Source: an optimization exercise on an open RTL-to-GDS flow (aim: small area, a short achievable clock period and few clock cycles per item). Production flows keep margins and buffers that such runs may drop.
RTL that was checked went through simulation tests only; none was proved equivalent to the original.
The series may have gaps, and a smaller design here may also do less where the tests do not look.
No functional check of the RTL was part of run 4.

### Sizing map, run 1

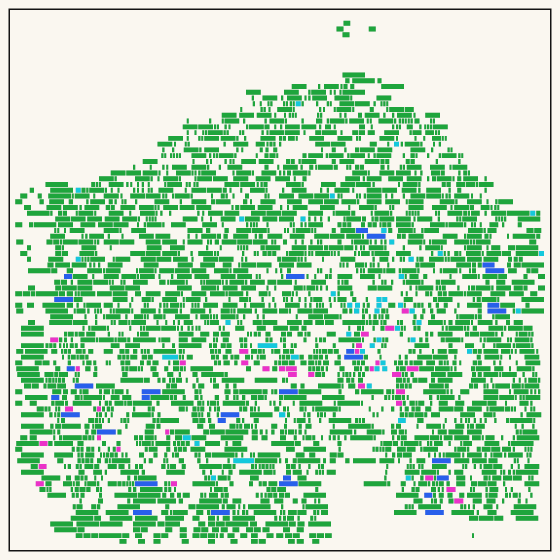
### Sequential cells grouped by signal name, run 1

The bar under the picture is 100 microns long. Other sequential cells in the stronger grey, the rest of the logic in the fainter grey.
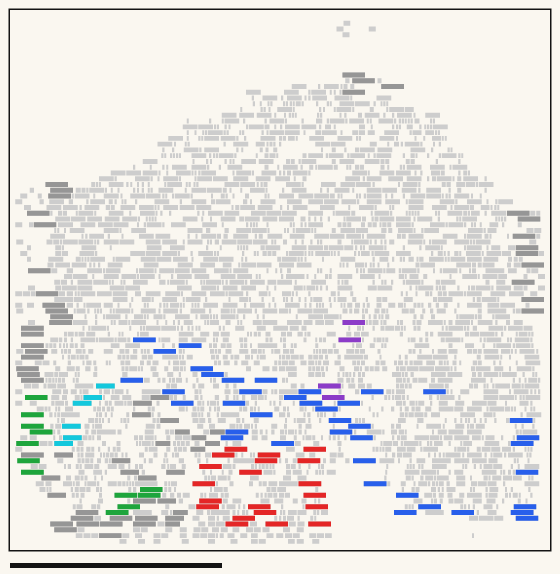
### The metal 1 layer, run 1

Supply wires on this layer in grey.
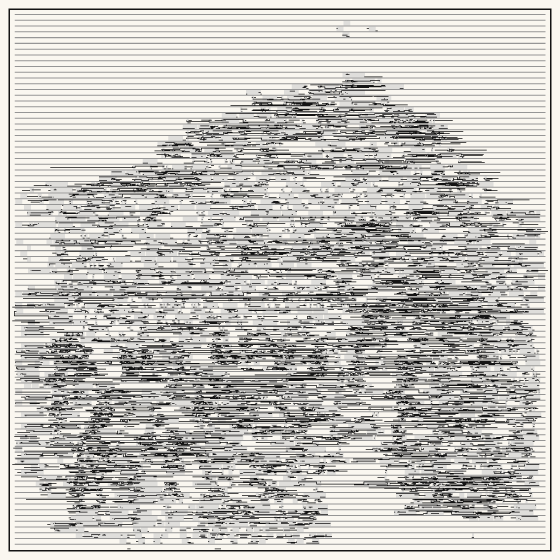
### Zoomed window, run 1

Region (179, 51) to (204, 76) microns. Cells in grey, sequential cells in the stronger grey; small squares are vias.
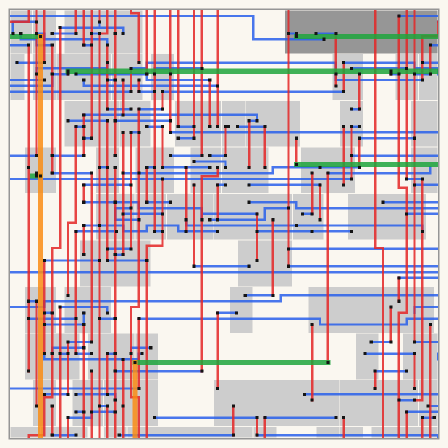
<file path="design/flow/run.sh">
#!/bin/bash
# synth_recipe.tcl (not shown) runs the flow's synth.tcl, then flattens the netlist and writes it again
# the make line also repeats each setting of config.mk as NAME=value (left out here)
make -C /OpenROAD-flow-scripts/flow DESIGN_CONFIG=/design/flow/config.mk WORK_HOME=/design/flow/orfs CLKGATE_MAP_FILE= SYNTH_SCRIPT=/design/flow/synth_recipe.tcl finish
</file>
<file path="design/flow/config.mk">
export PLATFORM = sky130hd
export DESIGN_NAME = CONV
export DESIGN_NICKNAME = CONV
export VERILOG_FILES = /design/flow/design.v
export SDC_FILE = /design/flow/constraint.sdc
export NUM_CORES = 4
export LEC_CHECK = 0
export CAP_MARGIN = 20
export CORE_MARGIN = 2
export CORE_UTILIZATION = 40
export PLACE_DENSITY = 0.6
export SLEW_MARGIN = 20
</file>
<file path="design/flow/constraint.sdc">
create_clock -name core_clock -period 9.5 [get_ports {clk}]
set_input_delay 1.9000 -clock core_clock [delete_from_list [all_inputs] [get_ports {clk}]]
set_output_delay 1.9000 -clock core_clock [all_outputs]
set_load 0.01 [all_outputs]
</file>
<file path="design/flow/design.v">
module CONV (
  output logic        busy,
  output logic [11:0] iaddr,      
  output logic        cwr,        
  output logic [11:0] caddr_wr,   
  output logic [19:0] cdata_wr,   
  output logic        crd,        
  output logic [11:0] caddr_rd,   
  output logic [ 2:0] csel,       
  input               clk,
  input               reset,
  input        [19:0] idata,      
  input        [19:0] cdata_rd,   
  input               ready       
);
  logic signed [19:0] KERNEL[9];
  assign KERNEL[0] = 20'h0A89E;
  assign KERNEL[1] = 20'h092D5;
  assign KERNEL[2] = 20'h06D43;
  assign KERNEL[3] = 20'h01004;
  assign KERNEL[4] = 20'hF8F71;
  assign KERNEL[5] = 20'hF6E54;
  assign KERNEL[6] = 20'hFA6D7;
  assign KERNEL[7] = 20'hFC834;
  assign KERNEL[8] = 20'hFAC19;
  logic signed [39:0] BIAS;
  assign BIAS = 40'h00_1310_0000;
  logic [5:0] row, col;   
  logic signed [19:0] idata_r;   
  logic signed [39:0] conv_mul;   
  logic signed [39:0] conv_mac;   
  logic        [19:0] conv_res;   
  logic        [ 3:0] ST_CONV_cnt;   
  logic        [ 3:0] ST_CONV_cnt_r;   
  logic signed [19:0] kernel_wire;   
  logic        [ 2:0] ST_MAXPOOL_cnt;   
  logic        [ 2:0] ST_MAXPOOL_cnt_r;   
  logic        [19:0] maxpool_res;   
  typedef enum logic [2:0] {
    ST_IDLE          = 3'b000,
    ST_CONV          = 3'b001,
    ST_WR_MEM_L0     = 3'b011,
    ST_CHECK_CONV    = 3'b010,
    ST_MAXPOOL       = 3'b110,
    ST_WR_MEM_L1     = 3'b111,
    ST_CHECK_MAXPOOL = 3'b101,
    ST_DONE          = 3'b100
  } state_t;
  state_t cs, ns;
  always_ff @(posedge clk or posedge reset) begin
    if (reset) begin
      row <= 0;
      col <= 0;
    end else if (cs == ST_WR_MEM_L0) begin
      col <= col + 1'd1;
      row <= (col == 63) ? row + 1'd1 : row;
    end else if (cs == ST_WR_MEM_L1) begin
      col <= col + 2'd2;
      row <= (col == 62) ? row + 2'd2 : row;
    end
  end
  always_ff @(posedge clk) begin
    if (ns == ST_CONV) begin
      unique case (ST_CONV_cnt)
        4'd0:    iaddr[11:0] <= {row[5:0] - 1'b1, col[5:0] - 1'b1};
        4'd1:    iaddr[11:0] <= {row[5:0] - 1'b1, col[5:0]};
        4'd2:    iaddr[11:0] <= {row[5:0] - 1'b1, col[5:0] + 1'b1};
        4'd3:    iaddr[11:0] <= {row[5:0], col[5:0] - 1'b1};
        4'd4:    iaddr[11:0] <= {row[5:0], col[5:0]};
        4'd5:    iaddr[11:0] <= {row[5:0], col[5:0] + 1'b1};
        4'd6:    iaddr[11:0] <= {row[5:0] + 1'b1, col[5:0] - 1'b1};
        4'd7:    iaddr[11:0] <= {row[5:0] + 1'b1, col[5:0]};
        4'd8:    iaddr[11:0] <= {row[5:0] + 1'b1, col[5:0] + 1'b1};
        default: iaddr[11:0] <= iaddr[11:0];
      endcase
    end
  end
  always_ff @(posedge clk or posedge reset) begin
    if (reset) ST_CONV_cnt <= 0;
    else if (ns == ST_CONV) ST_CONV_cnt <= ST_CONV_cnt + 1'b1;
    else if (ns == ST_CHECK_CONV) ST_CONV_cnt <= 0;
    else ST_CONV_cnt <= ST_CONV_cnt;
  end
  always_ff @(posedge clk) begin
    if (cs == ST_CONV) begin
      unique case (ST_CONV_cnt_r)
        4'd0:    idata_r <= (row == 0 || col == 0) ? 0 : idata;
        4'd1:    idata_r <= (row == 0) ? 0 : idata;
        4'd2:    idata_r <= (row == 0 || col == 63) ? 0 : idata;
        4'd3:    idata_r <= (col == 0) ? 0 : idata;
        4'd4:    idata_r <= idata;
        4'd5:    idata_r <= (col == 63) ? 0 : idata;
        4'd6:    idata_r <= (row == 63 || col == 0) ? 0 : idata;
        4'd7:    idata_r <= (row == 63) ? 0 : idata;
        4'd8:    idata_r <= (row == 63 || col == 63) ? 0 : idata;
        default: idata_r <= idata_r;
      endcase
    end
  end
  always_ff @(posedge clk) begin
    if (ns == ST_CONV) ST_CONV_cnt_r <= ST_CONV_cnt;
  end
  always_comb begin
    unique case (ST_CONV_cnt_r)
      4'd1:    kernel_wire = KERNEL[0];
      4'd2:    kernel_wire = KERNEL[1];
      4'd3:    kernel_wire = KERNEL[2];
      4'd4:    kernel_wire = KERNEL[3];
      4'd5:    kernel_wire = KERNEL[4];
      4'd6:    kernel_wire = KERNEL[5];
      4'd7:    kernel_wire = KERNEL[6];
      4'd8:    kernel_wire = KERNEL[7];
      4'd9:    kernel_wire = KERNEL[8];
      default: kernel_wire = 20'b0;
    endcase
  end
  assign conv_mul = idata_r * kernel_wire;
  always_ff @(posedge clk) begin
    if (cs == ST_CONV)
      if (ST_CONV_cnt_r == 0) conv_mac <= '0;
      else if (ST_CONV_cnt_r == 4'd10) conv_mac <= conv_mac + BIAS;
      else conv_mac <= conv_mac + conv_mul;
  end
  always_comb begin
    if (cs == ST_WR_MEM_L0) csel = 3'b001;   
    else if (cs == ST_MAXPOOL) csel = 3'b001;   
    else if (cs == ST_WR_MEM_L1) csel = 3'b011;   
    else csel = 0;
  end
  always_ff @(posedge clk) begin
    if (ns == ST_WR_MEM_L0) cwr <= 1;
    else if (ns == ST_WR_MEM_L1) cwr <= 1;
    else cwr <= 0;
  end
  always_ff @(posedge clk) begin
    if (ns == ST_WR_MEM_L0) caddr_wr <= {row, col};
    else if (ns == ST_WR_MEM_L1) caddr_wr <= {2'b00, {row[5:1], col[5:1]}};
  end
  assign conv_res = (conv_mac[15]) ?
                    {conv_mac[35:32],conv_mac[31:16]} + 1 :
                    {conv_mac[35:32],conv_mac[31:16]};
  always_comb begin
    if (cs == ST_WR_MEM_L0) cdata_wr = conv_mac[39] ? 0 : conv_res;
    else if (cs == ST_WR_MEM_L1) cdata_wr = maxpool_res;
    else cdata_wr = 0;
  end
  always_ff @(posedge clk) begin
    if (ns == ST_MAXPOOL) ST_MAXPOOL_cnt <= ST_MAXPOOL_cnt + 1;
    else ST_MAXPOOL_cnt <= 0;
  end
  always_ff @(posedge clk) begin
    ST_MAXPOOL_cnt_r <= ST_MAXPOOL_cnt;
  end
  always_ff @(posedge clk) begin
    if (ns == ST_MAXPOOL) crd <= 1;
    else crd <= 0;
  end
  always_ff @(posedge clk) begin
    if (ns == ST_MAXPOOL) begin
      unique case (ST_MAXPOOL_cnt)
        2'd0:    caddr_rd <= {row, col};
        2'd1:    caddr_rd <= {row, col + 1'b1};
        2'd2:    caddr_rd <= {row + 1'b1, col};
        2'd3:    caddr_rd <= {row + 1'b1, col + 1'b1};
        default: caddr_rd <= caddr_rd;
      endcase
    end
  end
  always_ff @(posedge clk) begin
    if (cs == ST_MAXPOOL) begin
      unique case (ST_MAXPOOL_cnt_r)
        2'd0:    maxpool_res <= cdata_rd;
        2'd1:    maxpool_res <= (cdata_rd > maxpool_res) ? cdata_rd : maxpool_res;
        2'd2:    maxpool_res <= (cdata_rd > maxpool_res) ? cdata_rd : maxpool_res;
        2'd3:    maxpool_res <= (cdata_rd > maxpool_res) ? cdata_rd : maxpool_res;
        default: maxpool_res <= maxpool_res;
      endcase
    end
  end
  always_ff @(posedge clk or posedge reset) begin
    if (reset) cs <= ST_IDLE;
    else cs <= ns;
  end
  always_comb begin
    case (cs)
      ST_IDLE:          ns = (ready) ? ST_CONV : ST_IDLE;
      ST_CONV:          ns = (ST_CONV_cnt_r == 4'd10) ? ST_WR_MEM_L0 : ST_CONV;
      ST_WR_MEM_L0:     ns = ST_CHECK_CONV;
      ST_CHECK_CONV:    ns = (row == 0 && col == 0) ? ST_MAXPOOL : ST_CONV;
      ST_MAXPOOL:       ns = (ST_MAXPOOL_cnt == 4) ? ST_WR_MEM_L1 : ST_MAXPOOL;
      ST_WR_MEM_L1:     ns = ST_CHECK_MAXPOOL;
      ST_CHECK_MAXPOOL: ns = (row == 0 && col == 0) ? ST_DONE : ST_MAXPOOL;
      default:          ns = ST_IDLE;
    endcase
  end
  assign busy = (cs != ST_IDLE);
endmodule
</file>
==> results.cfg, run 1 <==
[outcome]
status = timing/DRC/antenna clean

[worst_setup_path]
crit_top_cell = fa_1
path_class = register to register
worstPathRequired_ps = 9700
crit_buf_inv = 3
arrival_ps = 9060
crit_start = ST_CONV_cnt_r[1]$_DFFE_PP_
crit_path_max_incr_delay_ps = 850
reg2reg_depth = 25
cp-endpoint = conv_mac[37]$_SDFFCE_PP0P_
regToRegSetupSlack_ps = 650
critical-path-top-delay-family = adder cells
cp_num_cells = 25
reg2reg_to = conv_mac[37]$_SDFFCE_PP0P_
critical_path.max_fanout = 13
startpoint_type = register

[finish]
inverters_excl_clock = 686
fillers = 6077
layout_common_cells = inv_1, fa_1, nand2_1, ha_1, nor2_1
multiInputGateArea_sq_um = 18000
largest_reg_flops = 40
buf_share_pct = 4.78
nFlopsAndLatches = 147
num_antenna_cells = 0
biggestCellCategory = multi-input gates
top_register = conv_mac
top_regs = conv_mac x40, idata_r x20, maxpool_res x20
multi_input_cells = 1822
seq_share_pct = 15.2
seq_area_sq_um = 4240
drive_above_1_share_pct = 3.96
final_cells = 3676
clockNetworkAreaShare_pct = 2.25
nets = 3493
clock_buffer_count = 17
multi_input_area_share_pct = 64.7

[clock_tree]
cts.repair.resized = 0
cts_root_buf = clkbuf_16
hold_buffers = 0
clkTransAtPathRegs_ps = 80
cts_tree = yes
worst_skew_pair.late_latency_ps = 500
cts_made_buffers = 17
htree_num_levels = 4
clockBufferDepth = 2
post_cts_buffers = 0
clkSinkCount = 147

[logic_synthesis]
synth_top_family_by_area = adder cells
synthSimpleGateAreaFrac_pct = 14.1
yosys.cell_types.count = 77
yosys_warnings = 2
ys_ff_latch = 147
ys.flop_type = edfxtp_1
synth_compound_area_share_pct = 8.17
yosysMostFrequentCell = inv_1
yosys.area_share.adder_pct = 45.2
netlist_top_cells_count = inv_1, fa_1, nand2_1
synth_area_sq_um = 25200
yosysTopAreaCell = fa_1
async_reset_ff_share_pct = 12.9
synth_area_leaders = fa_1, edfxtp_1, inv_1, ha_1, nand2_1
synthXorXnorAreaFrac_pct = 3.30
ys_seq_area_share_pct = 16.8
avgSynthCellArea_sq_um = 9.10
synth_cells = 2772
synthMuxAreaShare_pct = 0.337
synth_top_area_share_pct = 36.5
synth_edf_count = 120

[grt]
grt_pass1_vias = 20000
met2_usage_pct = 37.6
grt_usage_pct = 21.2
grt_busiest_layer = met2
use_met1_pct = 27.4
grt_pass1_wl_mm = 107
met3_usage_pct = 3.00
antenna_found_initial = 2
grt_overflow = 0
grt_start_max_net_pins = 48

[routing]
routed_wl_mm = 65.6
drt-met1-wl_mm = 27.9
wl_per_cell_microns = 17.9
drtIter0Drc = 1109
drc = 0
highest_layer = met4
wl_met3_mm = 2.84
dr.pass1.iters = 5
ant_nets = 0
wl_met2_mm = 33.5
viasPerCell = 5.08
dr_total_vias = 18700

[worst_hold_path]
holdCritStartpoint = ST_MAXPOOL_cnt[1]$_SDFF_PN0_
whs_endpoint = ST_MAXPOOL_cnt_r[1]$_DFF_P_
hp-class = register to register
holdPathStages = 0

[place]
post-place-cells = 3644
place.gp.congestion = 0.933
dp_hpwl_mm = 53.7
placed_area_sq_um = 27200
pre_cts_ws_ps = 737
place.port_buffers = 103

[die]
rows = 92
core_sq_um = 62700
taps = 846
die_area_sq_um = 65100
ios = 105
die_w_microns = 255
initial_core_util_pct = 40.2

[sta]
grt_setup_unrepaired = false
drv_slew = 0
whs_ps = 433
min_period_ps = 8850
fin_crit_sh_pct = 93.2
tightest_slew_ps = 1120
setup_viol = 0
slew_headroom_pct = 25.1
finClkSkew_ps = 25.9
final-hold-violation-count = 0
finalSetupTns_ps = 0
fmax_mhz = 113

[flow_run]
max-cap-violations = 0
Testbench counts for the RTL of run 1, summed over its fixed seeds: cycles 712,716, images 12.
Notes on 'Sizing map' above:
Cyan shows drive 3 to 4, cells 48, share 1.7%. Green shows drive 1 or less, cells 2718, share 96%. Blue shows drive 6 and up, cells 30, share 1.1%. Magenta shows drive 2, cells 34, share 1.2%.
final worst slack: 646 ps
Syn-to-layout area delta: 10.3%
Non-clk bufs: 143
post-route cell area: 27800 sq um

Notes on 'Sequential cells grouped by signal name' above:
Blue shows conv_mac, placed flops 40, where a band across the bottom. Green shows caddr_wr, placed flops 12, where bottom left. Red shows maxpool_res, placed flops 20, where bottom middle. Purple shows ST_CONV_cnt_r, placed flops 4. Cyan shows row, placed flops 6, where bottom left.

Notes on 'The metal 1 layer' above:
The layer holds 42% of the routed length. The layer carries 27.9 mm of wire.

Notes on 'Zoomed window' above:
Orange shows met4. Green shows met3. Blue shows met1. Red shows met2.
Netlist names of flops here include conv_mac (1). 44 logic cells have their middle in the window. Most frequent: inv_1 (6), a21oi_1 (5), xnor2_1 (5). Sequential cells in the window: 1.

### Worst path highlighted, run 1

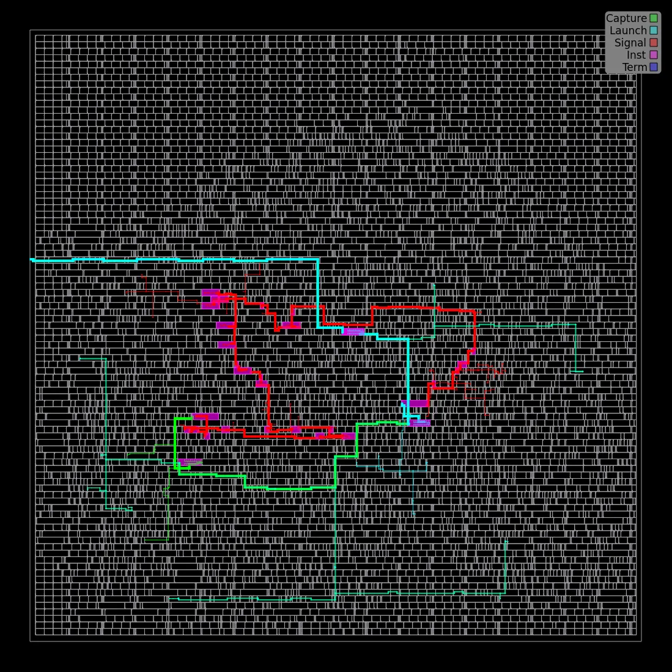

## Run 2: files that changed since run 1, shown whole
==> design/flow/design.v <==
module CONV (
  output logic        busy,
  output logic [11:0] iaddr,
  output logic        cwr,
  output logic [11:0] caddr_wr,
  output logic [19:0] cdata_wr,
  output logic        crd,
  output logic [11:0] caddr_rd,
  output logic [ 2:0] csel,
  input               clk,
  input               reset,
  input        [19:0] idata,
  input        [19:0] cdata_rd,
  input               ready
);
  logic       run;
  logic [6:0] r;
  logic [5:0] k;
  logic [1:0] q;
  logic       last;
  assign last = r[6] & (k == 6'd1) & (q == 2'd1);
  logic [6:0] r_n;
  logic [5:0] k_n;
  logic [1:0] q_n;
  always_comb begin
    r_n = r;
    k_n = k;
    q_n = q + 2'd1;
    if (q == 2'd2) begin
      q_n = 2'd0;
      k_n = k + 6'd1;
      if (k == 6'd63) r_n = r + 7'd1;
    end
  end
  always_ff @(posedge clk or posedge reset) begin
    if (reset) begin
      run <= 1'b0;
      r   <= '0;
      k   <= '0;
      q   <= '0;
    end else if (!run) begin
      run <= ready;
    end else if (last) begin
      run <= 1'b0;
      r   <= '0;
      k   <= '0;
      q   <= '0;
    end else begin
      r <= r_n;
      k <= k_n;
      q <= q_n;
    end
  end
  assign busy = run;
  logic [5:0] frow;
  always_comb begin
    case (q_n)
      2'd0:    frow = r_n[5:0] - 6'd1;
      2'd1:    frow = r_n[5:0];
      default: frow = r_n[5:0] + 6'd1;
    endcase
  end
  assign iaddr = {frow, k_n};
  logic fvalid;
  assign fvalid = run & ~last & ~r_n[6]
                & ~((r_n[5:0] == 6'd0) & (q_n == 2'd0))
                & ~((r_n[5:0] == 6'd63) & (q_n == 2'd2));
  logic signed [19:0] P;
  always_ff @(posedge clk) P <= fvalid ? idata : 20'd0;
  logic [19:0] Pb, Pb2;
  assign Pb  = {~P[19], P[18:0]};
  assign Pb2 = (k == 6'd0) ? 20'h80000 : Pb;
  logic [37:0] A0, A1, A2;
  wire [37:0] t0_0 = (q == 2'd0) ? ({18'd0, ~Pb} << 1) : (q == 2'd1) ? ({18'd0, Pb} << 2) : ({18'd0, ~Pb} << 0);
  wire [37:0] t0_1 = (q == 2'd0) ? ({18'd0, Pb} << 5) : (q == 2'd1) ? ({18'd0, Pb} << 12) : ({18'd0, ~Pb} << 3);
  wire [37:0] t0_2 = (q == 2'd0) ? ({18'd0, Pb} << 7) : (q == 2'd1) ? 38'd0 : ({18'd0, ~Pb} << 5);
  wire [37:0] t0_3 = (q == 2'd0) ? ({18'd0, Pb} << 11) : (q == 2'd1) ? 38'd0 : ({18'd0, ~Pb} << 8);
  wire [37:0] t0_4 = (q == 2'd0) ? ({18'd0, Pb} << 13) : (q == 2'd1) ? 38'd0 : ({18'd0, Pb} << 11);
  wire [37:0] t0_5 = (q == 2'd0) ? ({18'd0, Pb} << 15) : (q == 2'd1) ? 38'd0 : ({18'd0, Pb} << 13);
  wire [37:0] t0_6 = (q == 2'd0) ? 38'd0 : (q == 2'd1) ? 38'd0 : ({18'd0, ~Pb} << 15);
  wire [37:0] u0 = t0_0 + t0_1 + t0_2 + t0_3 + t0_4 + t0_5 + t0_6;
  wire [37:0] t1_0 = (q == 2'd0) ? ({18'd0, Pb} << 0) : (q == 2'd1) ? ({18'd0, Pb} << 0) : ({18'd0, Pb} << 2);
  wire [37:0] t1_1 = (q == 2'd0) ? ({18'd0, Pb} << 2) : (q == 2'd1) ? ({18'd0, ~Pb} << 4) : ({18'd0, ~Pb} << 4);
  wire [37:0] t1_2 = (q == 2'd0) ? ({18'd0, Pb} << 4) : (q == 2'd1) ? ({18'd0, ~Pb} << 7) : ({18'd0, Pb} << 6);
  wire [37:0] t1_3 = (q == 2'd0) ? ({18'd0, ~Pb} << 6) : (q == 2'd1) ? ({18'd0, Pb} << 12) : ({18'd0, Pb} << 11);
  wire [37:0] t1_4 = (q == 2'd0) ? ({18'd0, ~Pb} << 8) : (q == 2'd1) ? ({18'd0, ~Pb} << 15) : ({18'd0, ~Pb} << 14);
  wire [37:0] t1_5 = (q == 2'd0) ? ({18'd0, Pb} << 10) : (q == 2'd1) ? 38'd0 : 38'd0;
  wire [37:0] t1_6 = (q == 2'd0) ? ({18'd0, Pb} << 12) : (q == 2'd1) ? 38'd0 : 38'd0;
  wire [37:0] t1_7 = (q == 2'd0) ? ({18'd0, Pb} << 15) : (q == 2'd1) ? 38'd0 : 38'd0;
  wire [37:0] u1 = t1_0 + t1_1 + t1_2 + t1_3 + t1_4 + t1_5 + t1_6 + t1_7;
  wire [37:0] t2_0 = (q == 2'd0) ? ({18'd0, ~Pb2} << 0) : (q == 2'd1) ? ({18'd0, Pb2} << 2) : ({18'd0, Pb2} << 0);
  wire [37:0] t2_1 = (q == 2'd0) ? ({18'd0, Pb2} << 2) : (q == 2'd1) ? ({18'd0, Pb2} << 4) : ({18'd0, ~Pb2} << 3);
  wire [37:0] t2_2 = (q == 2'd0) ? ({18'd0, Pb2} << 6) : (q == 2'd1) ? ({18'd0, Pb2} << 6) : ({18'd0, Pb2} << 5);
  wire [37:0] t2_3 = (q == 2'd0) ? ({18'd0, Pb2} << 8) : (q == 2'd1) ? ({18'd0, ~Pb2} << 9) : ({18'd0, ~Pb2} << 10);
  wire [37:0] t2_4 = (q == 2'd0) ? ({18'd0, ~Pb2} << 10) : (q == 2'd1) ? ({18'd0, ~Pb2} << 12) : ({18'd0, ~Pb2} << 12);
  wire [37:0] t2_5 = (q == 2'd0) ? ({18'd0, ~Pb2} << 12) : (q == 2'd1) ? ({18'd0, ~Pb2} << 15) : ({18'd0, ~Pb2} << 14);
  wire [37:0] t2_6 = (q == 2'd0) ? ({18'd0, Pb2} << 15) : (q == 2'd1) ? 38'd0 : 38'd0;
  wire [37:0] u2 = t2_0 + t2_1 + t2_2 + t2_3 + t2_4 + t2_5 + t2_6;
  localparam logic [37:0] BIASC = 38'h1db4ba3d14;
  localparam logic [37:0] BIASC1 = 38'h28c331bbe9;
  logic [37:0] b0, b1, b2;
  always_comb begin
    if (q == 2'd0) begin
      b0 = BIASC;
      b1 = (k == 6'd0) ? BIASC1 : A0;
      b2 = A1;
    end else begin
      b0 = A0;
      b1 = A1;
      b2 = A2;
    end
  end
  always_ff @(posedge clk) begin
    A0 <= b0 + u0;
    A1 <= b1 + u1;
    A2 <= b2 + u2;
  end
  logic [5:0] ro, co;
  assign ro = (k[5:1] == 5'd0) ? r[5:0] - 6'd1 : r[5:0];
  assign co = k - 6'd2;
  logic ovalid;
  assign ovalid = run & ~((r == 7'd0) & (k[5:1] == 5'd0));
  logic [19:0] x;
  assign x = A2[37] ? 20'd0 : (A2[35:16] + {19'd0, A2[15]});
  logic [19:0] m;
  logic        podd, ceven;
  assign podd  = ovalid & ro[0];
  assign ceven = ~co[0];
  logic        l1w;
  assign l1w = podd & ~ceven & (q == 2'd1);
  logic [19:0] ma, mb;
  assign ma = ((q == 2'd0) & ceven) ? x : m;
  assign mb = ((q == 2'd0) & ~ceven) ? x : cdata_rd;
  always_ff @(posedge clk) begin
    if (podd & ((q == 2'd0) | ((q == 2'd1) & ceven))) m <= (mb > ma) ? mb : ma;
  end
  assign crd      = podd & ceven & ((q == 2'd0) | (q == 2'd1));
  assign caddr_rd = {ro[5:1], 1'b0, co[5:1], q[0]};
  assign cwr      = (ovalid & (q == 2'd0)) | l1w;
  assign csel     = {1'b0, l1w, 1'b1};
  assign caddr_wr = l1w ? {2'b00, ro[5:1], co[5:1]} : {ro, co};
  assign cdata_wr = l1w ? m : x;
endmodule
### Worst path highlighted, run 2

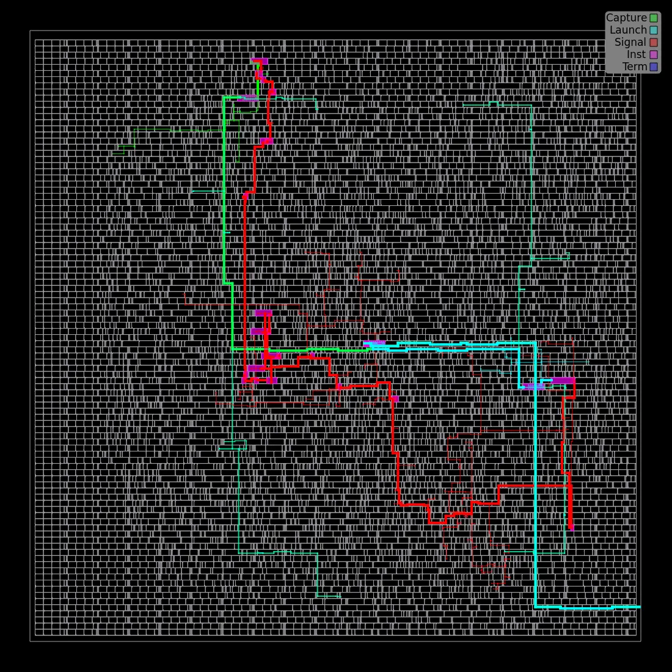
final cell count without fillers: 4384
final worst slack: 2050 ps
fin crit period: 7450 ps

==> run 2 against run 1 <==
- core utilization shrank 0.64 points
- first-iteration DRC count up 150%
- wire length up 41%
- sequential share of layout area down 3.2 points
- cell count is 19% higher
- still clean
- maximum frequency up 19%
==> results.cfg, run 2 <==
[outcome]
status = timing/DRC/antenna clean

[clock_tree]
cts.repair.resized = 0
cts_made_buffers = 17
clkSinkCount = 170
worst_skew_pair.late_latency_ps = 520
hold_buffers = 0
htree_num_levels = 4

[worst_setup_path]
reg2reg_to = A1[35]$_DFF_P_
cp_num_cells = 20
critical-path-top-delay-family = adder cells
arrival_ps = 7840
regToRegSetupSlack_ps = 2050
reg2reg_depth = 20
crit_buf_inv = 4

[logic_synthesis]
synth_area_leaders = fa_1, ha_1, dfxtp_1, nand2_1, inv_1
synth_compound_area_share_pct = 16.2
yosys.cell_types.count = 81
ys_seq_area_share_pct = 12.9
synthSimpleGateAreaFrac_pct = 16.4
synth_area_sq_um = 28400
ys.flop_type = dfxtp_1
yosysTopAreaCell = fa_1
netlist_top_cells_count = nand2_1, inv_1, fa_1
yosys_warnings = 1
synth_top_family_by_area = adder cells
avgSynthCellArea_sq_um = 8.17

[routing]
viasPerCell = 5.58
ant_nets = 0
wl_met3_mm = 7.92
drtIter0Drc = 2750
wl_met2_mm = 41.6
routed_wl_mm = 92.4
drt-met1-wl_mm = 40.0

[sta]
fin_crit_sh_pct = 78.4
final-hold-violation-count = 0
finClkSkew_ps = 13.8
grt_setup_unrepaired = false
setup_viol = 0
whs_ps = 553

[grt]
grt_overflow = 0
use_met1_pct = 35.2
grt_usage_pct = 25.5
met2_usage_pct = 40.1
grt_pass1_wl_mm = 145

[die]
initial_core_util_pct = 40.5
core_sq_um = 70300
ios = 105
rows = 97
taps = 940
die_area_sq_um = 73300

[finish]
nFlopsAndLatches = 170
buf_share_pct = 4.17
drive_above_1_share_pct = 3.66
multi_input_cells = 2650
seq_share_pct = 12.0
multi_input_area_share_pct = 72.4
biggestCellCategory = multi-input gates
clockNetworkAreaShare_pct = 2.02
multiInputGateArea_sq_um = 22300

[worst_hold_path]
holdPathStages = 3
whs_endpoint = A2[0]$_DFF_P_

[place]
place.port_buffers = 101
pre_cts_ws_ps = 2200
post-place-cells = 4352
placed_area_sq_um = 30100
Testbench counts for the RTL of run 2, summed over its fixed seeds: cycles 147,516, images 12.
### Zoomed window, run 2

Region (191, 55) to (216, 80) microns. Cells in grey, sequential cells in the stronger grey; small squares are vias.
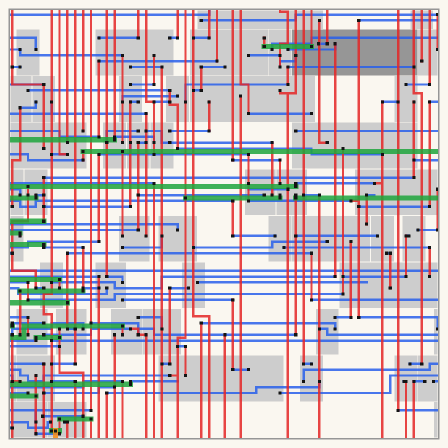
Blue shows met1. Red shows met2. Green shows met3. Orange shows met4.
Most frequent: nand2_1 (14), inv_1 (6), fa_1 (6). Sequential cells in the window: 1. Netlist names of flops here include A2 (1). 43 logic cells have their middle in the window.

### Sequential cells grouped by signal name, run 2

The bar under the picture is 100 microns long. Other sequential cells in the stronger grey, the rest of the logic in the fainter grey.
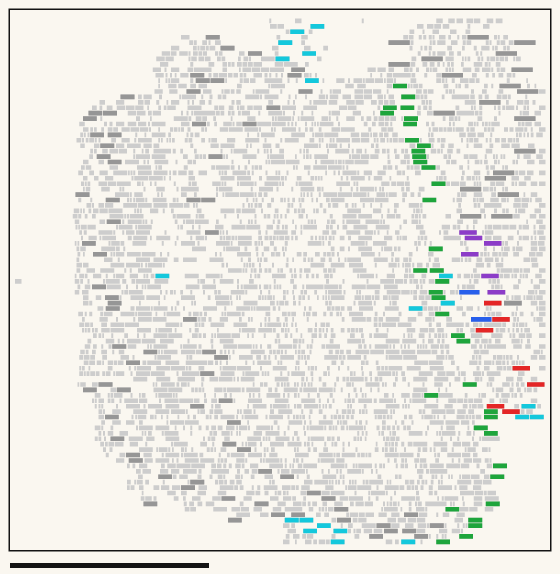

==> run 3: a larger rewrite; changed files in full <==
==> design/flow/design.v <==
module CONV (
  output logic        busy,
  output logic [11:0] iaddr,
  output logic        cwr,
  output logic [11:0] caddr_wr,
  output logic [19:0] cdata_wr,
  output logic        crd,
  output logic [11:0] caddr_rd,
  output logic [ 2:0] csel,
  input               clk,
  input               reset,
  input        [19:0] idata,
  input        [19:0] cdata_rd,
  input               ready
);
  logic       run;
  logic [6:0] fr;
  logic [5:0] fk;
  logic [1:0] fq;
  logic [5:0] frow;
  logic done;
  assign done = fr[6] & (fk == 6'd2);
  logic [2:0] ph;       
  logic       k0;       
  logic       ovalid;   
  logic [5:0] ro, co;   
  always_ff @(posedge clk or posedge reset) begin
    if (reset) begin
      run    <= 1'b0;
      fr     <= 7'd0;
      fk     <= 6'd0;
      fq     <= 2'd1;
      frow   <= 6'd0;
      ph     <= 3'b001;
      k0     <= 1'b1;
      ovalid <= 1'b0;
      ro     <= 6'd0;
      co     <= 6'd0;
    end else if (!run) begin
      run <= ready;
    end else if (done) begin
      run    <= 1'b0;
      fr     <= 7'd0;
      fk     <= 6'd0;
      fq     <= 2'd1;
      frow   <= 6'd0;
      ph     <= 3'b001;
      k0     <= 1'b1;
      ovalid <= 1'b0;
    end else begin
      if (fq == 2'd2) begin
        fq   <= 2'd0;
        fk   <= fk + 6'd1;
        if (fk == 6'd63) begin
          fr   <= fr + 7'd1;
          frow <= fr[5:0];
        end else begin
          frow <= fr[5:0] - 6'd1;
        end
      end else begin
        fq   <= fq + 2'd1;
        frow <= frow + 6'd1;
      end
      ph     <= {fq == 2'd2, fq == 2'd1, fq == 2'd0};
      k0     <= (fk == 6'd0);
      ovalid <= ~((fr == 7'd0) & (fk[5:1] == 5'd0));
      ro     <= (fk[5:1] == 5'd0) ? fr[5:0] - 6'd1 : fr[5:0];
      co     <= fk - 6'd2;
    end
  end
  assign busy  = run;
  assign iaddr = {frow, fk};
  logic fvalid;
  assign fvalid = run & ~fr[6]
                & ~((fr[5:0] == 6'd0) & (fq == 2'd0))
                & ~((fr[5:0] == 6'd63) & (fq == 2'd2));
  logic [19:0] P;
  always_ff @(posedge clk) P <= fvalid ? idata : 20'd0;
  logic [19:0] Pb, Pb2;
  assign Pb  = {~P[19], P[18:0]};
  assign Pb2 = k0 ? 20'h80000 : Pb;
  logic [21:0] idata3, P3;
  assign idata3 = {idata[19], idata, 1'b0} + {{2{idata[19]}}, idata};
  always_ff @(posedge clk) P3 <= fvalid ? idata3 : 22'd0;
  logic [21:0] P3b, P3b2;
  assign P3b  = {~P3[21], P3[20:0]};
  assign P3b2 = k0 ? 22'h200000 : P3b;
  localparam logic [37:0] BIASC  = 38'h17ad41b943;
  localparam logic [37:0] BIASC1 = 38'h257f799120;
  logic [37:0] S0, C0, S1, C1, S2, C2;
  logic [37:0] bs0, bc0, bs1, bc1, bs2, bc2;
  logic [37:0] ns0, nc0, ns1, nc1, ns2, nc2;
  always_comb begin
    if (ph[0]) begin
      bs0 = BIASC;
      bc0 = 38'd0;
      bs1 = k0 ? BIASC1 : S0;
      bc1 = k0 ? 38'd0 : C0;
      bs2 = S1;
      bc2 = C1;
    end else begin
      bs0 = S0;
      bc0 = C0;
      bs1 = S1;
      bc1 = C1;
      bs2 = S2;
      bc2 = C2;
    end
  end
  wire [37:0] t0_0 = ({38{ph[0]}} & ({18'd0, ~Pb} << 1))
      | ({38{ph[1]}} & ({18'd0, Pb} << 2))
      | ({38{ph[2]}} & ({18'd0, ~Pb} << 0));
  wire [37:0] t0_1 = ({38{ph[0]}} & ({18'd0, ~Pb} << 5))
      | ({38{ph[2]}} & ({16'd0, P3b} << 3));
  wire [37:0] t0_2 = ({38{ph[0]}} & ({16'd0, P3b} << 6))
      | ({38{ph[2]}} & ({16'd0, P3b} << 6));
  wire [37:0] t0_3 = ({38{ph[0]}} & ({16'd0, ~P3b} << 11))
      | ({38{ph[1]}} & ({18'd0, Pb} << 12))
      | ({38{ph[2]}} & ({16'd0, P3b} << 9));
  wire [37:0] t0_4 = ({38{ph[0]}} & ({16'd0, P3b} << 14))
      | ({38{ph[2]}} & ({16'd0, ~P3b} << 13));
  wire [37:0] s0_0_0 = t0_0 ^ t0_1 ^ t0_2;
  wire [37:0] c0_0_0_m = (t0_0 & t0_1) | (t0_0 & t0_2) | (t0_1 & t0_2);
  wire [37:0] c0_0_0 = {c0_0_0_m[36:0], 1'b0};
  wire [37:0] s0_0_1 = t0_3 ^ t0_4 ^ bs0;
  wire [37:0] c0_0_1_m = (t0_3 & t0_4) | (t0_3 & bs0) | (t0_4 & bs0);
  wire [37:0] c0_0_1 = {c0_0_1_m[36:0], 1'b0};
  wire [37:0] s0_1_0 = s0_0_0 ^ c0_0_0 ^ s0_0_1;
  wire [37:0] c0_1_0_m = (s0_0_0 & c0_0_0) | (s0_0_0 & s0_0_1) | (c0_0_0 & s0_0_1);
  wire [37:0] c0_1_0 = {c0_1_0_m[36:0], 1'b0};
  wire [37:0] s0_2_0 = s0_1_0 ^ c0_1_0 ^ c0_0_1;
  wire [37:0] c0_2_0_m = (s0_1_0 & c0_1_0) | (s0_1_0 & c0_0_1) | (c0_1_0 & c0_0_1);
  wire [37:0] c0_2_0 = {c0_2_0_m[36:0], 1'b0};
  wire [37:0] s0_3_0 = s0_2_0 ^ c0_2_0 ^ bc0;
  wire [37:0] c0_3_0_m = (s0_2_0 & c0_2_0) | (s0_2_0 & bc0) | (c0_2_0 & bc0);
  wire [37:0] c0_3_0 = {c0_3_0_m[36:0], 1'b0};
  assign ns0 = s0_3_0;
  assign nc0 = c0_3_0;
  wire [37:0] t1_0 = ({38{ph[0]}} & ({18'd0, Pb} << 0))
      | ({38{ph[1]}} & ({18'd0, Pb} << 0));
  wire [37:0] t1_1 = ({38{ph[0]}} & ({18'd0, Pb} << 2))
      | ({38{ph[2]}} & ({18'd0, Pb} << 2));
  wire [37:0] t1_2 = ({38{ph[0]}} & ({16'd0, ~P3b} << 4))
      | ({38{ph[1]}} & ({16'd0, P3b} << 4))
      | ({38{ph[2]}} & ({16'd0, P3b} << 4));
  wire [37:0] t1_3 = ({38{ph[0]}} & ({16'd0, P3b} << 8))
      | ({38{ph[1]}} & ({16'd0, ~P3b} << 6));
  wire [37:0] t1_4 = ({38{ph[0]}} & ({18'd0, Pb} << 12))
      | ({38{ph[1]}} & ({18'd0, Pb} << 12))
      | ({38{ph[2]}} & ({18'd0, Pb} << 11));
  wire [37:0] t1_5 = ({38{ph[0]}} & ({18'd0, Pb} << 15))
      | ({38{ph[1]}} & ({18'd0, ~Pb} << 15))
      | ({38{ph[2]}} & ({18'd0, ~Pb} << 14));
  wire [37:0] s1_0_0 = t1_0 ^ t1_1 ^ t1_2;
  wire [37:0] c1_0_0_m = (t1_0 & t1_1) | (t1_0 & t1_2) | (t1_1 & t1_2);
  wire [37:0] c1_0_0 = {c1_0_0_m[36:0], 1'b0};
  wire [37:0] s1_0_1 = t1_3 ^ t1_4 ^ t1_5;
  wire [37:0] c1_0_1_m = (t1_3 & t1_4) | (t1_3 & t1_5) | (t1_4 & t1_5);
  wire [37:0] c1_0_1 = {c1_0_1_m[36:0], 1'b0};
  wire [37:0] s1_1_0 = s1_0_0 ^ c1_0_0 ^ s1_0_1;
  wire [37:0] c1_1_0_m = (s1_0_0 & c1_0_0) | (s1_0_0 & s1_0_1) | (c1_0_0 & s1_0_1);
  wire [37:0] c1_1_0 = {c1_1_0_m[36:0], 1'b0};
  wire [37:0] s1_1_1 = c1_0_1 ^ bs1 ^ bc1;
  wire [37:0] c1_1_1_m = (c1_0_1 & bs1) | (c1_0_1 & bc1) | (bs1 & bc1);
  wire [37:0] c1_1_1 = {c1_1_1_m[36:0], 1'b0};
  wire [37:0] s1_2_0 = s1_1_0 ^ c1_1_0 ^ s1_1_1;
  wire [37:0] c1_2_0_m = (s1_1_0 & c1_1_0) | (s1_1_0 & s1_1_1) | (c1_1_0 & s1_1_1);
  wire [37:0] c1_2_0 = {c1_2_0_m[36:0], 1'b0};
  wire [37:0] s1_3_0 = s1_2_0 ^ c1_2_0 ^ c1_1_1;
  wire [37:0] c1_3_0_m = (s1_2_0 & c1_2_0) | (s1_2_0 & c1_1_1) | (c1_2_0 & c1_1_1);
  wire [37:0] c1_3_0 = {c1_3_0_m[36:0], 1'b0};
  assign ns1 = s1_3_0;
  assign nc1 = c1_3_0;
  wire [37:0] t2_0 = ({38{ph[0]}} & ({16'd0, P3b2} << 0))
      | ({38{ph[1]}} & ({18'd0, Pb2} << 2))
      | ({38{ph[2]}} & ({18'd0, Pb2} << 0));
  wire [37:0] t2_1 = ({38{ph[0]}} & ({18'd0, ~Pb2} << 6))
      | ({38{ph[1]}} & ({16'd0, ~P3b2} << 4))
      | ({38{ph[2]}} & ({16'd0, P3b2} << 3));
  wire [37:0] t2_2 = ({38{ph[0]}} & ({16'd0, P3b2} << 7))
      | ({38{ph[1]}} & ({16'd0, ~P3b2} << 7));
  wire [37:0] t2_3 = ({38{ph[0]}} & ({16'd0, P3b2} << 10))
      | ({38{ph[1]}} & ({16'd0, ~P3b2} << 12))
      | ({38{ph[2]}} & ({16'd0, P3b2} << 10));
  wire [37:0] t2_4 = ({38{ph[0]}} & ({16'd0, P3b2} << 13))
      | ({38{ph[1]}} & ({16'd0, ~P3b2} << 13))
      | ({38{ph[2]}} & ({16'd0, ~P3b2} << 13));
  wire [37:0] s2_0_0 = t2_0 ^ t2_1 ^ t2_2;
  wire [37:0] c2_0_0_m = (t2_0 & t2_1) | (t2_0 & t2_2) | (t2_1 & t2_2);
  wire [37:0] c2_0_0 = {c2_0_0_m[36:0], 1'b0};
  wire [37:0] s2_0_1 = t2_3 ^ t2_4 ^ bs2;
  wire [37:0] c2_0_1_m = (t2_3 & t2_4) | (t2_3 & bs2) | (t2_4 & bs2);
  wire [37:0] c2_0_1 = {c2_0_1_m[36:0], 1'b0};
  wire [37:0] s2_1_0 = s2_0_0 ^ c2_0_0 ^ s2_0_1;
  wire [37:0] c2_1_0_m = (s2_0_0 & c2_0_0) | (s2_0_0 & s2_0_1) | (c2_0_0 & s2_0_1);
  wire [37:0] c2_1_0 = {c2_1_0_m[36:0], 1'b0};
  wire [37:0] s2_2_0 = s2_1_0 ^ c2_1_0 ^ c2_0_1;
  wire [37:0] c2_2_0_m = (s2_1_0 & c2_1_0) | (s2_1_0 & c2_0_1) | (c2_1_0 & c2_0_1);
  wire [37:0] c2_2_0 = {c2_2_0_m[36:0], 1'b0};
  wire [37:0] s2_3_0 = s2_2_0 ^ c2_2_0 ^ bc2;
  wire [37:0] c2_3_0_m = (s2_2_0 & c2_2_0) | (s2_2_0 & bc2) | (c2_2_0 & bc2);
  wire [37:0] c2_3_0 = {c2_3_0_m[36:0], 1'b0};
  assign ns2 = s2_3_0;
  assign nc2 = c2_3_0;
  always_ff @(posedge clk) begin
    S0 <= ns0;
    C0 <= nc0;
    S1 <= ns1;
    C1 <= nc1;
    S2 <= ns2;
    C2 <= nc2;
  end
  logic [37:0] A2sum;
  assign A2sum = S2 + C2;
  logic [20:0] Y;
  always_ff @(posedge clk) Y <= {A2sum[37], A2sum[35:16]};
  logic [19:0] x;
  assign x = Y[20] ? 20'd0 : Y[19:0];
  logic [19:0] m;
  logic        podd, ceven;
  assign podd  = ovalid & ro[0];
  assign ceven = ~co[0];
  logic        l1w;
  assign l1w = podd & ~ceven & ph[2];
  logic [19:0] ma, mb;
  assign ma = (ph[1] & ceven) ? x : m;
  assign mb = (ph[1] & ~ceven) ? x : cdata_rd;
  always_ff @(posedge clk) begin
    if (podd & (ph[1] | (ph[2] & ceven))) m <= (mb > ma) ? mb : ma;
  end
  assign crd      = podd & ceven & (ph[1] | ph[2]);
  assign caddr_rd = {ro[5:1], 1'b0, co[5:1], ph[2]};
  assign cwr      = (ovalid & ph[1]) | l1w;
  assign csel     = {1'b0, l1w, 1'b1};
  assign caddr_wr = l1w ? {2'b00, ro[5:1], co[5:1]} : {ro, co};
  assign cdata_wr = l1w ? m : x;
endmodule
### Sequential cells grouped by signal name, run 3

The bar under the picture is 100 microns long. Other sequential cells in the stronger grey, the rest of the logic in the fainter grey.
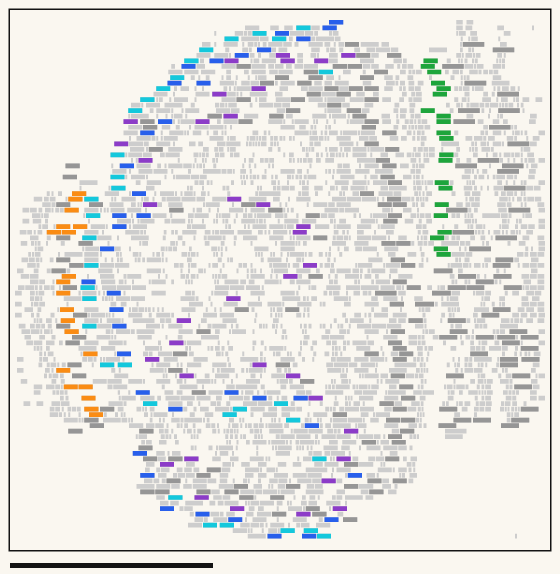
Blue shows S0, placed flops 38. Orange shows P3, placed flops 20, where left middle. Purple shows C1, placed flops 36. Cyan shows C0, placed flops 35. Green shows Y, placed flops 21, where top right.

### Worst path highlighted, run 3

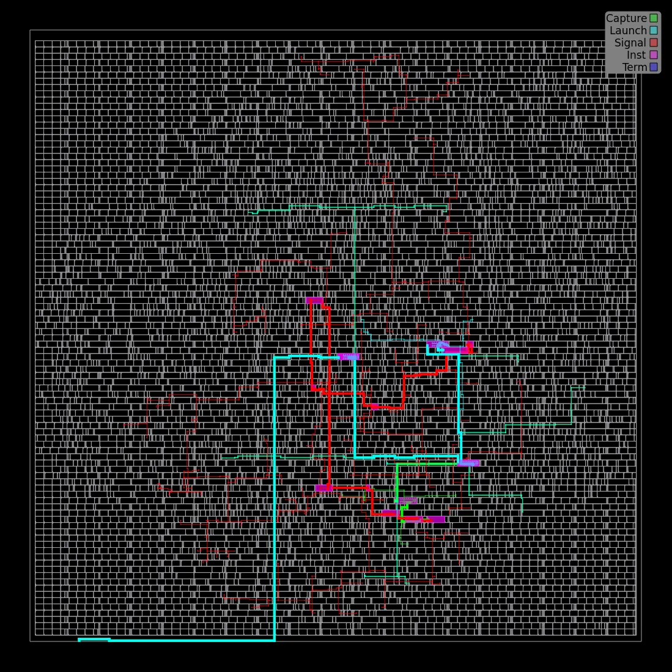
Setup TNS: 0 ps
final worst slack: 4240 ps

==> run 3 against run 2 <==
- still clean
- register-to-register slack better by 2200 ps
- critical endpoint is now S1[9]$_DFF_P_
==> results.cfg, run 3 <==
[outcome]
status = timing/DRC/antenna clean

[finish]
layout_common_cells = fa_1, inv_1, nand2_1, dfxtp_1, ha_1
buf_share_pct = 3.92
seq_area_sq_um = 7160
multi_input_cells = 2019
multiInputGateArea_sq_um = 18200
multi_input_area_share_pct = 59.9
clockNetworkAreaShare_pct = 4.73
nFlopsAndLatches = 338
biggestCellCategory = multi-input gates
seq_share_pct = 23.5
final_cells = 3782
drive_above_1_share_pct = 6.81

[sta]
min_period_ps = 5260
grt_setup_unrepaired = false
final-hold-violation-count = 0
whs_ps = 522
setup_viol = 0
fmax_mhz = 190
finClkSkew_ps = 19.1
fin_crit_sh_pct = 55.3
tightest_slew_ps = 1060

[clock_tree]
clkSinkCount = 338
cts_tree = yes
cts_made_buffers = 42
cts.repair.resized = 0
hold_buffers = 0
worst_skew_pair.late_latency_ps = 580
htree_num_levels = 2

[grt]
grt_usage_pct = 23.5
grt_overflow = 0
met3_usage_pct = 6.32
grt_pass1_wl_mm = 128
use_met1_pct = 32.7
met2_usage_pct = 36.1
grt_pass1_vias = 22100

[logic_synthesis]
avgSynthCellArea_sq_um = 9.49
ys_ff_latch = 338
yosys.cell_types.count = 77
yosysMostFrequentCell = fa_1
synth_compound_area_share_pct = 14.3
yosysTopAreaCell = fa_1
yosys_warnings = 1
synth_top_family_by_area = adder cells
ys_seq_area_share_pct = 26.1
ys.flop_type = dfxtp_1
synth_area_leaders = fa_1, dfxtp_1, ha_1, inv_1, nand2_1
synth_area_sq_um = 27400
yosys.area_share.adder_pct = 34.5
synthSimpleGateAreaFrac_pct = 11.5
netlist_top_cells_count = fa_1, inv_1, nand2_1
async_reset_ff_share_pct = 10.9

[routing]
routed_wl_mm = 81.9
wl_met3_mm = 8.01
wl_met2_mm = 35.7
wl_per_cell_microns = 21.7
drt-met1-wl_mm = 35.8
drtIter0Drc = 1860
ant_nets = 0
viasPerCell = 5.51

[place]
placed_area_sq_um = 29000
place.port_buffers = 101
post-place-cells = 3705
dp_hpwl_mm = 63.0
pre_cts_ws_ps = 4260
place.gp.congestion = 0.932

[worst_hold_path]
holdCritStartpoint = frow[5]$_DFFE_PP0P_
holdPathStages = 2
whs_endpoint = frow[5]$_DFFE_PP0P_

[die]
initial_core_util_pct = 40.6
taps = 873
rows = 95
die_h_microns = 266
die_area_sq_um = 70600
core_sq_um = 67500
ios = 105

[worst_setup_path]
worstPathRequired_ps = 9960
timing.critical_path.slowest_stage_cell = dfstp_4
cp_num_cells = 8
critical-path-top-delay-family = adder cells
reg2reg_to = S1[9]$_DFF_P_
reg2reg_depth = 8
crit_buf_inv = 3
cp-end-kind = register
arrival_ps = 5710
startpoint_type = register
regToRegSetupSlack_ps = 4240

[power_and_ir_drop]
Testbench counts for the RTL of run 3, summed over its fixed seeds: cycles 147,528, images 12.
### Sizing map, run 3

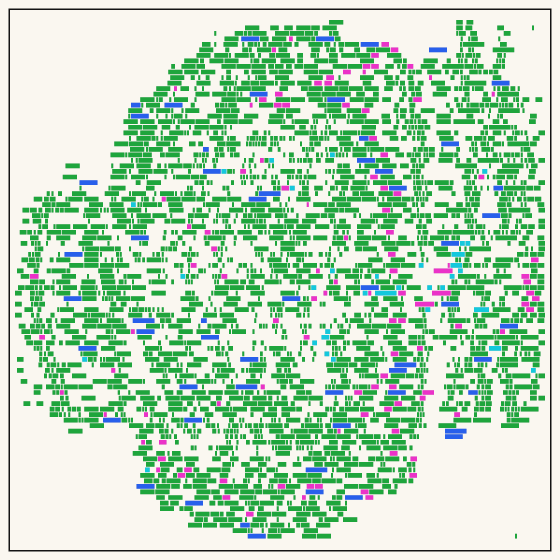

--- run 4: outline of the changes from run 3 ---
design/flow/design.v: 237 -> 995 lines; modules unchanged: 0
  CONV: edited, 237 -> 995 lines
--- a/design/flow/config.mk
+++ b/design/flow/config.mk
@@ -10,3 +10,5 @@
 export CORE_UTILIZATION = 40
 export PLACE_DENSITY = 0.6
+export SETUP_SLACK_MARGIN = 5
 export SLEW_MARGIN = 20
+export TNS_END_PERCENT = 100
### Sizing map, run 4

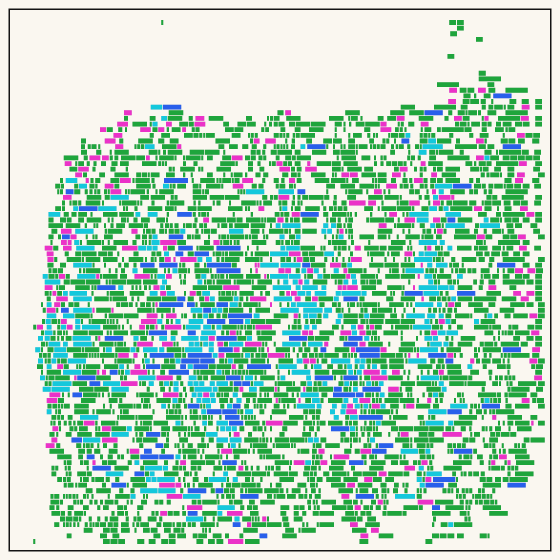
Syn-to-layout area delta: 27.1%
final worst slack: 4780 ps
post-route cell area: 33400 sq um

==> run 4 against run 3 <==
- still clean on timing, DRC and antenna
- critical path depth rose by 10
- first-iteration DRC count grew 27%
- die area shrank 4.1%
- sequential cell count decreased by 108
- global-route usage is 2.9 points higher
- cell count grew 11%
- maximum frequency grew 11%
- clock skew grew 8.0 ps
- critical path type unchanged
==> results.cfg, run 4 <==
[worst_setup_path]
reg2reg_to = A2[35]$_DFF_P_
crit_path_max_incr_delay_ps = 560
path_class = register to register
worstPathRequired_ps = 10040
arrival_ps = 5250
critical_path.max_fanout = 10
reg2reg_depth = 18
critical-path-top-delay-family = adder cells
startpoint_type = register
cp-end-kind = register
regToRegSetupSlack_ps = 4780
timing.critical_path.slowest_stage_cell = fa_1
cp_num_cells = 18
crit_buf_inv = 4

[sta]
finClkSkew_ps = 27.1
min_period_ps = 4720
drv_slew = 0
grt_setup_unrepaired = true
setup_viol = 0
whs_ps = 407
finalSetupTns_ps = 0
tightest_slew_ps = 956
final-hold-violation-count = 0
slew_headroom_pct = 36.2
fmax_mhz = 212
fin_crit_sh_pct = 49.6

[die]
taps = 855
die_h_microns = 260
die_area_sq_um = 67800
rows = 93
ios = 105
core_sq_um = 64700
initial_core_util_pct = 40.6

[routing]
wl_per_cell_microns = 21.8
dr.pass1.iters = 6
viasPerCell = 5.77
wl_met3_mm = 9.42
routed_wl_mm = 91.8
drtIter0Drc = 2365
ant_nets = 0
drt-met1-wl_mm = 37.8
wl_met2_mm = 39.7

[logic_synthesis]
ys_ff_latch = 230
synth_edf_count = 20
ys.flop_type = dfxtp_1
yosysTopAreaCell = fa_1
netlist_top_cells_count = inv_1, nand2_1, fa_1
yosys.cell_types.count = 88
avgSynthCellArea_sq_um = 8.38
synth_top_family_by_area = adder cells
async_reset_ff_share_pct = 11.3
yosys.area_share.adder_pct = 28.7
yosys_warnings = 1
synth_area_sq_um = 26300
ys_seq_area_share_pct = 18.8
synth_compound_area_share_pct = 20.4
synth_area_leaders = fa_1, dfxtp_1, ha_1, inv_1, nand2_1
yosysMostFrequentCell = inv_1
synthSimpleGateAreaFrac_pct = 13.1

[grt]
grt_pass1_vias = 23800
met3_usage_pct = 7.29
grt_usage_pct = 26.4
met2_usage_pct = 41.7
grt_busiest_layer = met2
grt_pass1_wl_mm = 139
use_met1_pct = 34.2
grt_overflow = 0

[place]
pre_cts_ws_ps = 3380
place.gp.congestion = 0.947
placed_area_sq_um = 28000
post-place-cells = 3929
dp_hpwl_mm = 63.6
place.port_buffers = 101

[clock_tree]
cts_tree = yes
cts_root_buf = clkbuf_16
cts_made_buffers = 29
post_cts_buffers = 144
hold_buffers = 0
clkSinkCount = 230
cts.repair.resized = 415
worst_skew_pair.late_latency_ps = 610
htree_num_levels = 1

[finish]
drive_above_1_share_pct = 22.3
biggestCellCategory = multi-input gates
multiInputGateArea_sq_um = 20800
multi_input_area_share_pct = 62.3
layout_common_cells = inv_1, nand2_1, fa_1, buf_4, dfxtp_1
clockNetworkAreaShare_pct = 2.84
num_antenna_cells = 2
multi_input_cells = 2243
clock_buffer_count = 35
nFlopsAndLatches = 230
buf_share_pct = 11.0
final_cells = 4204

[outcome]
status = timing/DRC/antenna clean

[worst_hold_path]
hp-class = register to register
whs_endpoint = r2[0]$_SDFF_PN1_
holdPathStages = 1
holdCritStartpoint = r2[2]$_SDFF_PN0_

[flow_run]
max-cap-violations = 0
### Sequential cells grouped by signal name, run 4

The bar under the picture is 100 microns long. Other sequential cells in the stronger grey, the rest of the logic in the fainter grey.
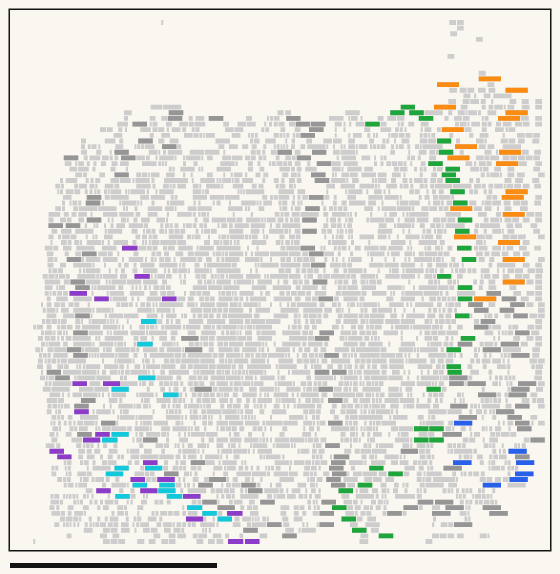
Register Area: 5030 sq um
post-layout util: 51.6%
Seq/total area: 15.1%

### Worst path highlighted, run 4

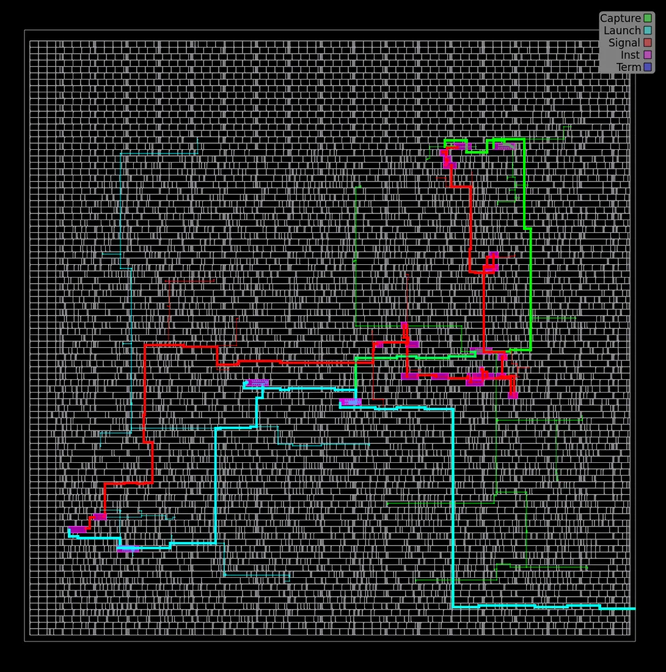

## Run 5: large edit since run 4, in outline
design/flow/design.v: 995 -> 1275 lines; modules unchanged: 0
  CONV: edited, 995 -> 1275 lines
--- a/design/flow/config.mk
+++ b/design/flow/config.mk
@@ -10,5 +10,3 @@
 export CORE_UTILIZATION = 40
 export PLACE_DENSITY = 0.6
-export SETUP_SLACK_MARGIN = 5
 export SLEW_MARGIN = 20
-export TNS_END_PERCENT = 100
### Worst path highlighted, run 5

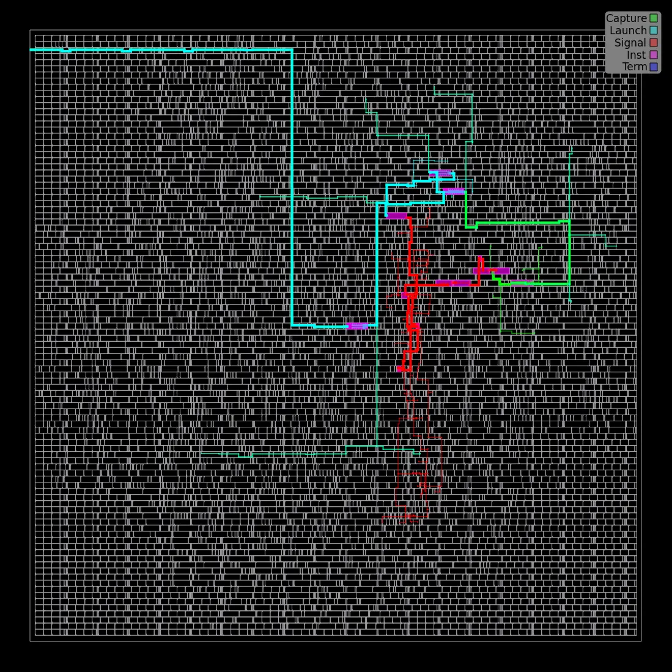
final cell count without fillers: 3830
fin crit period: 4830 ps
post-layout util: 44.9%
final worst slack: 4670 ps

==> run 5 against run 4 <==
- worst setup slack got worse by 120 ps
- synthesized cell count decreased by 9.3%
- die area is 8.8% higher
- still clean on timing, DRC and antenna
- register-to-register slack worse by 120 ps
==> results.cfg, run 5 <==
[finish]
buf_share_pct = 3.76
seq_area_sq_um = 9180
multi_input_area_share_pct = 53.6
nets = 3365
fin_area_sq_um = 32000
buffers = 124
layout_commonest_cell = inv_1
nFlopsAndLatches = 420
num_antenna_cells = 0
multiInputGateArea_sq_um = 17200
drive_above_1_share_pct = 7.12
seq_share_pct = 28.7
inverters_excl_clock = 425
layout_common_cells = inv_1, fa_1, dfxtp_1, nand2_1, a21oi_1
fillers = 6698
biggestCellCategory = multi-input gates
multi_input_cells = 1818
area_delta_synth_final_pct = 11.7
clock_buffer_count = 71
clockNetworkAreaShare_pct = 5.21

[logic_synthesis]
yosysMostFrequentCell = inv_1
yosys.cell_types.count = 75
synth_edf_count = 40
synth_cells = 2843
ys_seq_area_share_pct = 32.0
synth_area_leaders = fa_1, dfxtp_1, ha_1, dfrtp_1, inv_1
synth_top_area_share_pct = 24.2
yosys.area_share.adder_pct = 30.2
yosysTopAreaCell = fa_1
netlist_top_cells_count = inv_1, fa_1, dfxtp_1
ys.flop_type = dfxtp_1
synth_area_sq_um = 28600
synthSimpleGateAreaFrac_pct = 8.68
synthXorXnorAreaFrac_pct = 1.71
synth_compound_area_share_pct = 14.5
synth_top_family_by_area = adder cells
async_reset_ff_share_pct = 17.1
yosys_warnings = 1
ys_ff_latch = 420
avgSynthCellArea_sq_um = 10.1
synthMuxAreaShare_pct = 4.72

[worst_setup_path]
cp_cell_sequence = clkinv_1 > nand2_1 > a21boi_0 > fa_1 > fa_1 > inv_1 > fa_1
arrival_ps = 5310
worstPathRequired_ps = 9970
path_class = register to register
critical_path.max_fanout = 28
reg2reg_depth = 7
crit_path_max_incr_delay_ps = 1010
timing.critical_path.slowest_stage_cell = dfrtp_1
crit_buf_inv = 2
startpoint_type = register
crit_top_cell = fa_1
cp_num_cells = 7
reg2reg_to = C2[24]$_DFF_P_
regToRegSetupSlack_ps = 4670
cp-end-kind = register
crit_start = pe2[0]$_DFF_PP0_
rr_startpoint = pe2[0]$_DFF_PP0_
cp-endpoint = C2[24]$_DFF_P_
critical-path-top-delay-family = adder cells

[sta]
whs_ps = 359
drv_slew = 0
fmax_mhz = 207
fin_crit_sh_pct = 50.9
setup_viol = 0
grt_setup_unrepaired = false
finClkSkew_ps = 28.7
slew_headroom_pct = 25.9
tightest_slew_ps = 1110
final-hold-violation-count = 0
finalSetupTns_ps = 0

[routing]
dr_total_vias = 21200
routed_wl_mm = 82.1
drtIter0Drc = 2189
highest_layer = met5
dr.pass1.iters = 6
viasPerCell = 5.53
ant_nets = 0
wl_per_cell_microns = 21.4
drt-met1-wl_mm = 36.5
wl_met2_mm = 36.1
drc = 0
wl_met3_mm = 7.76

[outcome]
status = timing/DRC/antenna clean

[die]
die_h_microns = 272
initial_core_util_pct = 40.2
taps = 950
core_sq_um = 71200
die_w_microns = 272
ios = 105
rows = 98
die_area_sq_um = 73800

[clock_tree]
worst_skew_pair.late_latency_ps = 620
cts_made_buffers = 50
htree_num_levels = 2
clkSinkCount = 420
cts_tree = yes
cts_root_buf = clkbuf_16
clkTransAtPathRegs_ps = 60
clockBufferDepth = 3
cts.repair.resized = 0
hold_buffers = 0
post_cts_buffers = 0

[grt]
antenna_found_initial = 1
grt_start_max_net_pins = 75
grt_pass1_vias = 22300
grt_overflow = 0
grt_usage_pct = 22.3
met3_usage_pct = 5.23
use_met1_pct = 31.8
grt_pass1_wl_mm = 128
grt_busiest_layer = met2
met2_usage_pct = 34.1

[place]
placed_area_sq_um = 30300
pre_cts_ws_ps = 4870
place.gp.congestion = 0.938
post-place-cells = 3736
place.port_buffers = 101
dp_hpwl_mm = 62.7

[worst_hold_path]
holdPathStages = 0
whs_endpoint = P[0]$_DFF_P_
hp-class = register to register
holdCritStartpoint = R[0]$_SDFF_PN0_

[flow_run]
max-cap-violations = 0
Testbench counts for the RTL of run 5, summed over its fixed seeds: cycles 147,540, images 12.
### Zoomed window, run 5

Region (191, 55) to (216, 80) microns. Cells in grey, sequential cells in the stronger grey; small squares are vias.
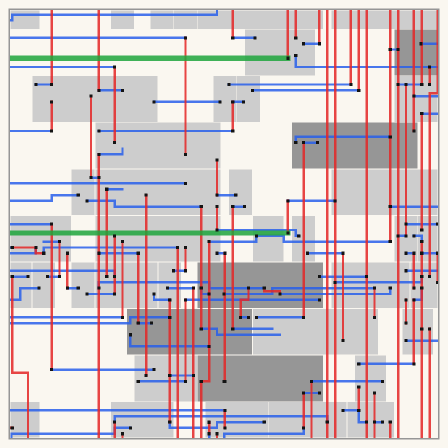
Green shows met3. Blue shows met1. Red shows met2.
Netlist names of flops here include C2 (2), S2 (2). Sequential cells in the window: 4. 33 logic cells have their middle in the window. Most frequent: inv_1 (8), fa_1 (5).

### Sequential cells grouped by signal name, run 5

The bar under the picture is 100 microns long. Other sequential cells in the stronger grey, the rest of the logic in the fainter grey.
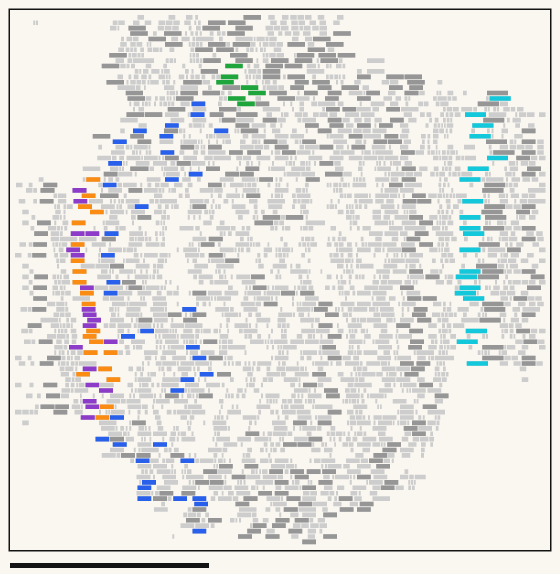

==> run 5 -> run 6 <==
--- a/design/flow/design.v
+++ b/design/flow/design.v
@@ -62,10 +62,6 @@
   logic [5:0] s1k;
   logic [1:0] s1q;
-  always_ff @(posedge clk or posedge reset) begin
-    if (reset) begin
-      s1r <= 7'd0;
-      s1k <= 6'd0;
-      s1q <= 2'd0;
-    end else if (run & ~done) begin
+  always_ff @(posedge clk) begin
+    if (run & ~done) begin
       s1r <= fr;
       s1k <= fk;
@@ -95,40 +91,30 @@
     if (reset) begin
       crun  <= 1'b0;
-      r0    <= 3'b001;
-      r1    <= 3'b001;
-      r2    <= 3'b001;
-      pe2   <= 3'b000;
-      k0    <= 1'b0;
-      k62   <= 1'b0;
-      ro    <= 6'd0;
-      co    <= 6'd0;
       cwr_r <= 1'b0;
       crd_r <= 1'b0;
       l1w_r <= 1'b0;
-      rdq2  <= 1'b0;
-      e1    <= 1'b0;
-      e23   <= 1'b0;
-      e4    <= 1'b0;
       last  <= 1'b0;
     end else begin
       crun  <= run & ~done;
-      r0    <= crun ? {r0[1:0], r0[2]} : 3'b001;
-      r1    <= crun ? {r1[1:0], r1[2]} : 3'b001;
-      r2    <= crun ? {r2[1:0], r2[2]} : 3'b001;
-      pe2   <= {s1q == 2'd2, s1q == 2'd1, s1q == 2'd0} & {3{s1k != 6'd0}};
-      k0    <= (s1k == 6'd0);
-      k62   <= (s1k == 6'd62);
-      ro    <= n_ro;
-      co    <= n_co;
       cwr_r <= n_ov & ((s1q == 2'd1) | (n_ro[0] & n_co[0] & (s1q == 2'd2)));
       crd_r <= n_pool & ~n_co[0] & (s1q != 2'd0);
       l1w_r <= n_pool & n_co[0] & (s1q == 2'd2);
-      rdq2  <= (s1q == 2'd2);
-      e1    <= n_pool & ~n_co[0] & (s1q == 2'd1);
-      e23   <= n_pool & ((~n_co[0] & (s1q == 2'd2)) | (n_co[0] & (s1q == 2'd0)));
-      e4    <= n_pool & n_co[0] & (s1q == 2'd1);
       last  <= s1r[6] & (s1k == 6'd1) & (s1q == 2'd2);
     end
   end
+  always_ff @(posedge clk) begin
+    r0   <= crun ? {r0[1:0], r0[2]} : 3'b001;
+    r1   <= crun ? {r1[1:0], r1[2]} : 3'b001;
+    r2   <= crun ? {r2[1:0], r2[2]} : 3'b001;
+    pe2  <= {s1q == 2'd2, s1q == 2'd1, s1q == 2'd0} & {3{s1k != 6'd0}};
+    k0   <= (s1k == 6'd0);
+    k62  <= (s1k == 6'd62);
+    ro   <= n_ro;
+    co   <= n_co;
+    rdq2 <= (s1q == 2'd2);
+    e1   <= n_pool & ~n_co[0] & (s1q == 2'd1);
+    e23  <= n_pool & ((~n_co[0] & (s1q == 2'd2)) | (n_co[0] & (s1q == 2'd0)));
+    e4   <= n_pool & n_co[0] & (s1q == 2'd1);
+  end
   assign done = last;
   logic [19:0] P;
--- a/design/flow/config.mk
+++ b/design/flow/config.mk
@@ -6,7 +6,10 @@
 export NUM_CORES = 4
 export LEC_CHECK = 0
+export ABC_CLOCK_PERIOD_IN_PS = 3000
 export CAP_MARGIN = 20
 export CORE_MARGIN = 2
 export CORE_UTILIZATION = 40
 export PLACE_DENSITY = 0.6
+export SETUP_SLACK_MARGIN = 5
 export SLEW_MARGIN = 20
+export TNS_END_PERCENT = 100
### Sequential cells grouped by signal name, run 6

The bar under the picture is 100 microns long. Other sequential cells in the stronger grey, the rest of the logic in the fainter grey.
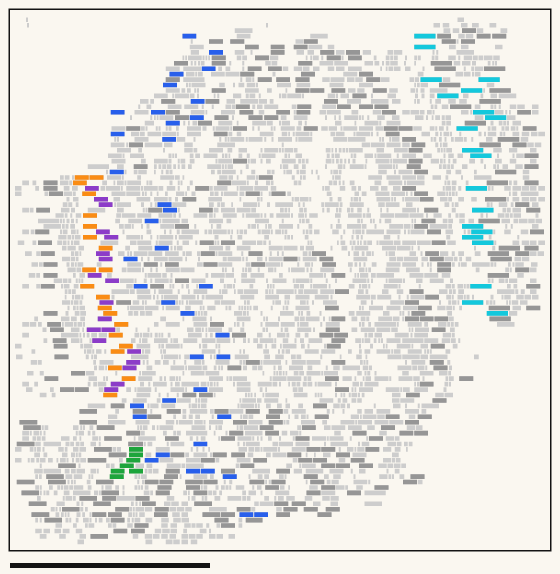
post-layout util: 45.3%
Register Area: 8950 sq um
Seq/total area: 28.2%

==> run 6 against run 5 <==
- still clean on timing, DRC and antenna
- via count down 0.75%
- critical path depth up 2
- non-clock buffer count up 4
- die area down 1.1%
- register-to-register slack better by 580 ps
- clock skew up 17 ps
- first-iteration DRC count up 2.6%
- global-route usage about the same
- critical path type unchanged
- critical endpoint is now C0[21]$_DFF_P_
==> results.cfg, run 6 <==
[outcome]
status = timing/DRC/antenna clean

[sta]
whs_ps = 358
finalSetupTns_ps = 0
fmax_mhz = 235
drv_slew = 0
final-hold-violation-count = 0
fin_crit_sh_pct = 44.7
setup_viol = 0
tightest_slew_ps = 1190
finClkSkew_ps = 45.6
slew_headroom_pct = 20.5
grt_setup_unrepaired = false

[finish]
layout_common_cells = inv_1, dfxtp_1, fa_1, nand2_1, ha_1
buf_share_pct = 3.82
buffers = 128
num_antenna_cells = 0
fillers = 6602
drive_above_1_share_pct = 7.01
inverters_excl_clock = 446
multiInputGateArea_sq_um = 17000
multi_input_cells = 1795
clockNetworkAreaShare_pct = 5.55
biggestCellCategory = multi-input gates
multi_input_area_share_pct = 53.5
final_cells = 3823
nets = 3367
layout_commonest_cell = inv_1
area_delta_synth_final_pct = 12.1
nFlopsAndLatches = 420
clock_buffer_count = 69

[logic_synthesis]
async_reset_ff_share_pct = 6.43
avgSynthCellArea_sq_um = 9.98
synthMuxAreaShare_pct = 4.86
synth_area_sq_um = 28300
synth_top_area_share_pct = 25.0
yosysMostFrequentCell = inv_1
netlist_top_cells_count = inv_1, dfxtp_1, fa_1
synth_cells = 2839
synthXorXnorAreaFrac_pct = 1.79
synthSimpleGateAreaFrac_pct = 8.82
synth_area_leaders = dfxtp_1, fa_1, ha_1, inv_1, edfxtp_1
ys_seq_area_share_pct = 31.6
synth_compound_area_share_pct = 13.9
yosys.cell_types.count = 72
synth_top_family_by_area = adder cells
ys_ff_latch = 420
yosys_warnings = 1
yosysTopAreaCell = dfxtp_1
ys.flop_type = dfxtp_1
synth_edf_count = 40

[grt]
met3_usage_pct = 4.74
use_met1_pct = 31.7
antenna_found_initial = 1
grt_overflow = 0
grt_start_max_net_pins = 75
grt_pass1_wl_mm = 128
met2_usage_pct = 34.0
grt_usage_pct = 22.3
grt_busiest_layer = met2
grt_pass1_vias = 22200

[worst_setup_path]
cp_cell_sequence = inv_2 > buf_4 > nand2_1 > nand2_1 > fa_1 > fa_1 > fa_1 > inv_1 > fa_1
arrival_ps = 4750
critical_path.max_fanout = 51
cp-end-kind = register
reg2reg_depth = 9
worstPathRequired_ps = 10000
crit_path_max_incr_delay_ps = 560
crit_start = r0[0]$_SDFF_PN1_
crit_top_cell = fa_1
path_class = register to register
startpoint_type = register
regToRegSetupSlack_ps = 5250
timing.critical_path.slowest_stage_cell = nand2_1
rr_startpoint = r0[0]$_SDFF_PN1_
cp-endpoint = C0[21]$_DFF_P_
cp_num_cells = 9
crit_buf_inv = 3
reg2reg_to = C0[21]$_DFF_P_
critical-path-top-delay-family = adder cells

[die]
initial_core_util_pct = 40.4
rows = 97
taps = 940
ios = 105
die_w_microns = 270
core_sq_um = 70000

[routing]
routed_wl_mm = 81.3
dr.pass1.iters = 9
ant_nets = 0
wl_met2_mm = 36.1
viasPerCell = 5.50
wl_per_cell_microns = 21.3
dr_total_vias = 21000
wl_met3_mm = 7.34
drc = 0
drt-met1-wl_mm = 35.8
highest_layer = met4
drtIter0Drc = 2247

[clock_tree]
worst_skew_pair.late_latency_ps = 620
cts_root_buf = clkbuf_16
clkSinkCount = 420
cts.repair.resized = 0
clkTransAtPathRegs_ps = 70
clockBufferDepth = 3
post_cts_buffers = 0
cts_made_buffers = 50
hold_buffers = 0
cts_tree = yes
htree_num_levels = 2

[worst_hold_path]
holdCritStartpoint = R[19]$_SDFF_PN0_
hp-class = register to register
holdPathStages = 0
whs_endpoint = P3[21]$_DFF_P_

[place]
placed_area_sq_um = 30000
dp_hpwl_mm = 61.8
place.port_buffers = 101
place.gp.congestion = 0.948
pre_cts_ws_ps = 5170
post-place-cells = 3729

[flow_run]
max-cap-violations = 0
Testbench counts for the RTL of run 6, summed over its fixed seeds: cycles 147,540, images 12.
### Worst path highlighted, run 6

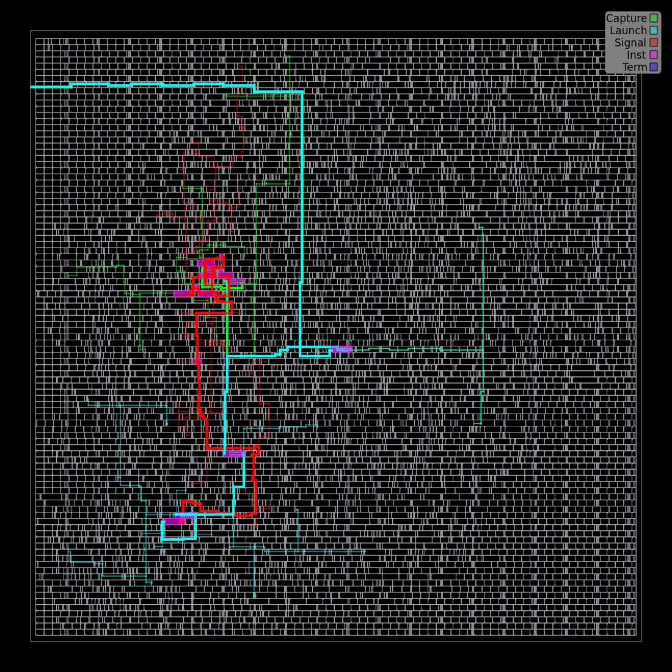
fin crit period: 4250 ps
final worst slack: 5250 ps

==> run 6 -> run 7 <==
--- a/design/flow/config.mk
+++ b/design/flow/config.mk
@@ -6,5 +6,4 @@
 export NUM_CORES = 4
 export LEC_CHECK = 0
-export ABC_CLOCK_PERIOD_IN_PS = 3000
 export CAP_MARGIN = 20
 export CORE_MARGIN = 2
### The metal 1 layer, run 7

Supply wires on this layer in grey.
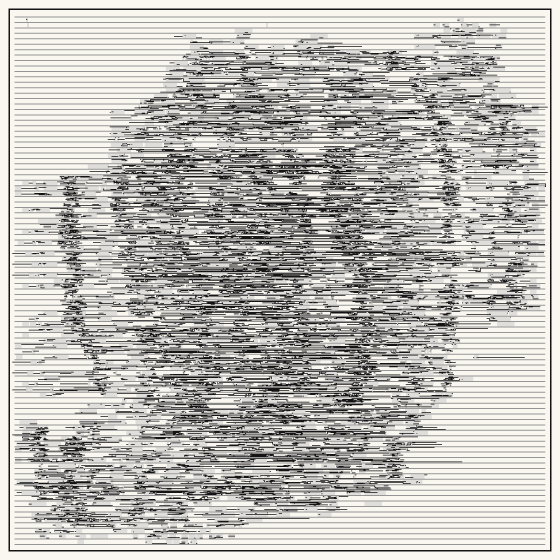
met1 usage: 31.7%
final WL: 81.3 mm
via count: 21000

### Sizing map, run 7

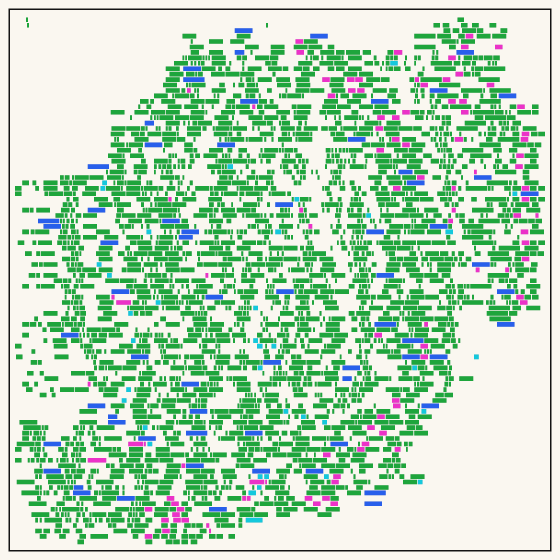
Blue shows drive 6 and up, cells 66, share 2.3%. Green shows drive 1 or less, cells 2681, share 93%. Magenta shows drive 2, cells 99, share 3.4%. Cyan shows drive 3 to 4, cells 37, share 1.3%.

==> run 7 against run 6 <==
- maximum frequency unchanged
- design area unchanged
- sequential share of layout area unchanged
- wire length unchanged
- synthesized area unchanged
- synthesized cell count unchanged
- critical path type unchanged
- critical endpoint unchanged
==> results.cfg, run 7 <==
[outcome]
status = timing/DRC/antenna clean

[logic_synthesis]
synthMuxAreaShare_pct = 4.86
synth_area_sq_um = 28300
synth_top_family_by_area = adder cells
synthSimpleGateAreaFrac_pct = 8.82
yosysMostFrequentCell = inv_1
ys.flop_type = dfxtp_1
async_reset_ff_share_pct = 6.43
synth_edf_count = 40
yosys_warnings = 1
ys_seq_area_share_pct = 31.6
synth_compound_area_share_pct = 13.9

[worst_setup_path]
reg2reg_depth = 9
worstPathRequired_ps = 10000
startpoint_type = register
crit_buf_inv = 3
crit_top_cell = fa_1
reg2reg_to = C0[21]$_DFF_P_
cp-endpoint = C0[21]$_DFF_P_
regToRegSetupSlack_ps = 5250
cp_num_cells = 9
arrival_ps = 4750
critical-path-top-delay-family = adder cells
rr_startpoint = r0[0]$_SDFF_PN1_

[sta]
setup_viol = 0
fin_crit_sh_pct = 44.7
grt_setup_unrepaired = false
whs_ps = 358
final-hold-violation-count = 0
tightest_slew_ps = 1190
finalSetupTns_ps = 0

[finish]
final_core_util_pct = 45.3
multi_input_area_share_pct = 53.5
buffers = 128
clockNetworkAreaShare_pct = 5.55
area_delta_synth_final_pct = 12.1
layout_common_cells = inv_1, dfxtp_1, fa_1, nand2_1, ha_1
num_antenna_cells = 0
inverters_excl_clock = 446
seq_share_pct = 28.2
fillers = 6602
drive_above_1_share_pct = 7.01
final_cells = 3823
clock_buffer_count = 69
multiInputGateArea_sq_um = 17000
seq_area_sq_um = 8950
buf_share_pct = 3.82
multi_input_cells = 1795

[grt]
grt_pass1_vias = 22200
grt_overflow = 0
met3_usage_pct = 4.74
antenna_found_initial = 1

[routing]
ant_nets = 0
wl_met2_mm = 36.1
wl_met3_mm = 7.34
drc = 0
drtIter0Drc = 2247
viasPerCell = 5.50

[clock_tree]
cts_root_buf = clkbuf_16
clockBufferDepth = 3
worst_skew_pair.late_latency_ps = 620
clkSinkCount = 420
hold_buffers = 0
post_cts_buffers = 0
clkTransAtPathRegs_ps = 70

[worst_hold_path]
hp-class = register to register

[place]
place.port_buffers = 101
dp_hpwl_mm = 61.8

[die]
die_w_microns = 270
rows = 97
ios = 105

[flow_run]
max-cap-violations = 0
### Zoomed window, run 7

Region (190, 55) to (215, 80) microns. Cells in grey, sequential cells in the stronger grey; small squares are vias.
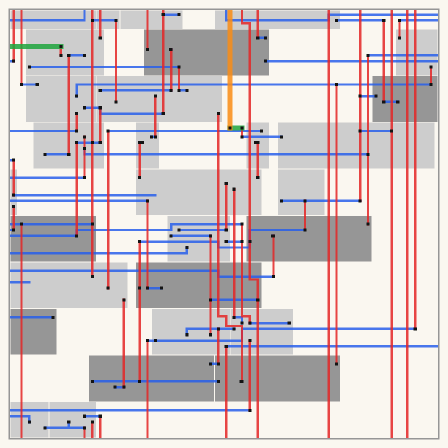

==> run 7 -> run 8 <==
--- a/design/flow/design.v
+++ b/design/flow/design.v
@@ -57,28 +57,11 @@
                 & ~((fr[5:0] == 6'd0) & (fq == 2'd0))
                 & ~((fr[5:0] == 6'd63) & (fq == 2'd2));
-  logic [19:0] R;
-  always_ff @(posedge clk) R <= fvalid ? idata : 20'd0;
-  logic [6:0] s1r;
-  logic [5:0] s1k;
-  logic [1:0] s1q;
-  always_ff @(posedge clk) begin
-    if (run & ~done) begin
-      s1r <= fr;
-      s1k <= fk;
-      s1q <= fq;
-    end else begin
-      s1r <= 7'd0;
-      s1k <= 6'd0;
-      s1q <= 2'd0;
-    end
-  end
   logic       n_ov;
   logic [5:0] n_ro, n_co;
-  assign n_ov = ~((s1r == 7'd0) & (s1k[5:1] == 5'd0));
-  assign n_ro = (s1k[5:1] == 5'd0) ? s1r[5:0] - 6'd1 : s1r[5:0];
-  assign n_co = s1k - 6'd2;
+  assign n_ov = run & ~done & ~((fr == 7'd0) & (fk[5:1] == 5'd0));
+  assign n_ro = (fk[5:1] == 5'd0) ? fr[5:0] - 6'd1 : fr[5:0];
+  assign n_co = fk - 6'd2;
   logic n_pool;
   assign n_pool = n_ov & n_ro[0];
-  logic       crun;           
   logic [2:0] r0, r1, r2;     
   logic [2:0] pe2;            
@@ -86,9 +69,8 @@
   logic [5:0] ro, co;
   logic       cwr_r, crd_r, l1w_r, rdq2;
-  logic       e1, e23, e4;    
+  logic       e1, e2, e3;     
   logic       last;
   always_ff @(posedge clk or posedge reset) begin
     if (reset) begin
-      crun  <= 1'b0;
       cwr_r <= 1'b0;
       crd_r <= 1'b0;
@@ -96,33 +78,36 @@
       last  <= 1'b0;
     end else begin
-      crun  <= run & ~done;
-      cwr_r <= n_ov & ((s1q == 2'd1) | (n_ro[0] & n_co[0] & (s1q == 2'd2)));
-      crd_r <= n_pool & ~n_co[0] & (s1q != 2'd0);
-      l1w_r <= n_pool & n_co[0] & (s1q == 2'd2);
-      last  <= s1r[6] & (s1k == 6'd1) & (s1q == 2'd2);
+      cwr_r <= n_ov & ((fq == 2'd1) | (n_ro[0] & n_co[0] & (fq == 2'd2)));
+      crd_r <= n_pool & ~n_co[0] & (fq != 2'd0);
+      l1w_r <= n_pool & n_co[0] & (fq == 2'd2);
+      last  <= run & ~done & fr[6] & (fk == 6'd1) & (fq == 2'd2);
     end
   end
   always_ff @(posedge clk) begin
-    r0   <= crun ? {r0[1:0], r0[2]} : 3'b001;
-    r1   <= crun ? {r1[1:0], r1[2]} : 3'b001;
-    r2   <= crun ? {r2[1:0], r2[2]} : 3'b001;
-    pe2  <= {s1q == 2'd2, s1q == 2'd1, s1q == 2'd0} & {3{s1k != 6'd0}};
-    k0   <= (s1k == 6'd0);
-    k62  <= (s1k == 6'd62);
+    r0   <= run ? {r0[1:0], r0[2]} : 3'b001;
+    r1   <= run ? {r1[1:0], r1[2]} : 3'b001;
+    r2   <= run ? {r2[1:0], r2[2]} : 3'b001;
+    pe2  <= {fq == 2'd2, fq == 2'd1, fq == 2'd0} & {3{fk != 6'd0}};
+    k0   <= (fk == 6'd0);
+    k62  <= (fk == 6'd62);
     ro   <= n_ro;
     co   <= n_co;
-    rdq2 <= (s1q == 2'd2);
-    e1   <= n_pool & ~n_co[0] & (s1q == 2'd1);
-    e23  <= n_pool & ((~n_co[0] & (s1q == 2'd2)) | (n_co[0] & (s1q == 2'd0)));
-    e4   <= n_pool & n_co[0] & (s1q == 2'd1);
+    rdq2 <= (fq == 2'd2);
+    e1   <= n_pool & ~n_co[0] & (fq == 2'd1);
+    e2   <= n_pool & ~n_co[0] & (fq == 2'd2);
+    e3   <= n_pool & n_co[0] & (fq == 2'd1);
   end
   assign done = last;
   logic [19:0] P;
-  always_ff @(posedge clk) P <= R;
-  logic [19:0] Pb;
-  assign Pb = {~P[19], P[18:0]};
   logic [21:0] P3;
-  always_ff @(posedge clk) P3 <= {R[19], R, 1'b0} + {{2{R[19]}}, R};
+  logic [21:0] idata3;
+  assign idata3 = {idata[19], idata, 1'b0} + {{2{idata[19]}}, idata};
+  always_ff @(posedge clk) begin
+    P  <= fvalid ? idata : 20'd0;
+    P3 <= fvalid ? idata3 : 22'd0;
+  end
+  logic [19:0] Pb;
   logic [21:0] P3b;
+  assign Pb  = {~P[19], P[18:0]};
   assign P3b = {~P3[21], P3[20:0]};
   localparam logic [37:0] BIASC  = 38'h17ad41b943;
@@ -1242,14 +1227,13 @@
   logic [37:0] A2sum;
   assign A2sum = S2 + C2;
-  logic [19:0] Y, m, Rd;
-  logic [19:0] mb, mx;
-  assign mb = e4 ? Y : Rd;
-  assign mx = (mb > m) ? mb : m;
+  logic [19:0] Y, m;
+  logic [19:0] ma, mb, mx;
+  assign ma = e1 ? Y : m;
+  assign mb = e3 ? Y : cdata_rd;
+  assign mx = (mb > ma) ? mb : ma;
   always_ff @(posedge clk) begin
-    Rd <= cdata_rd;
     if (r2[0]) Y <= A2sum[37] ? 20'd0 : A2sum[35:16];
-    else if (e4) Y <= mx;
-    if (e1) m <= Y;
-    else if (e23) m <= mx;
+    else if (e3) Y <= mx;
+    if (e1 | e2) m <= mx;
   end
   assign cdata_wr = Y;
==> design/flow/flow/run.sh (new file) <==
#!/bin/bash
set -euo pipefail
MARGIN=6
sed "s/SETUP_SLACK_MARGIN=[0-9.]*/SETUP_SLACK_MARGIN=$MARGIN/" standard.sh > standard_margin.sh
bash standard_margin.sh > flow.log 2>&1
==> design/flow/standard.sh (new file) <==
#!/bin/bash
# synth_recipe.tcl (not shown) runs the flow's synth.tcl, then flattens the netlist and writes it again
# the make line also repeats each setting of config.mk as NAME=value (left out here)
make -C /OpenROAD-flow-scripts/flow DESIGN_CONFIG=/design/flow/config.mk WORK_HOME=/design/flow/orfs CLKGATE_MAP_FILE= SYNTH_SCRIPT=/design/flow/synth_recipe.tcl "${@:-finish}"
removed: design/flow/run.sh
### Zoomed window, run 8

Region (186, 54) to (211, 79) microns. Cells in grey, sequential cells in the stronger grey; small squares are vias.
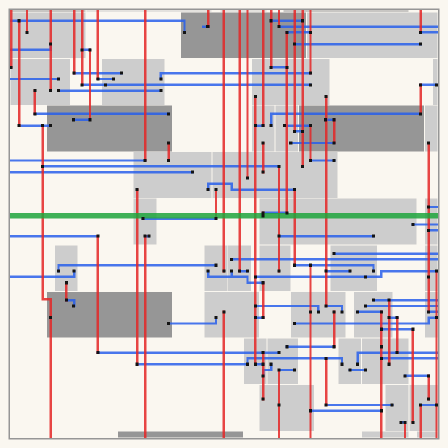
Green shows met3. Red shows met2. Blue shows met1.
Sequential cells in the window: 4. Netlist names of flops here include C0 (2), C2 (2). Most frequent: dfxtp_1 (4). 29 logic cells have their middle in the window.

### Sequential cells grouped by signal name, run 8

The bar under the picture is 100 microns long. Other sequential cells in the stronger grey, the rest of the logic in the fainter grey.
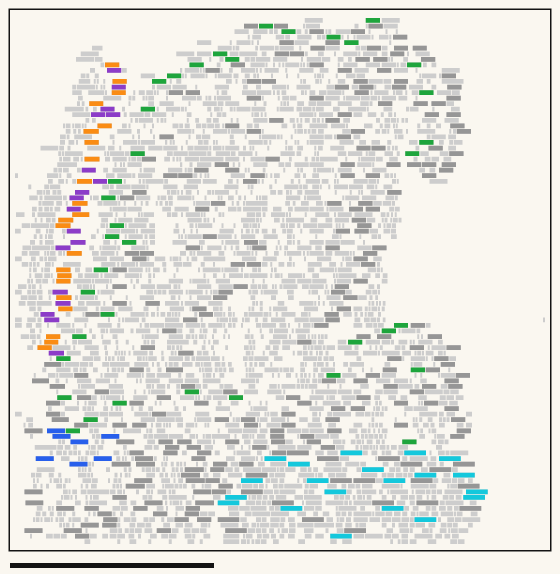
Cyan shows Y, placed flops 20. Orange shows P3, placed flops 22. Blue shows fr, placed flops 7, where bottom left. Purple shows P, placed flops 18. Green shows S0, placed flops 38, where all over the die.
post-layout util: 47.6%
Register Area: 7870 sq um

==> run 8 against run 7 <==
- largest cell class unchanged
- critical path depth is 6 higher
- highest routed layer is now met5
- non-clock buffer count is 109 higher
- still clean
- synthesized cell count is 2.9% lower
- wire length is 7.4% higher
- sequential cell count is 56 lower
==> results.cfg, run 8 <==
[outcome]
status = timing/DRC/antenna clean

[grt]
use_met1_pct = 34.2
grt_busiest_layer = met2
met2_usage_pct = 38.0
met3_usage_pct = 5.07
grt_pass1_wl_mm = 133
grt_overflow = 0
grt_pass1_vias = 22400
grt_usage_pct = 24.5
antenna_found_initial = 1
grt_start_max_net_pins = 62

[finish]
inverters_excl_clock = 438
buf_share_pct = 6.64
nets = 3386
area_delta_synth_final_pct = 17.7
layout_commonest_cell = inv_1
num_antenna_cells = 0
multi_input_cells = 1774
layout_common_cells = inv_1, fa_1, dfxtp_1, nand2_1, a21oi_1
nFlopsAndLatches = 364
multi_input_area_share_pct = 55.5
buffers = 237
fillers = 6236
final_cells = 3763
drive_above_1_share_pct = 15.3
multiInputGateArea_sq_um = 17800
clockNetworkAreaShare_pct = 4.59
fin_area_sq_um = 32000
clock_buffer_count = 52
seq_share_pct = 24.5
biggestCellCategory = multi-input gates

[sta]
min_period_ps = 3840
finalSetupTns_ps = 0
setup_viol = 0
drv_slew = 0
tightest_slew_ps = 1090
finClkSkew_ps = 25.6
fin_crit_sh_pct = 40.4
whs_ps = 406
fmax_mhz = 260
slew_headroom_pct = 27.6
timing.final.ws_setup_ps = 5660
final-hold-violation-count = 0
grt_setup_unrepaired = true

[worst_hold_path]
hp-class = register to register
holdCritStartpoint = r2[2]$_SDFF_PN0_
whs_endpoint = r2[0]$_SDFF_PN1_
holdPathStages = 1

[worst_setup_path]
crit_start = cdata_rd[5]
startpoint_type = input pin
cp-end-kind = register
reg2reg_depth = 10
worstPathRequired_ps = 9950
rr_startpoint = S2[7]$_DFF_P_
timing.critical_path.slowest_stage_cell = o22ai_4
critical_path.max_fanout = 4
crit_buf_inv = 4
cp-endpoint = Y[6]$_DFFE_PP_
crit_path_max_incr_delay_ps = 300
cp_cell_sequence = buf_6 > mux2i_4 > inv_2 > ha_4 > a21o_1 > a21o_1 > a21oi_2 > o21ai_1 > nand3_1 > o211ai_1 > o22ai_4 > buf_12 > buf_16 > mux2i_2 > o2bb2ai_2
arrival_ps = 4290
reg2reg_to = Y[0]$_DFFE_PP_
cp_num_cells = 15
regToRegSetupSlack_ps = 5970
path_class = input pin to register
critical-path-top-delay-family = compound AO/OA/AOI/OAI gates
crit_top_cell = a21o_1

[die]
die_h_microns = 265
rows = 95
taps = 873
die_area_sq_um = 70200
ios = 105
die_w_microns = 265
core_sq_um = 67300
initial_core_util_pct = 40.5

[routing]
dr.pass1.iters = 10
dr_total_vias = 21400
wl_met3_mm = 7.91
drt-met1-wl_mm = 36.9
drtIter0Drc = 2363
drc = 0
ant_nets = 0
highest_layer = met5
routed_wl_mm = 87.3
wl_per_cell_microns = 23.2
wl_met2_mm = 39.4
viasPerCell = 5.70

[logic_synthesis]
yosys.cell_types.count = 71
synth_area_leaders = fa_1, dfxtp_1, ha_1, inv_1, edfxtp_1
ys_seq_area_share_pct = 28.7
async_reset_ff_share_pct = 7.14
avgSynthCellArea_sq_um = 9.87
synthSimpleGateAreaFrac_pct = 8.48
synth_edf_count = 40
synthMuxAreaShare_pct = 5.57
ys_ff_latch = 364
yosysMostFrequentCell = inv_1
synth_compound_area_share_pct = 14.6
synth_area_sq_um = 27200
yosys_warnings = 1
yosysTopAreaCell = fa_1
ys.flop_type = dfxtp_1
synth_cells = 2758
synth_top_area_share_pct = 25.4
synth_top_family_by_area = adder cells
yosys.area_share.adder_pct = 31.9
netlist_top_cells_count = inv_1, fa_1, dfxtp_1
synthXorXnorAreaFrac_pct = 1.87

[clock_tree]
clkSinkCount = 364
hold_buffers = 0
worst_skew_pair.late_latency_ps = 600
cts_made_buffers = 42
clockBufferDepth = 3
clkTransAtPathRegs_ps = 60
cts_tree = yes
cts.repair.resized = 198
cts_root_buf = clkbuf_16
post_cts_buffers = 73

[place]
post-place-cells = 3576
placed_area_sq_um = 28900
dp_hpwl_mm = 62.9
pre_cts_ws_ps = 4280
place.gp.congestion = 0.923
place.port_buffers = 101

[flow_run]
max-cap-violations = 0
Testbench counts for the RTL of run 8, summed over its fixed seeds: cycles 147,528, images 12.
### Worst path highlighted, run 8

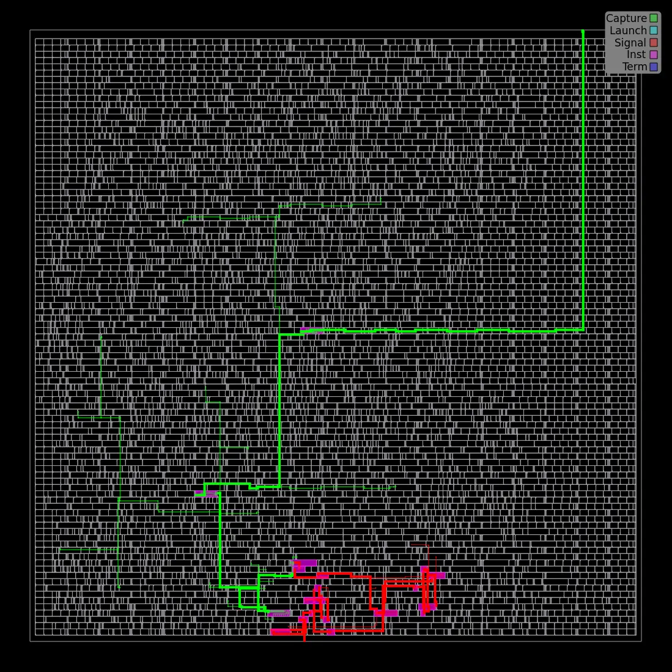

==> run 8 -> run 9 <==
==> design/flow/run.sh (new file) <==
#!/bin/bash
# synth_recipe.tcl (not shown) runs the flow's synth.tcl, then flattens the netlist and writes it again
# the make line also repeats each setting of config.mk as NAME=value (left out here)
make -C /OpenROAD-flow-scripts/flow DESIGN_CONFIG=/design/flow/config.mk WORK_HOME=/design/flow/orfs CLKGATE_MAP_FILE= SYNTH_SCRIPT=/design/flow/synth_recipe.tcl finish
removed: design/flow/flow/run.sh
removed: design/flow/standard.sh
### Worst path highlighted, run 9

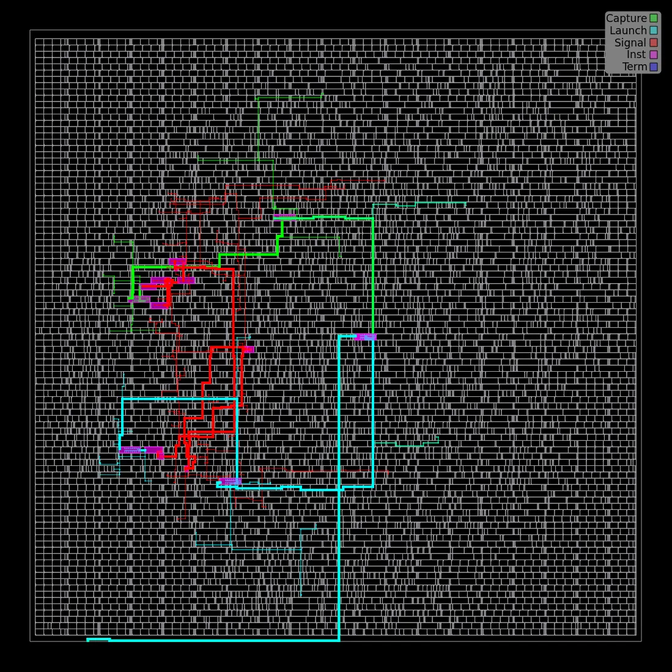
final worst slack: 5220 ps
final cell count without fillers: 3660
fin crit period: 4280 ps

### The metal 1 layer, run 9

Supply wires on this layer in grey.
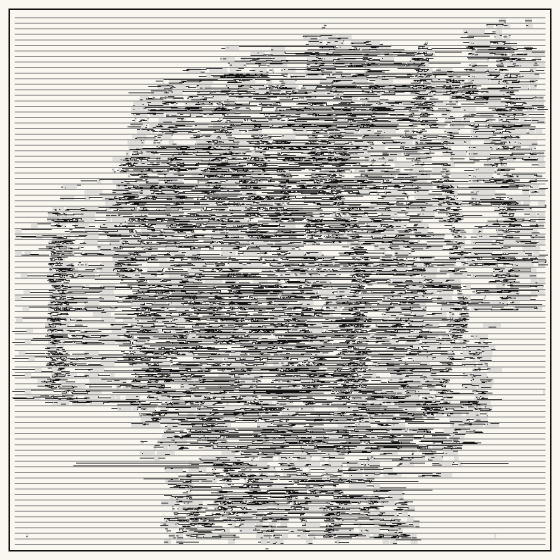
The layer carries 35.3 mm of wire. 3061 nets have wire on it. The layer holds 44% of the routed length. The wires run mostly horizontal. The longest straight run is 84.6 microns.
final WL: 81.0 mm
via count: 20800

==> run 9 against run 8 <==
- still clean
- synthesized area unchanged
- clock skew up 3.6 ps
- sequential cell count unchanged
- global-route usage down 1.4 points
- die area unchanged
- sequential share of layout area up 1.3 points
- maximum frequency down 10%
- register-to-register slack worse by 750 ps
- highest routed layer is now met4
==> results.cfg, run 9 <==
[die]
core_sq_um = 67300
taps = 873
initial_core_util_pct = 40.5
die_h_microns = 265
die_w_microns = 265
ios = 105
rows = 95
die_area_sq_um = 70200

[grt]
use_met1_pct = 32.9
grt_busiest_layer = met2
grt_start_max_net_pins = 63
grt_usage_pct = 23.1
grt_pass1_wl_mm = 126
met3_usage_pct = 6.22
grt_pass1_vias = 21500
grt_overflow = 0
met2_usage_pct = 34.7
antenna_found_initial = 1

[worst_setup_path]
rr_startpoint = r0[2]$_SDFF_PN0_
timing.critical_path.slowest_stage_cell = nand2_1
reg2reg_depth = 10
crit_buf_inv = 4
regToRegSetupSlack_ps = 5220
startpoint_type = register
crit_top_cell = fa_1
crit_path_max_incr_delay_ps = 650
worstPathRequired_ps = 9960
cp_num_cells = 10
cp_cell_sequence = buf_4 > inv_1 > buf_4 > nand2_1 > nand2_1 > fa_1 > fa_1 > fa_1 > inv_1 > fa_1
reg2reg_to = C0[21]$_DFF_P_
critical_path.max_fanout = 62
arrival_ps = 4740
critical-path-top-delay-family = adder cells
crit_start = r0[2]$_SDFF_PN0_
cp-end-kind = register
cp-endpoint = C0[21]$_DFF_P_
path_class = register to register

[finish]
biggestCellCategory = multi-input gates
drive_above_1_share_pct = 6.78
buf_share_pct = 4.18
multiInputGateArea_sq_um = 17000
final_core_util_pct = 45.0
fillers = 6290
multi_input_area_share_pct = 56.3
inverters_excl_clock = 436
layout_common_cells = inv_1, fa_1, dfxtp_1, nand2_1, a21oi_1
multi_input_cells = 1774
area_delta_synth_final_pct = 11.1
nets = 3282
nFlopsAndLatches = 364
clock_buffer_count = 54
clockNetworkAreaShare_pct = 4.60
num_antenna_cells = 1
layout_commonest_cell = inv_1
buffers = 135
seq_area_sq_um = 7830
seq_share_pct = 25.9
fin_area_sq_um = 30300

[sta]
finClkSkew_ps = 29.1
tightest_slew_ps = 1100
slew_headroom_pct = 26.7
fin_crit_sh_pct = 45.1
finalSetupTns_ps = 0
drv_slew = 0
final-hold-violation-count = 0
setup_viol = 0
grt_setup_unrepaired = false
fmax_mhz = 233
whs_ps = 412

[logic_synthesis]
synth_compound_area_share_pct = 14.6
yosysMostFrequentCell = inv_1
synth_area_leaders = fa_1, dfxtp_1, ha_1, inv_1, edfxtp_1
yosys.cell_types.count = 71
yosys.area_share.adder_pct = 31.9
synthXorXnorAreaFrac_pct = 1.87
yosysTopAreaCell = fa_1
synth_area_sq_um = 27200
yosys_warnings = 1
synth_top_family_by_area = adder cells
synth_top_area_share_pct = 25.4
netlist_top_cells_count = inv_1, fa_1, dfxtp_1
ys_seq_area_share_pct = 28.7
ys.flop_type = dfxtp_1
synth_cells = 2758
synth_edf_count = 40
avgSynthCellArea_sq_um = 9.87
synthMuxAreaShare_pct = 5.57
synthSimpleGateAreaFrac_pct = 8.48
ys_ff_latch = 364
async_reset_ff_share_pct = 7.14

[worst_hold_path]
holdPathStages = 1
holdCritStartpoint = r2[2]$_SDFF_PN0_
whs_endpoint = r2[0]$_SDFF_PN1_
hp-class = register to register

[clock_tree]
cts_tree = yes
clockBufferDepth = 3
worst_skew_pair.late_latency_ps = 600
clkSinkCount = 364
clkTransAtPathRegs_ps = 60
cts.repair.resized = 2
cts_made_buffers = 42
hold_buffers = 0
htree_num_levels = 2
post_cts_buffers = 0
cts_root_buf = clkbuf_16

[routing]
drt-met1-wl_mm = 35.3
drtIter0Drc = 2001
highest_layer = met4
ant_nets = 0
viasPerCell = 5.67
wl_per_cell_microns = 22.1
drc = 0
dr.pass1.iters = 9
wl_met2_mm = 35.1
wl_met3_mm = 8.60

[outcome]
status = timing/DRC/antenna clean

[place]
dp_hpwl_mm = 61.5
place.gp.congestion = 0.929
placed_area_sq_um = 28800
pre_cts_ws_ps = 4340
place.port_buffers = 101
post-place-cells = 3580

[flow_run]
max-cap-violations = 0
### Zoomed window, run 9

Region (186, 54) to (211, 79) microns. Cells in grey, sequential cells in the stronger grey; small squares are vias.
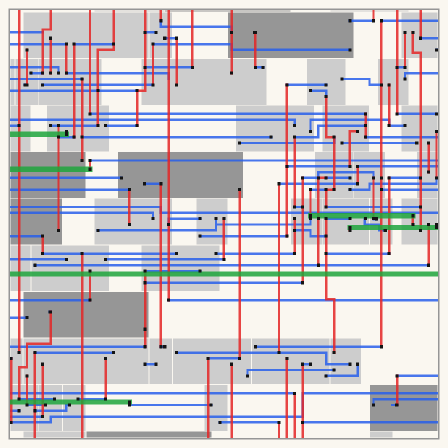

==> run 9 -> run 10 <==
--- a/design/flow/design.v
+++ b/design/flow/design.v
@@ -69,5 +69,5 @@
   logic [5:0] ro, co;
   logic       cwr_r, crd_r, l1w_r, rdq2;
-  logic       e1, e2, e3;     
+  logic       e1, e23, e4;    
   logic       last;
   always_ff @(posedge clk or posedge reset) begin
@@ -95,6 +95,6 @@
     rdq2 <= (fq == 2'd2);
     e1   <= n_pool & ~n_co[0] & (fq == 2'd1);
-    e2   <= n_pool & ~n_co[0] & (fq == 2'd2);
-    e3   <= n_pool & n_co[0] & (fq == 2'd1);
+    e23  <= n_pool & ((~n_co[0] & (fq == 2'd2)) | (n_co[0] & (fq == 2'd0)));
+    e4   <= n_pool & n_co[0] & (fq == 2'd1);
   end
   assign done = last;
@@ -1227,13 +1227,14 @@
   logic [37:0] A2sum;
   assign A2sum = S2 + C2;
-  logic [19:0] Y, m;
-  logic [19:0] ma, mb, mx;
-  assign ma = e1 ? Y : m;
-  assign mb = e3 ? Y : cdata_rd;
-  assign mx = (mb > ma) ? mb : ma;
+  logic [19:0] Y, m, Rd;
+  logic [19:0] mb, mx;
+  assign mb = e4 ? Y : Rd;
+  assign mx = (mb > m) ? mb : m;
   always_ff @(posedge clk) begin
+    Rd <= cdata_rd;
     if (r2[0]) Y <= A2sum[37] ? 20'd0 : A2sum[35:16];
-    else if (e3) Y <= mx;
-    if (e1 | e2) m <= mx;
+    else if (e4) Y <= mx;
+    if (e1) m <= Y;
+    else if (e23) m <= mx;
   end
   assign cdata_wr = Y;
==> design/flow/flow/run.sh (new file) <==
#!/bin/bash
set -euo pipefail
MARGIN=6.5
sed "s/SETUP_SLACK_MARGIN=[0-9.]*/SETUP_SLACK_MARGIN=$MARGIN/" standard.sh > standard_margin.sh
bash standard_margin.sh > flow.log 2>&1
==> design/flow/standard.sh (new file) <==
#!/bin/bash
# synth_recipe.tcl (not shown) runs the flow's synth.tcl, then flattens the netlist and writes it again
# the make line also repeats each setting of config.mk as NAME=value (left out here)
make -C /OpenROAD-flow-scripts/flow DESIGN_CONFIG=/design/flow/config.mk WORK_HOME=/design/flow/orfs CLKGATE_MAP_FILE= SYNTH_SCRIPT=/design/flow/synth_recipe.tcl "${@:-finish}"
removed: design/flow/run.sh
### Zoomed window, run 10

Region (188, 54) to (213, 79) microns. Cells in grey, sequential cells in the stronger grey; small squares are vias.
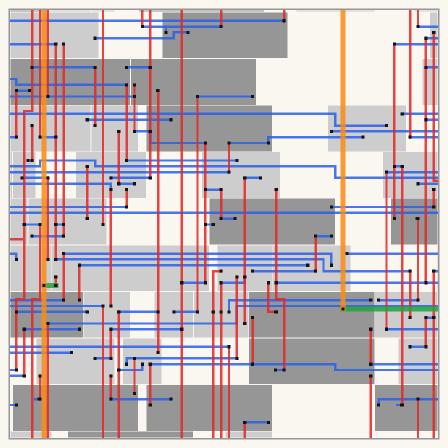
Red shows met2. Green shows met3. Blue shows met1. Orange shows met4.
30 logic cells have their middle in the window. Netlist names of flops here include C2 (3), S0 (2), S1 (2). Most frequent: dfxtp_1 (11), ha_1 (6), mux2_2 (3). Sequential cells in the window: 11.

### Sizing map, run 10

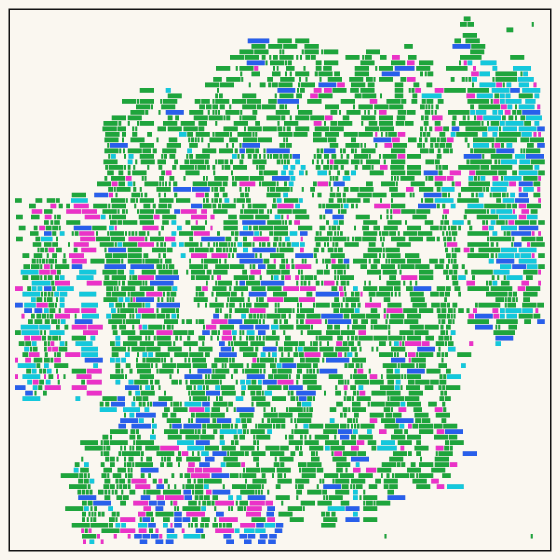
Blue shows drive 6 and up, cells 177, share 5.9%. Green shows drive 1 or less, cells 2297, share 76%. Cyan shows drive 3 to 4, cells 284, share 9.4%. Magenta shows drive 2, cells 260, share 8.6%.
Non-clk bufs: 319
final worst slack: 5970 ps
post-route cell area: 34500 sq um
Syn-to-layout area delta: 24.7%

==> run 10 against run 9 <==
- core utilization grew 5.4 points
- register-to-register slack gained 910 ps
- highest routed layer is now met5
- count of clock-buffer cells in the layout grew 10
- global-route usage grew 2.6 points
- hold slack gained 4.2 ps
- first-iteration DRC count grew 15%
- still clean
==> results.cfg, run 10 <==
[finish]
nFlopsAndLatches = 384
multi_input_area_share_pct = 52.9
seq_area_sq_um = 8340
biggestCellCategory = multi-input gates
clock_buffer_count = 64
layout_common_cells = inv_1, fa_1, dfxtp_1, nand2_1, buf_4
fillers = 6051
multiInputGateArea_sq_um = 18200
final_core_util_pct = 50.3
layout_commonest_cell = inv_1
drive_above_1_share_pct = 23.9
buf_share_pct = 9.86
seq_share_pct = 24.2
final_cells = 3901
clockNetworkAreaShare_pct = 4.69
inverters_excl_clock = 433
multi_input_cells = 1798
nets = 3511

[die]
initial_core_util_pct = 40.4
rows = 96
die_h_microns = 267
ios = 105
core_sq_um = 68500
taps = 882
die_w_microns = 267
die_area_sq_um = 71200

[logic_synthesis]
netlist_top_cells_count = inv_1, fa_1, dfxtp_1
synth_area_leaders = fa_1, dfxtp_1, ha_1, inv_1, edfxtp_1
yosys.cell_types.count = 79
yosysTopAreaCell = fa_1
async_reset_ff_share_pct = 6.77
synth_compound_area_share_pct = 14.9
ys_ff_latch = 384
synthSimpleGateAreaFrac_pct = 8.55
synth_edf_count = 40
synth_top_area_share_pct = 25.1
yosys_warnings = 1
synth_area_sq_um = 27600
synthMuxAreaShare_pct = 4.82
synth_cells = 2799
synth_top_family_by_area = adder cells
avgSynthCellArea_sq_um = 9.87
ys_seq_area_share_pct = 29.7
yosysMostFrequentCell = inv_1
yosys.area_share.adder_pct = 31.4
ys.flop_type = dfxtp_1

[sta]
fin_crit_sh_pct = 37.2
whs_ps = 416
finClkSkew_ps = 36.5
tightest_slew_ps = 696
drv_slew = 0
grt_setup_unrepaired = true
finalSetupTns_ps = 0
setup_viol = 0
slew_headroom_pct = 53.6
final-hold-violation-count = 0
min_period_ps = 3530
fmax_mhz = 283

[routing]
highest_layer = met5
dr.pass1.iters = 6
drc = 0
wl_per_cell_microns = 23.6
wl_met2_mm = 40.2
drtIter0Drc = 2298
routed_wl_mm = 92.1
wl_met3_mm = 9.87
drt-met1-wl_mm = 37.9
dr_total_vias = 22200

[worst_hold_path]
whs_endpoint = r2[0]$_SDFF_PN1_
hp-class = register to register
holdPathStages = 1
holdCritStartpoint = r2[2]$_SDFF_PN0_

[worst_setup_path]
rr_startpoint = P[15]$_SDFF_PN0_
arrival_ps = 1630
cp-endpoint = caddr_wr[0]
reg2reg_to = C0[16]$_DFF_P_
crit_start = l1w_r$_DFF_PP0_
crit_buf_inv = 2
crit_path_max_incr_delay_ps = 430
critical-path-top-delay-family = flip-flops
startpoint_type = register
regToRegSetupSlack_ps = 6130
worstPathRequired_ps = 7600
critical_path.max_fanout = 6
cp-end-kind = primary output
cp_num_cells = 3
path_class = register to primary output
crit_top_cell = buf_6
timing.critical_path.slowest_stage_cell = dfrtp_2

[clock_tree]
cts.repair.resized = 606
cts_root_buf = clkbuf_16
post_cts_buffers = 120
htree_num_levels = 2
clockBufferDepth = 3
cts_made_buffers = 46
worst_skew_pair.late_latency_ps = 620
hold_buffers = 0
cts_tree = yes
clkSinkCount = 384

[grt]
grt_overflow = 0
use_met1_pct = 34.9
met3_usage_pct = 7.07
grt_start_max_net_pins = 73
grt_busiest_layer = met2
grt_usage_pct = 25.7
grt_pass1_vias = 23000
antenna_found_initial = 2

[place]
placed_area_sq_um = 29300
place.gp.congestion = 0.950
dp_hpwl_mm = 61.7
place.port_buffers = 101
pre_cts_ws_ps = 4800
post-place-cells = 3620

[flow_run]
max-cap-violations = 0

[outcome]
status = timing/DRC/antenna clean
Testbench counts for the RTL of run 10, summed over its fixed seeds: cycles 147,528, images 12.
### Worst path highlighted, run 10

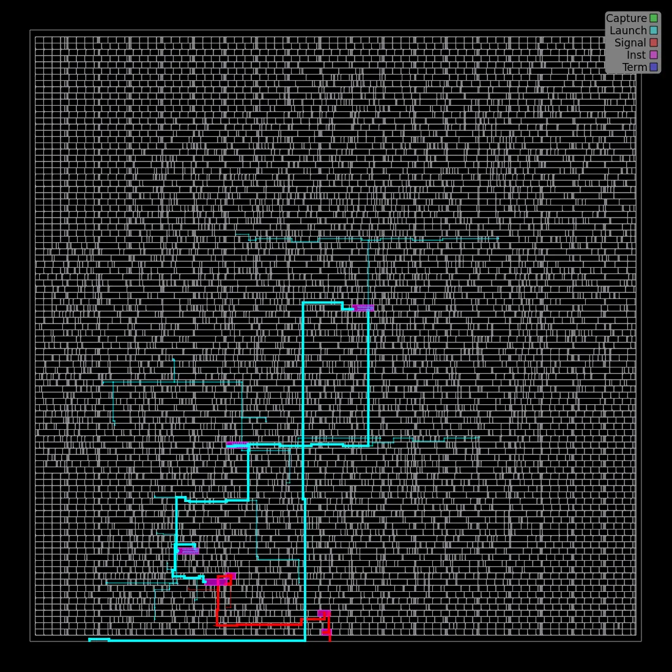

==> run 10 -> run 11 <==
==> design/flow/flow/run.sh (replaced) <==
#!/bin/bash
set -euo pipefail
MARGIN=6
sed "s/SETUP_SLACK_MARGIN=[0-9.]*/SETUP_SLACK_MARGIN=$MARGIN/" standard.sh > standard_margin.sh
bash standard_margin.sh > flow.log 2>&1
### Worst path highlighted, run 11

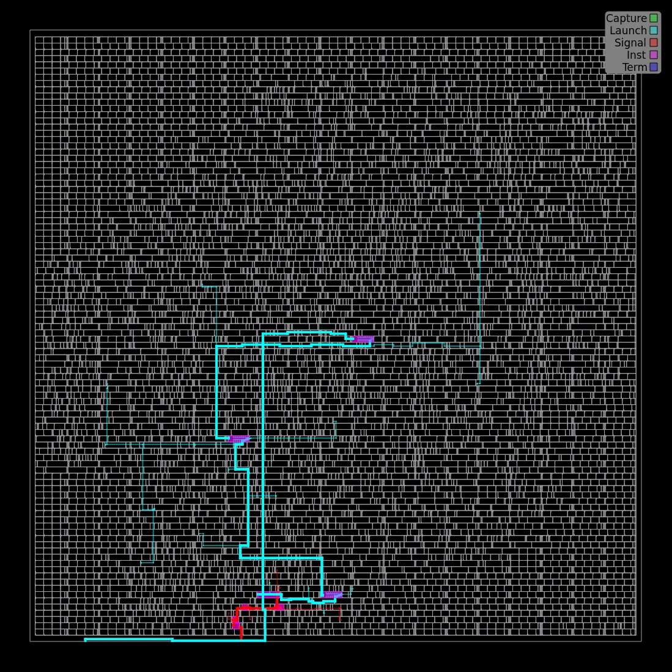
final cell count without fillers: 3769
fin crit period: 3570 ps

### Zoomed window, run 11

Region (188, 54) to (213, 79) microns. Cells in grey, sequential cells in the stronger grey; small squares are vias.
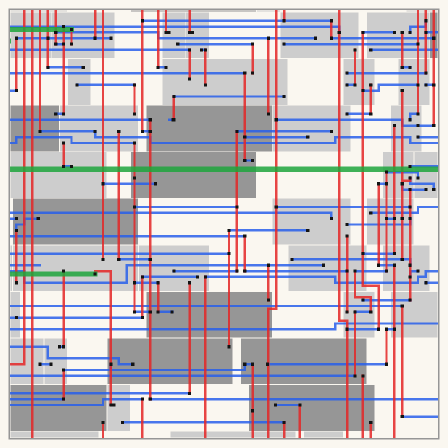
Green shows met3. Blue shows met1. Red shows met2.
Sequential cells in the window: 8. 32 logic cells have their middle in the window. Netlist names of flops here include C2 (4), S0 (2). Most frequent: dfxtp_1 (8), inv_1 (5), ha_1 (5).

==> run 11 against run 10 <==
- critical path type unchanged
- largest cell class unchanged
- sequential share of layout area increased by 2.0 points
- maximum frequency decreased by 1.2%
- worst setup slack got worse by 44 ps
- non-clock buffer count decreased by 133
- critical path depth increased by 1
- highest routed layer is now met4
- hold slack got worse by 9.5 ps
==> results.cfg, run 11 <==
[worst_setup_path]
reg2reg_to = C1[22]$_DFF_P_
crit_top_cell = buf_4
cp_num_cells = 4
crit_start = l1w_r$_DFF_PP0_
path_class = register to primary output
critical-path-top-delay-family = buffers and inverters
rr_startpoint = r1[0]$_SDFF_PN1_
arrival_ps = 1670
cp-endpoint = csel[1]
crit_path_max_incr_delay_ps = 430

[routing]
dr_total_vias = 21300
dr.pass1.iters = 8
routed_wl_mm = 84.2
drt-met1-wl_mm = 36.1
wl_met3_mm = 9.32
drtIter0Drc = 2239

[finish]
final_core_util_pct = 46.2
fillers = 6436
nFlopsAndLatches = 384
seq_area_sq_um = 8280
nets = 3379
area_delta_synth_final_pct = 14.5
inverters_excl_clock = 434
buffers = 186
seq_share_pct = 26.2
clockNetworkAreaShare_pct = 4.81
multi_input_cells = 1797
layout_commonest_cell = inv_1

[logic_synthesis]
synthSimpleGateAreaFrac_pct = 8.55
netlist_top_cells_count = inv_1, fa_1, dfxtp_1
ys_ff_latch = 384
synthMuxAreaShare_pct = 4.82
yosys.area_share.adder_pct = 31.4
synth_top_area_share_pct = 25.1
yosysTopAreaCell = fa_1
ys_seq_area_share_pct = 29.7
synth_compound_area_share_pct = 14.9
ys.flop_type = dfxtp_1
yosysMostFrequentCell = inv_1
async_reset_ff_share_pct = 6.77

[clock_tree]
clockBufferDepth = 3
htree_num_levels = 2
clkSinkCount = 384

[place]
pre_cts_ws_ps = 4820
place.gp.congestion = 0.960
dp_hpwl_mm = 63.3
post-place-cells = 3620

[sta]
tightest_slew_ps = 1130
slew_headroom_pct = 24.6

[die]
initial_core_util_pct = 40.4
core_sq_um = 68500
die_h_microns = 267

[worst_hold_path]
whs_endpoint = r2[0]$_SDFF_PN1_
hp-class = register to register

[grt]
met3_usage_pct = 6.15
grt_start_max_net_pins = 64

[outcome]
status = timing/DRC/antenna clean

## Gallery

The metal 1 layer.
Supply wires on this layer in grey.
shot_01.png
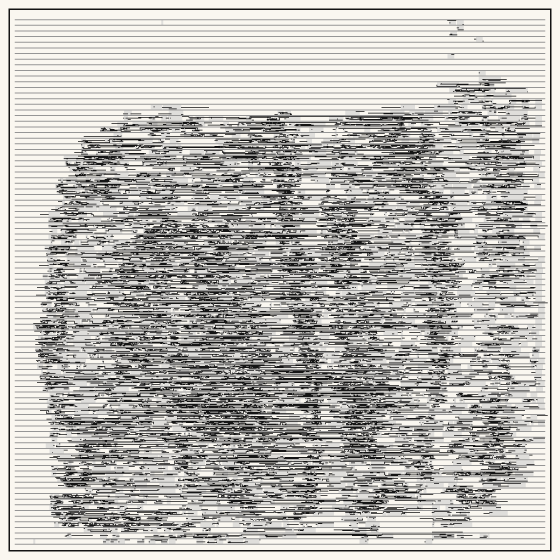
shot_02.png
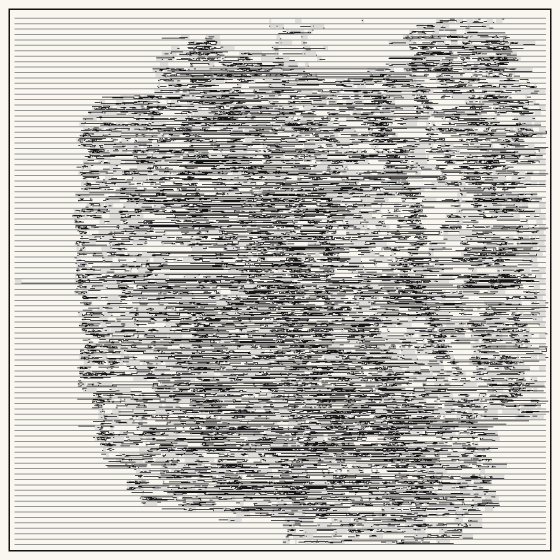
shot_03.png
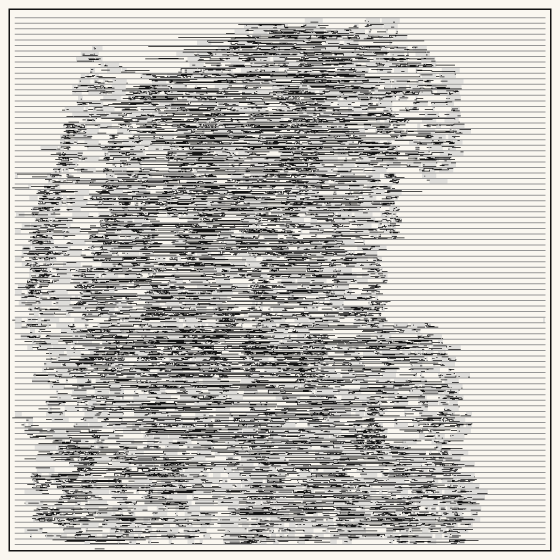
shot_04.png
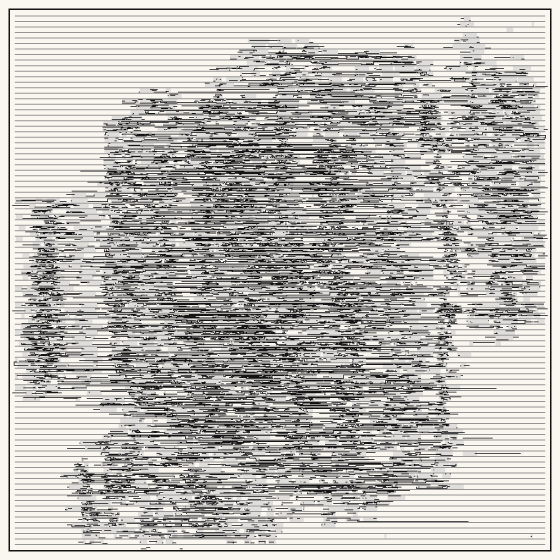
shot_05.png
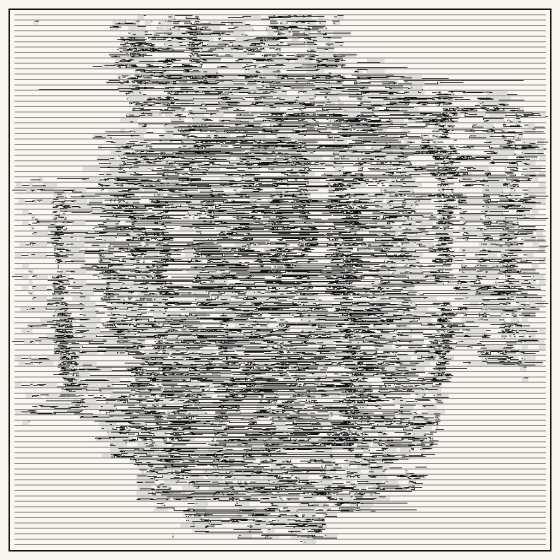
shot_06.png
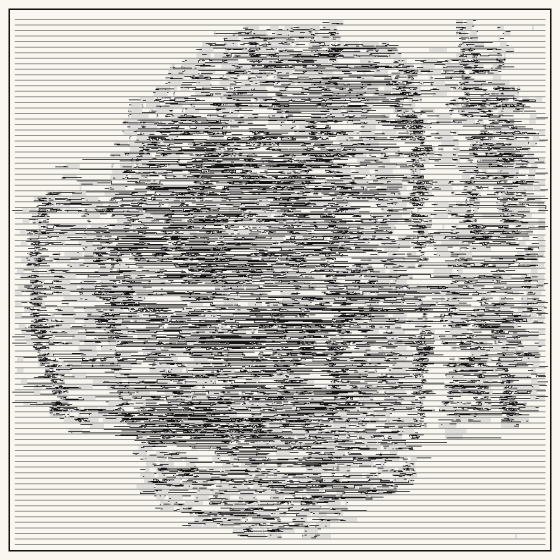
Run 4 is shot_01.png.
Run 2 is shot_02.png.
Run 5 is shot_05.png.
Run 10 is shot_04.png.
Run 8 is shot_03.png.
Run 3 is shot_06.png.


==> layout pictures side by side <==
Sizing map.
Plate I
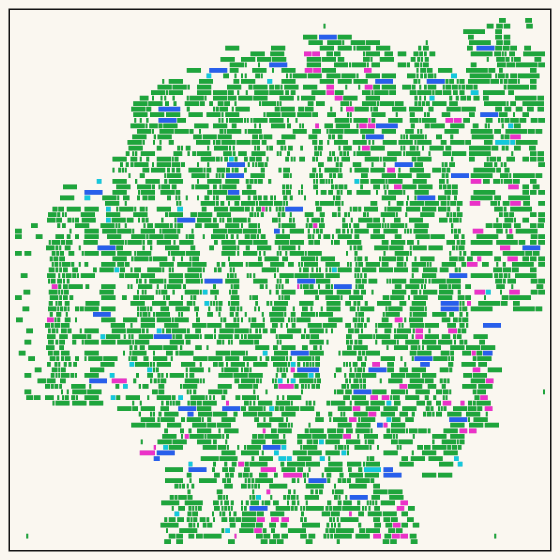
Plate II
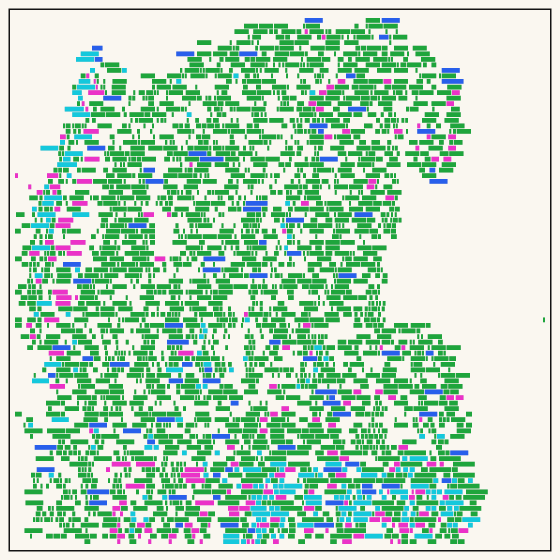
Plate III
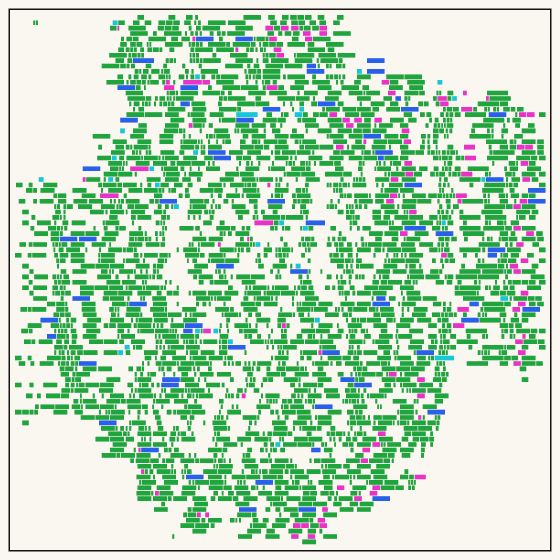
Plate IV
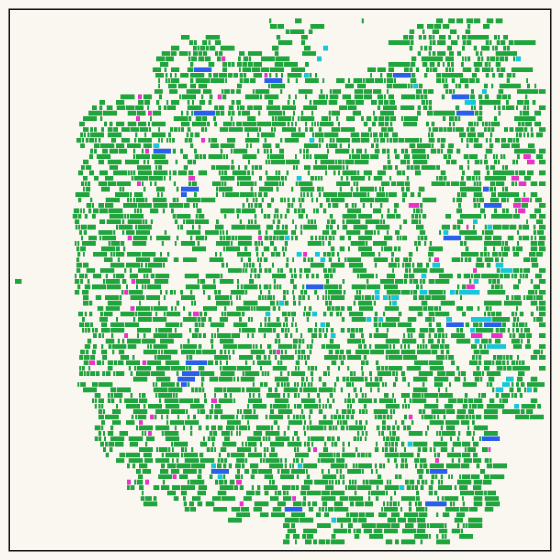
run 9: Plate I
run 2: Plate IV
run 5: Plate III
run 8: Plate II

Key to Plate IV:
Green shows drive 1 or less, cells 3318, share 96%. Magenta shows drive 2, cells 49, share 1.4%. Blue shows drive 6 and up, cells 24, share 0.70%. Cyan shows drive 3 to 4, cells 53, share 1.5%.

==> re-timing with driven ports <==
In the flow no input, the clock included, has a driving cell. The finished layouts below were timed again as built, in two steps. Step 1 (the two cells are an assumption about what drives the block):
set clk [get_ports {clk}]
set_driving_cell -lib_cell sky130_fd_sc_hd__clkbuf_16 $clk
set_driving_cell -lib_cell sky130_fd_sc_hd__buf_2 [delete_from_list [all_inputs] $clk]
Step 2, shift: input delay + t, output delay - t, t = (earliest + latest rising clock arrival at the registers) / 2. This alone moves slack from input paths to output paths. Three values: ideal ports, drivers, drivers and shift; two values: the first two.
run	t, ns	slack for setup (ns)	hold WS [ns]	worst setup path after step 2	pins driven straight from the clock port
run 1	0.534	0.646 / 0.646 / 0.646	0.433 / 0.433 / 0.433	register to register	1
run 2	0.579	2.049 / 2.049 / 2.049	0.553 / 0.553 / 0.553	register to register	1
run 3	0.630	4.244 / 4.244 / 4.244	0.522 / 0.522 / 0.522	register to register	1
run 4	0.659	4.784 / 4.784 / 4.501	0.407 / 0.407 / 0.407	input to register	1
run 5	0.667	4.667 / 4.667 / 4.667	0.359 / 0.359 / 0.359	register to register	1
run 6	0.665	5.249 / 5.249 / 5.249	0.358 / 0.358 / 0.358	register to register	1
run 7	0.665	5.249 / 5.249 / 5.249	0.358 / 0.358 / 0.358	register to register	1
run 8	0.643	5.658 / 5.681 / 5.038	0.406 / 0.406 / 0.406	input to register	1
run 9	0.641	5.216 / 5.216 / 4.700	0.412 / 0.412 / 0.412	input to register	1
run 10	0.667	5.970 / 5.906 / 5.346	0.416 / 0.416 / 0.416	input to register	1
run 11	0.643	5.926 / 5.861 / 5.320	0.407 / 0.407 / 0.407	input to register	1
After both steps every run listed still meets setup and hold. For run 10, which loses most, drivers alone change the setup slack by -0.064 ns; drivers and shift together by -0.624 ns.
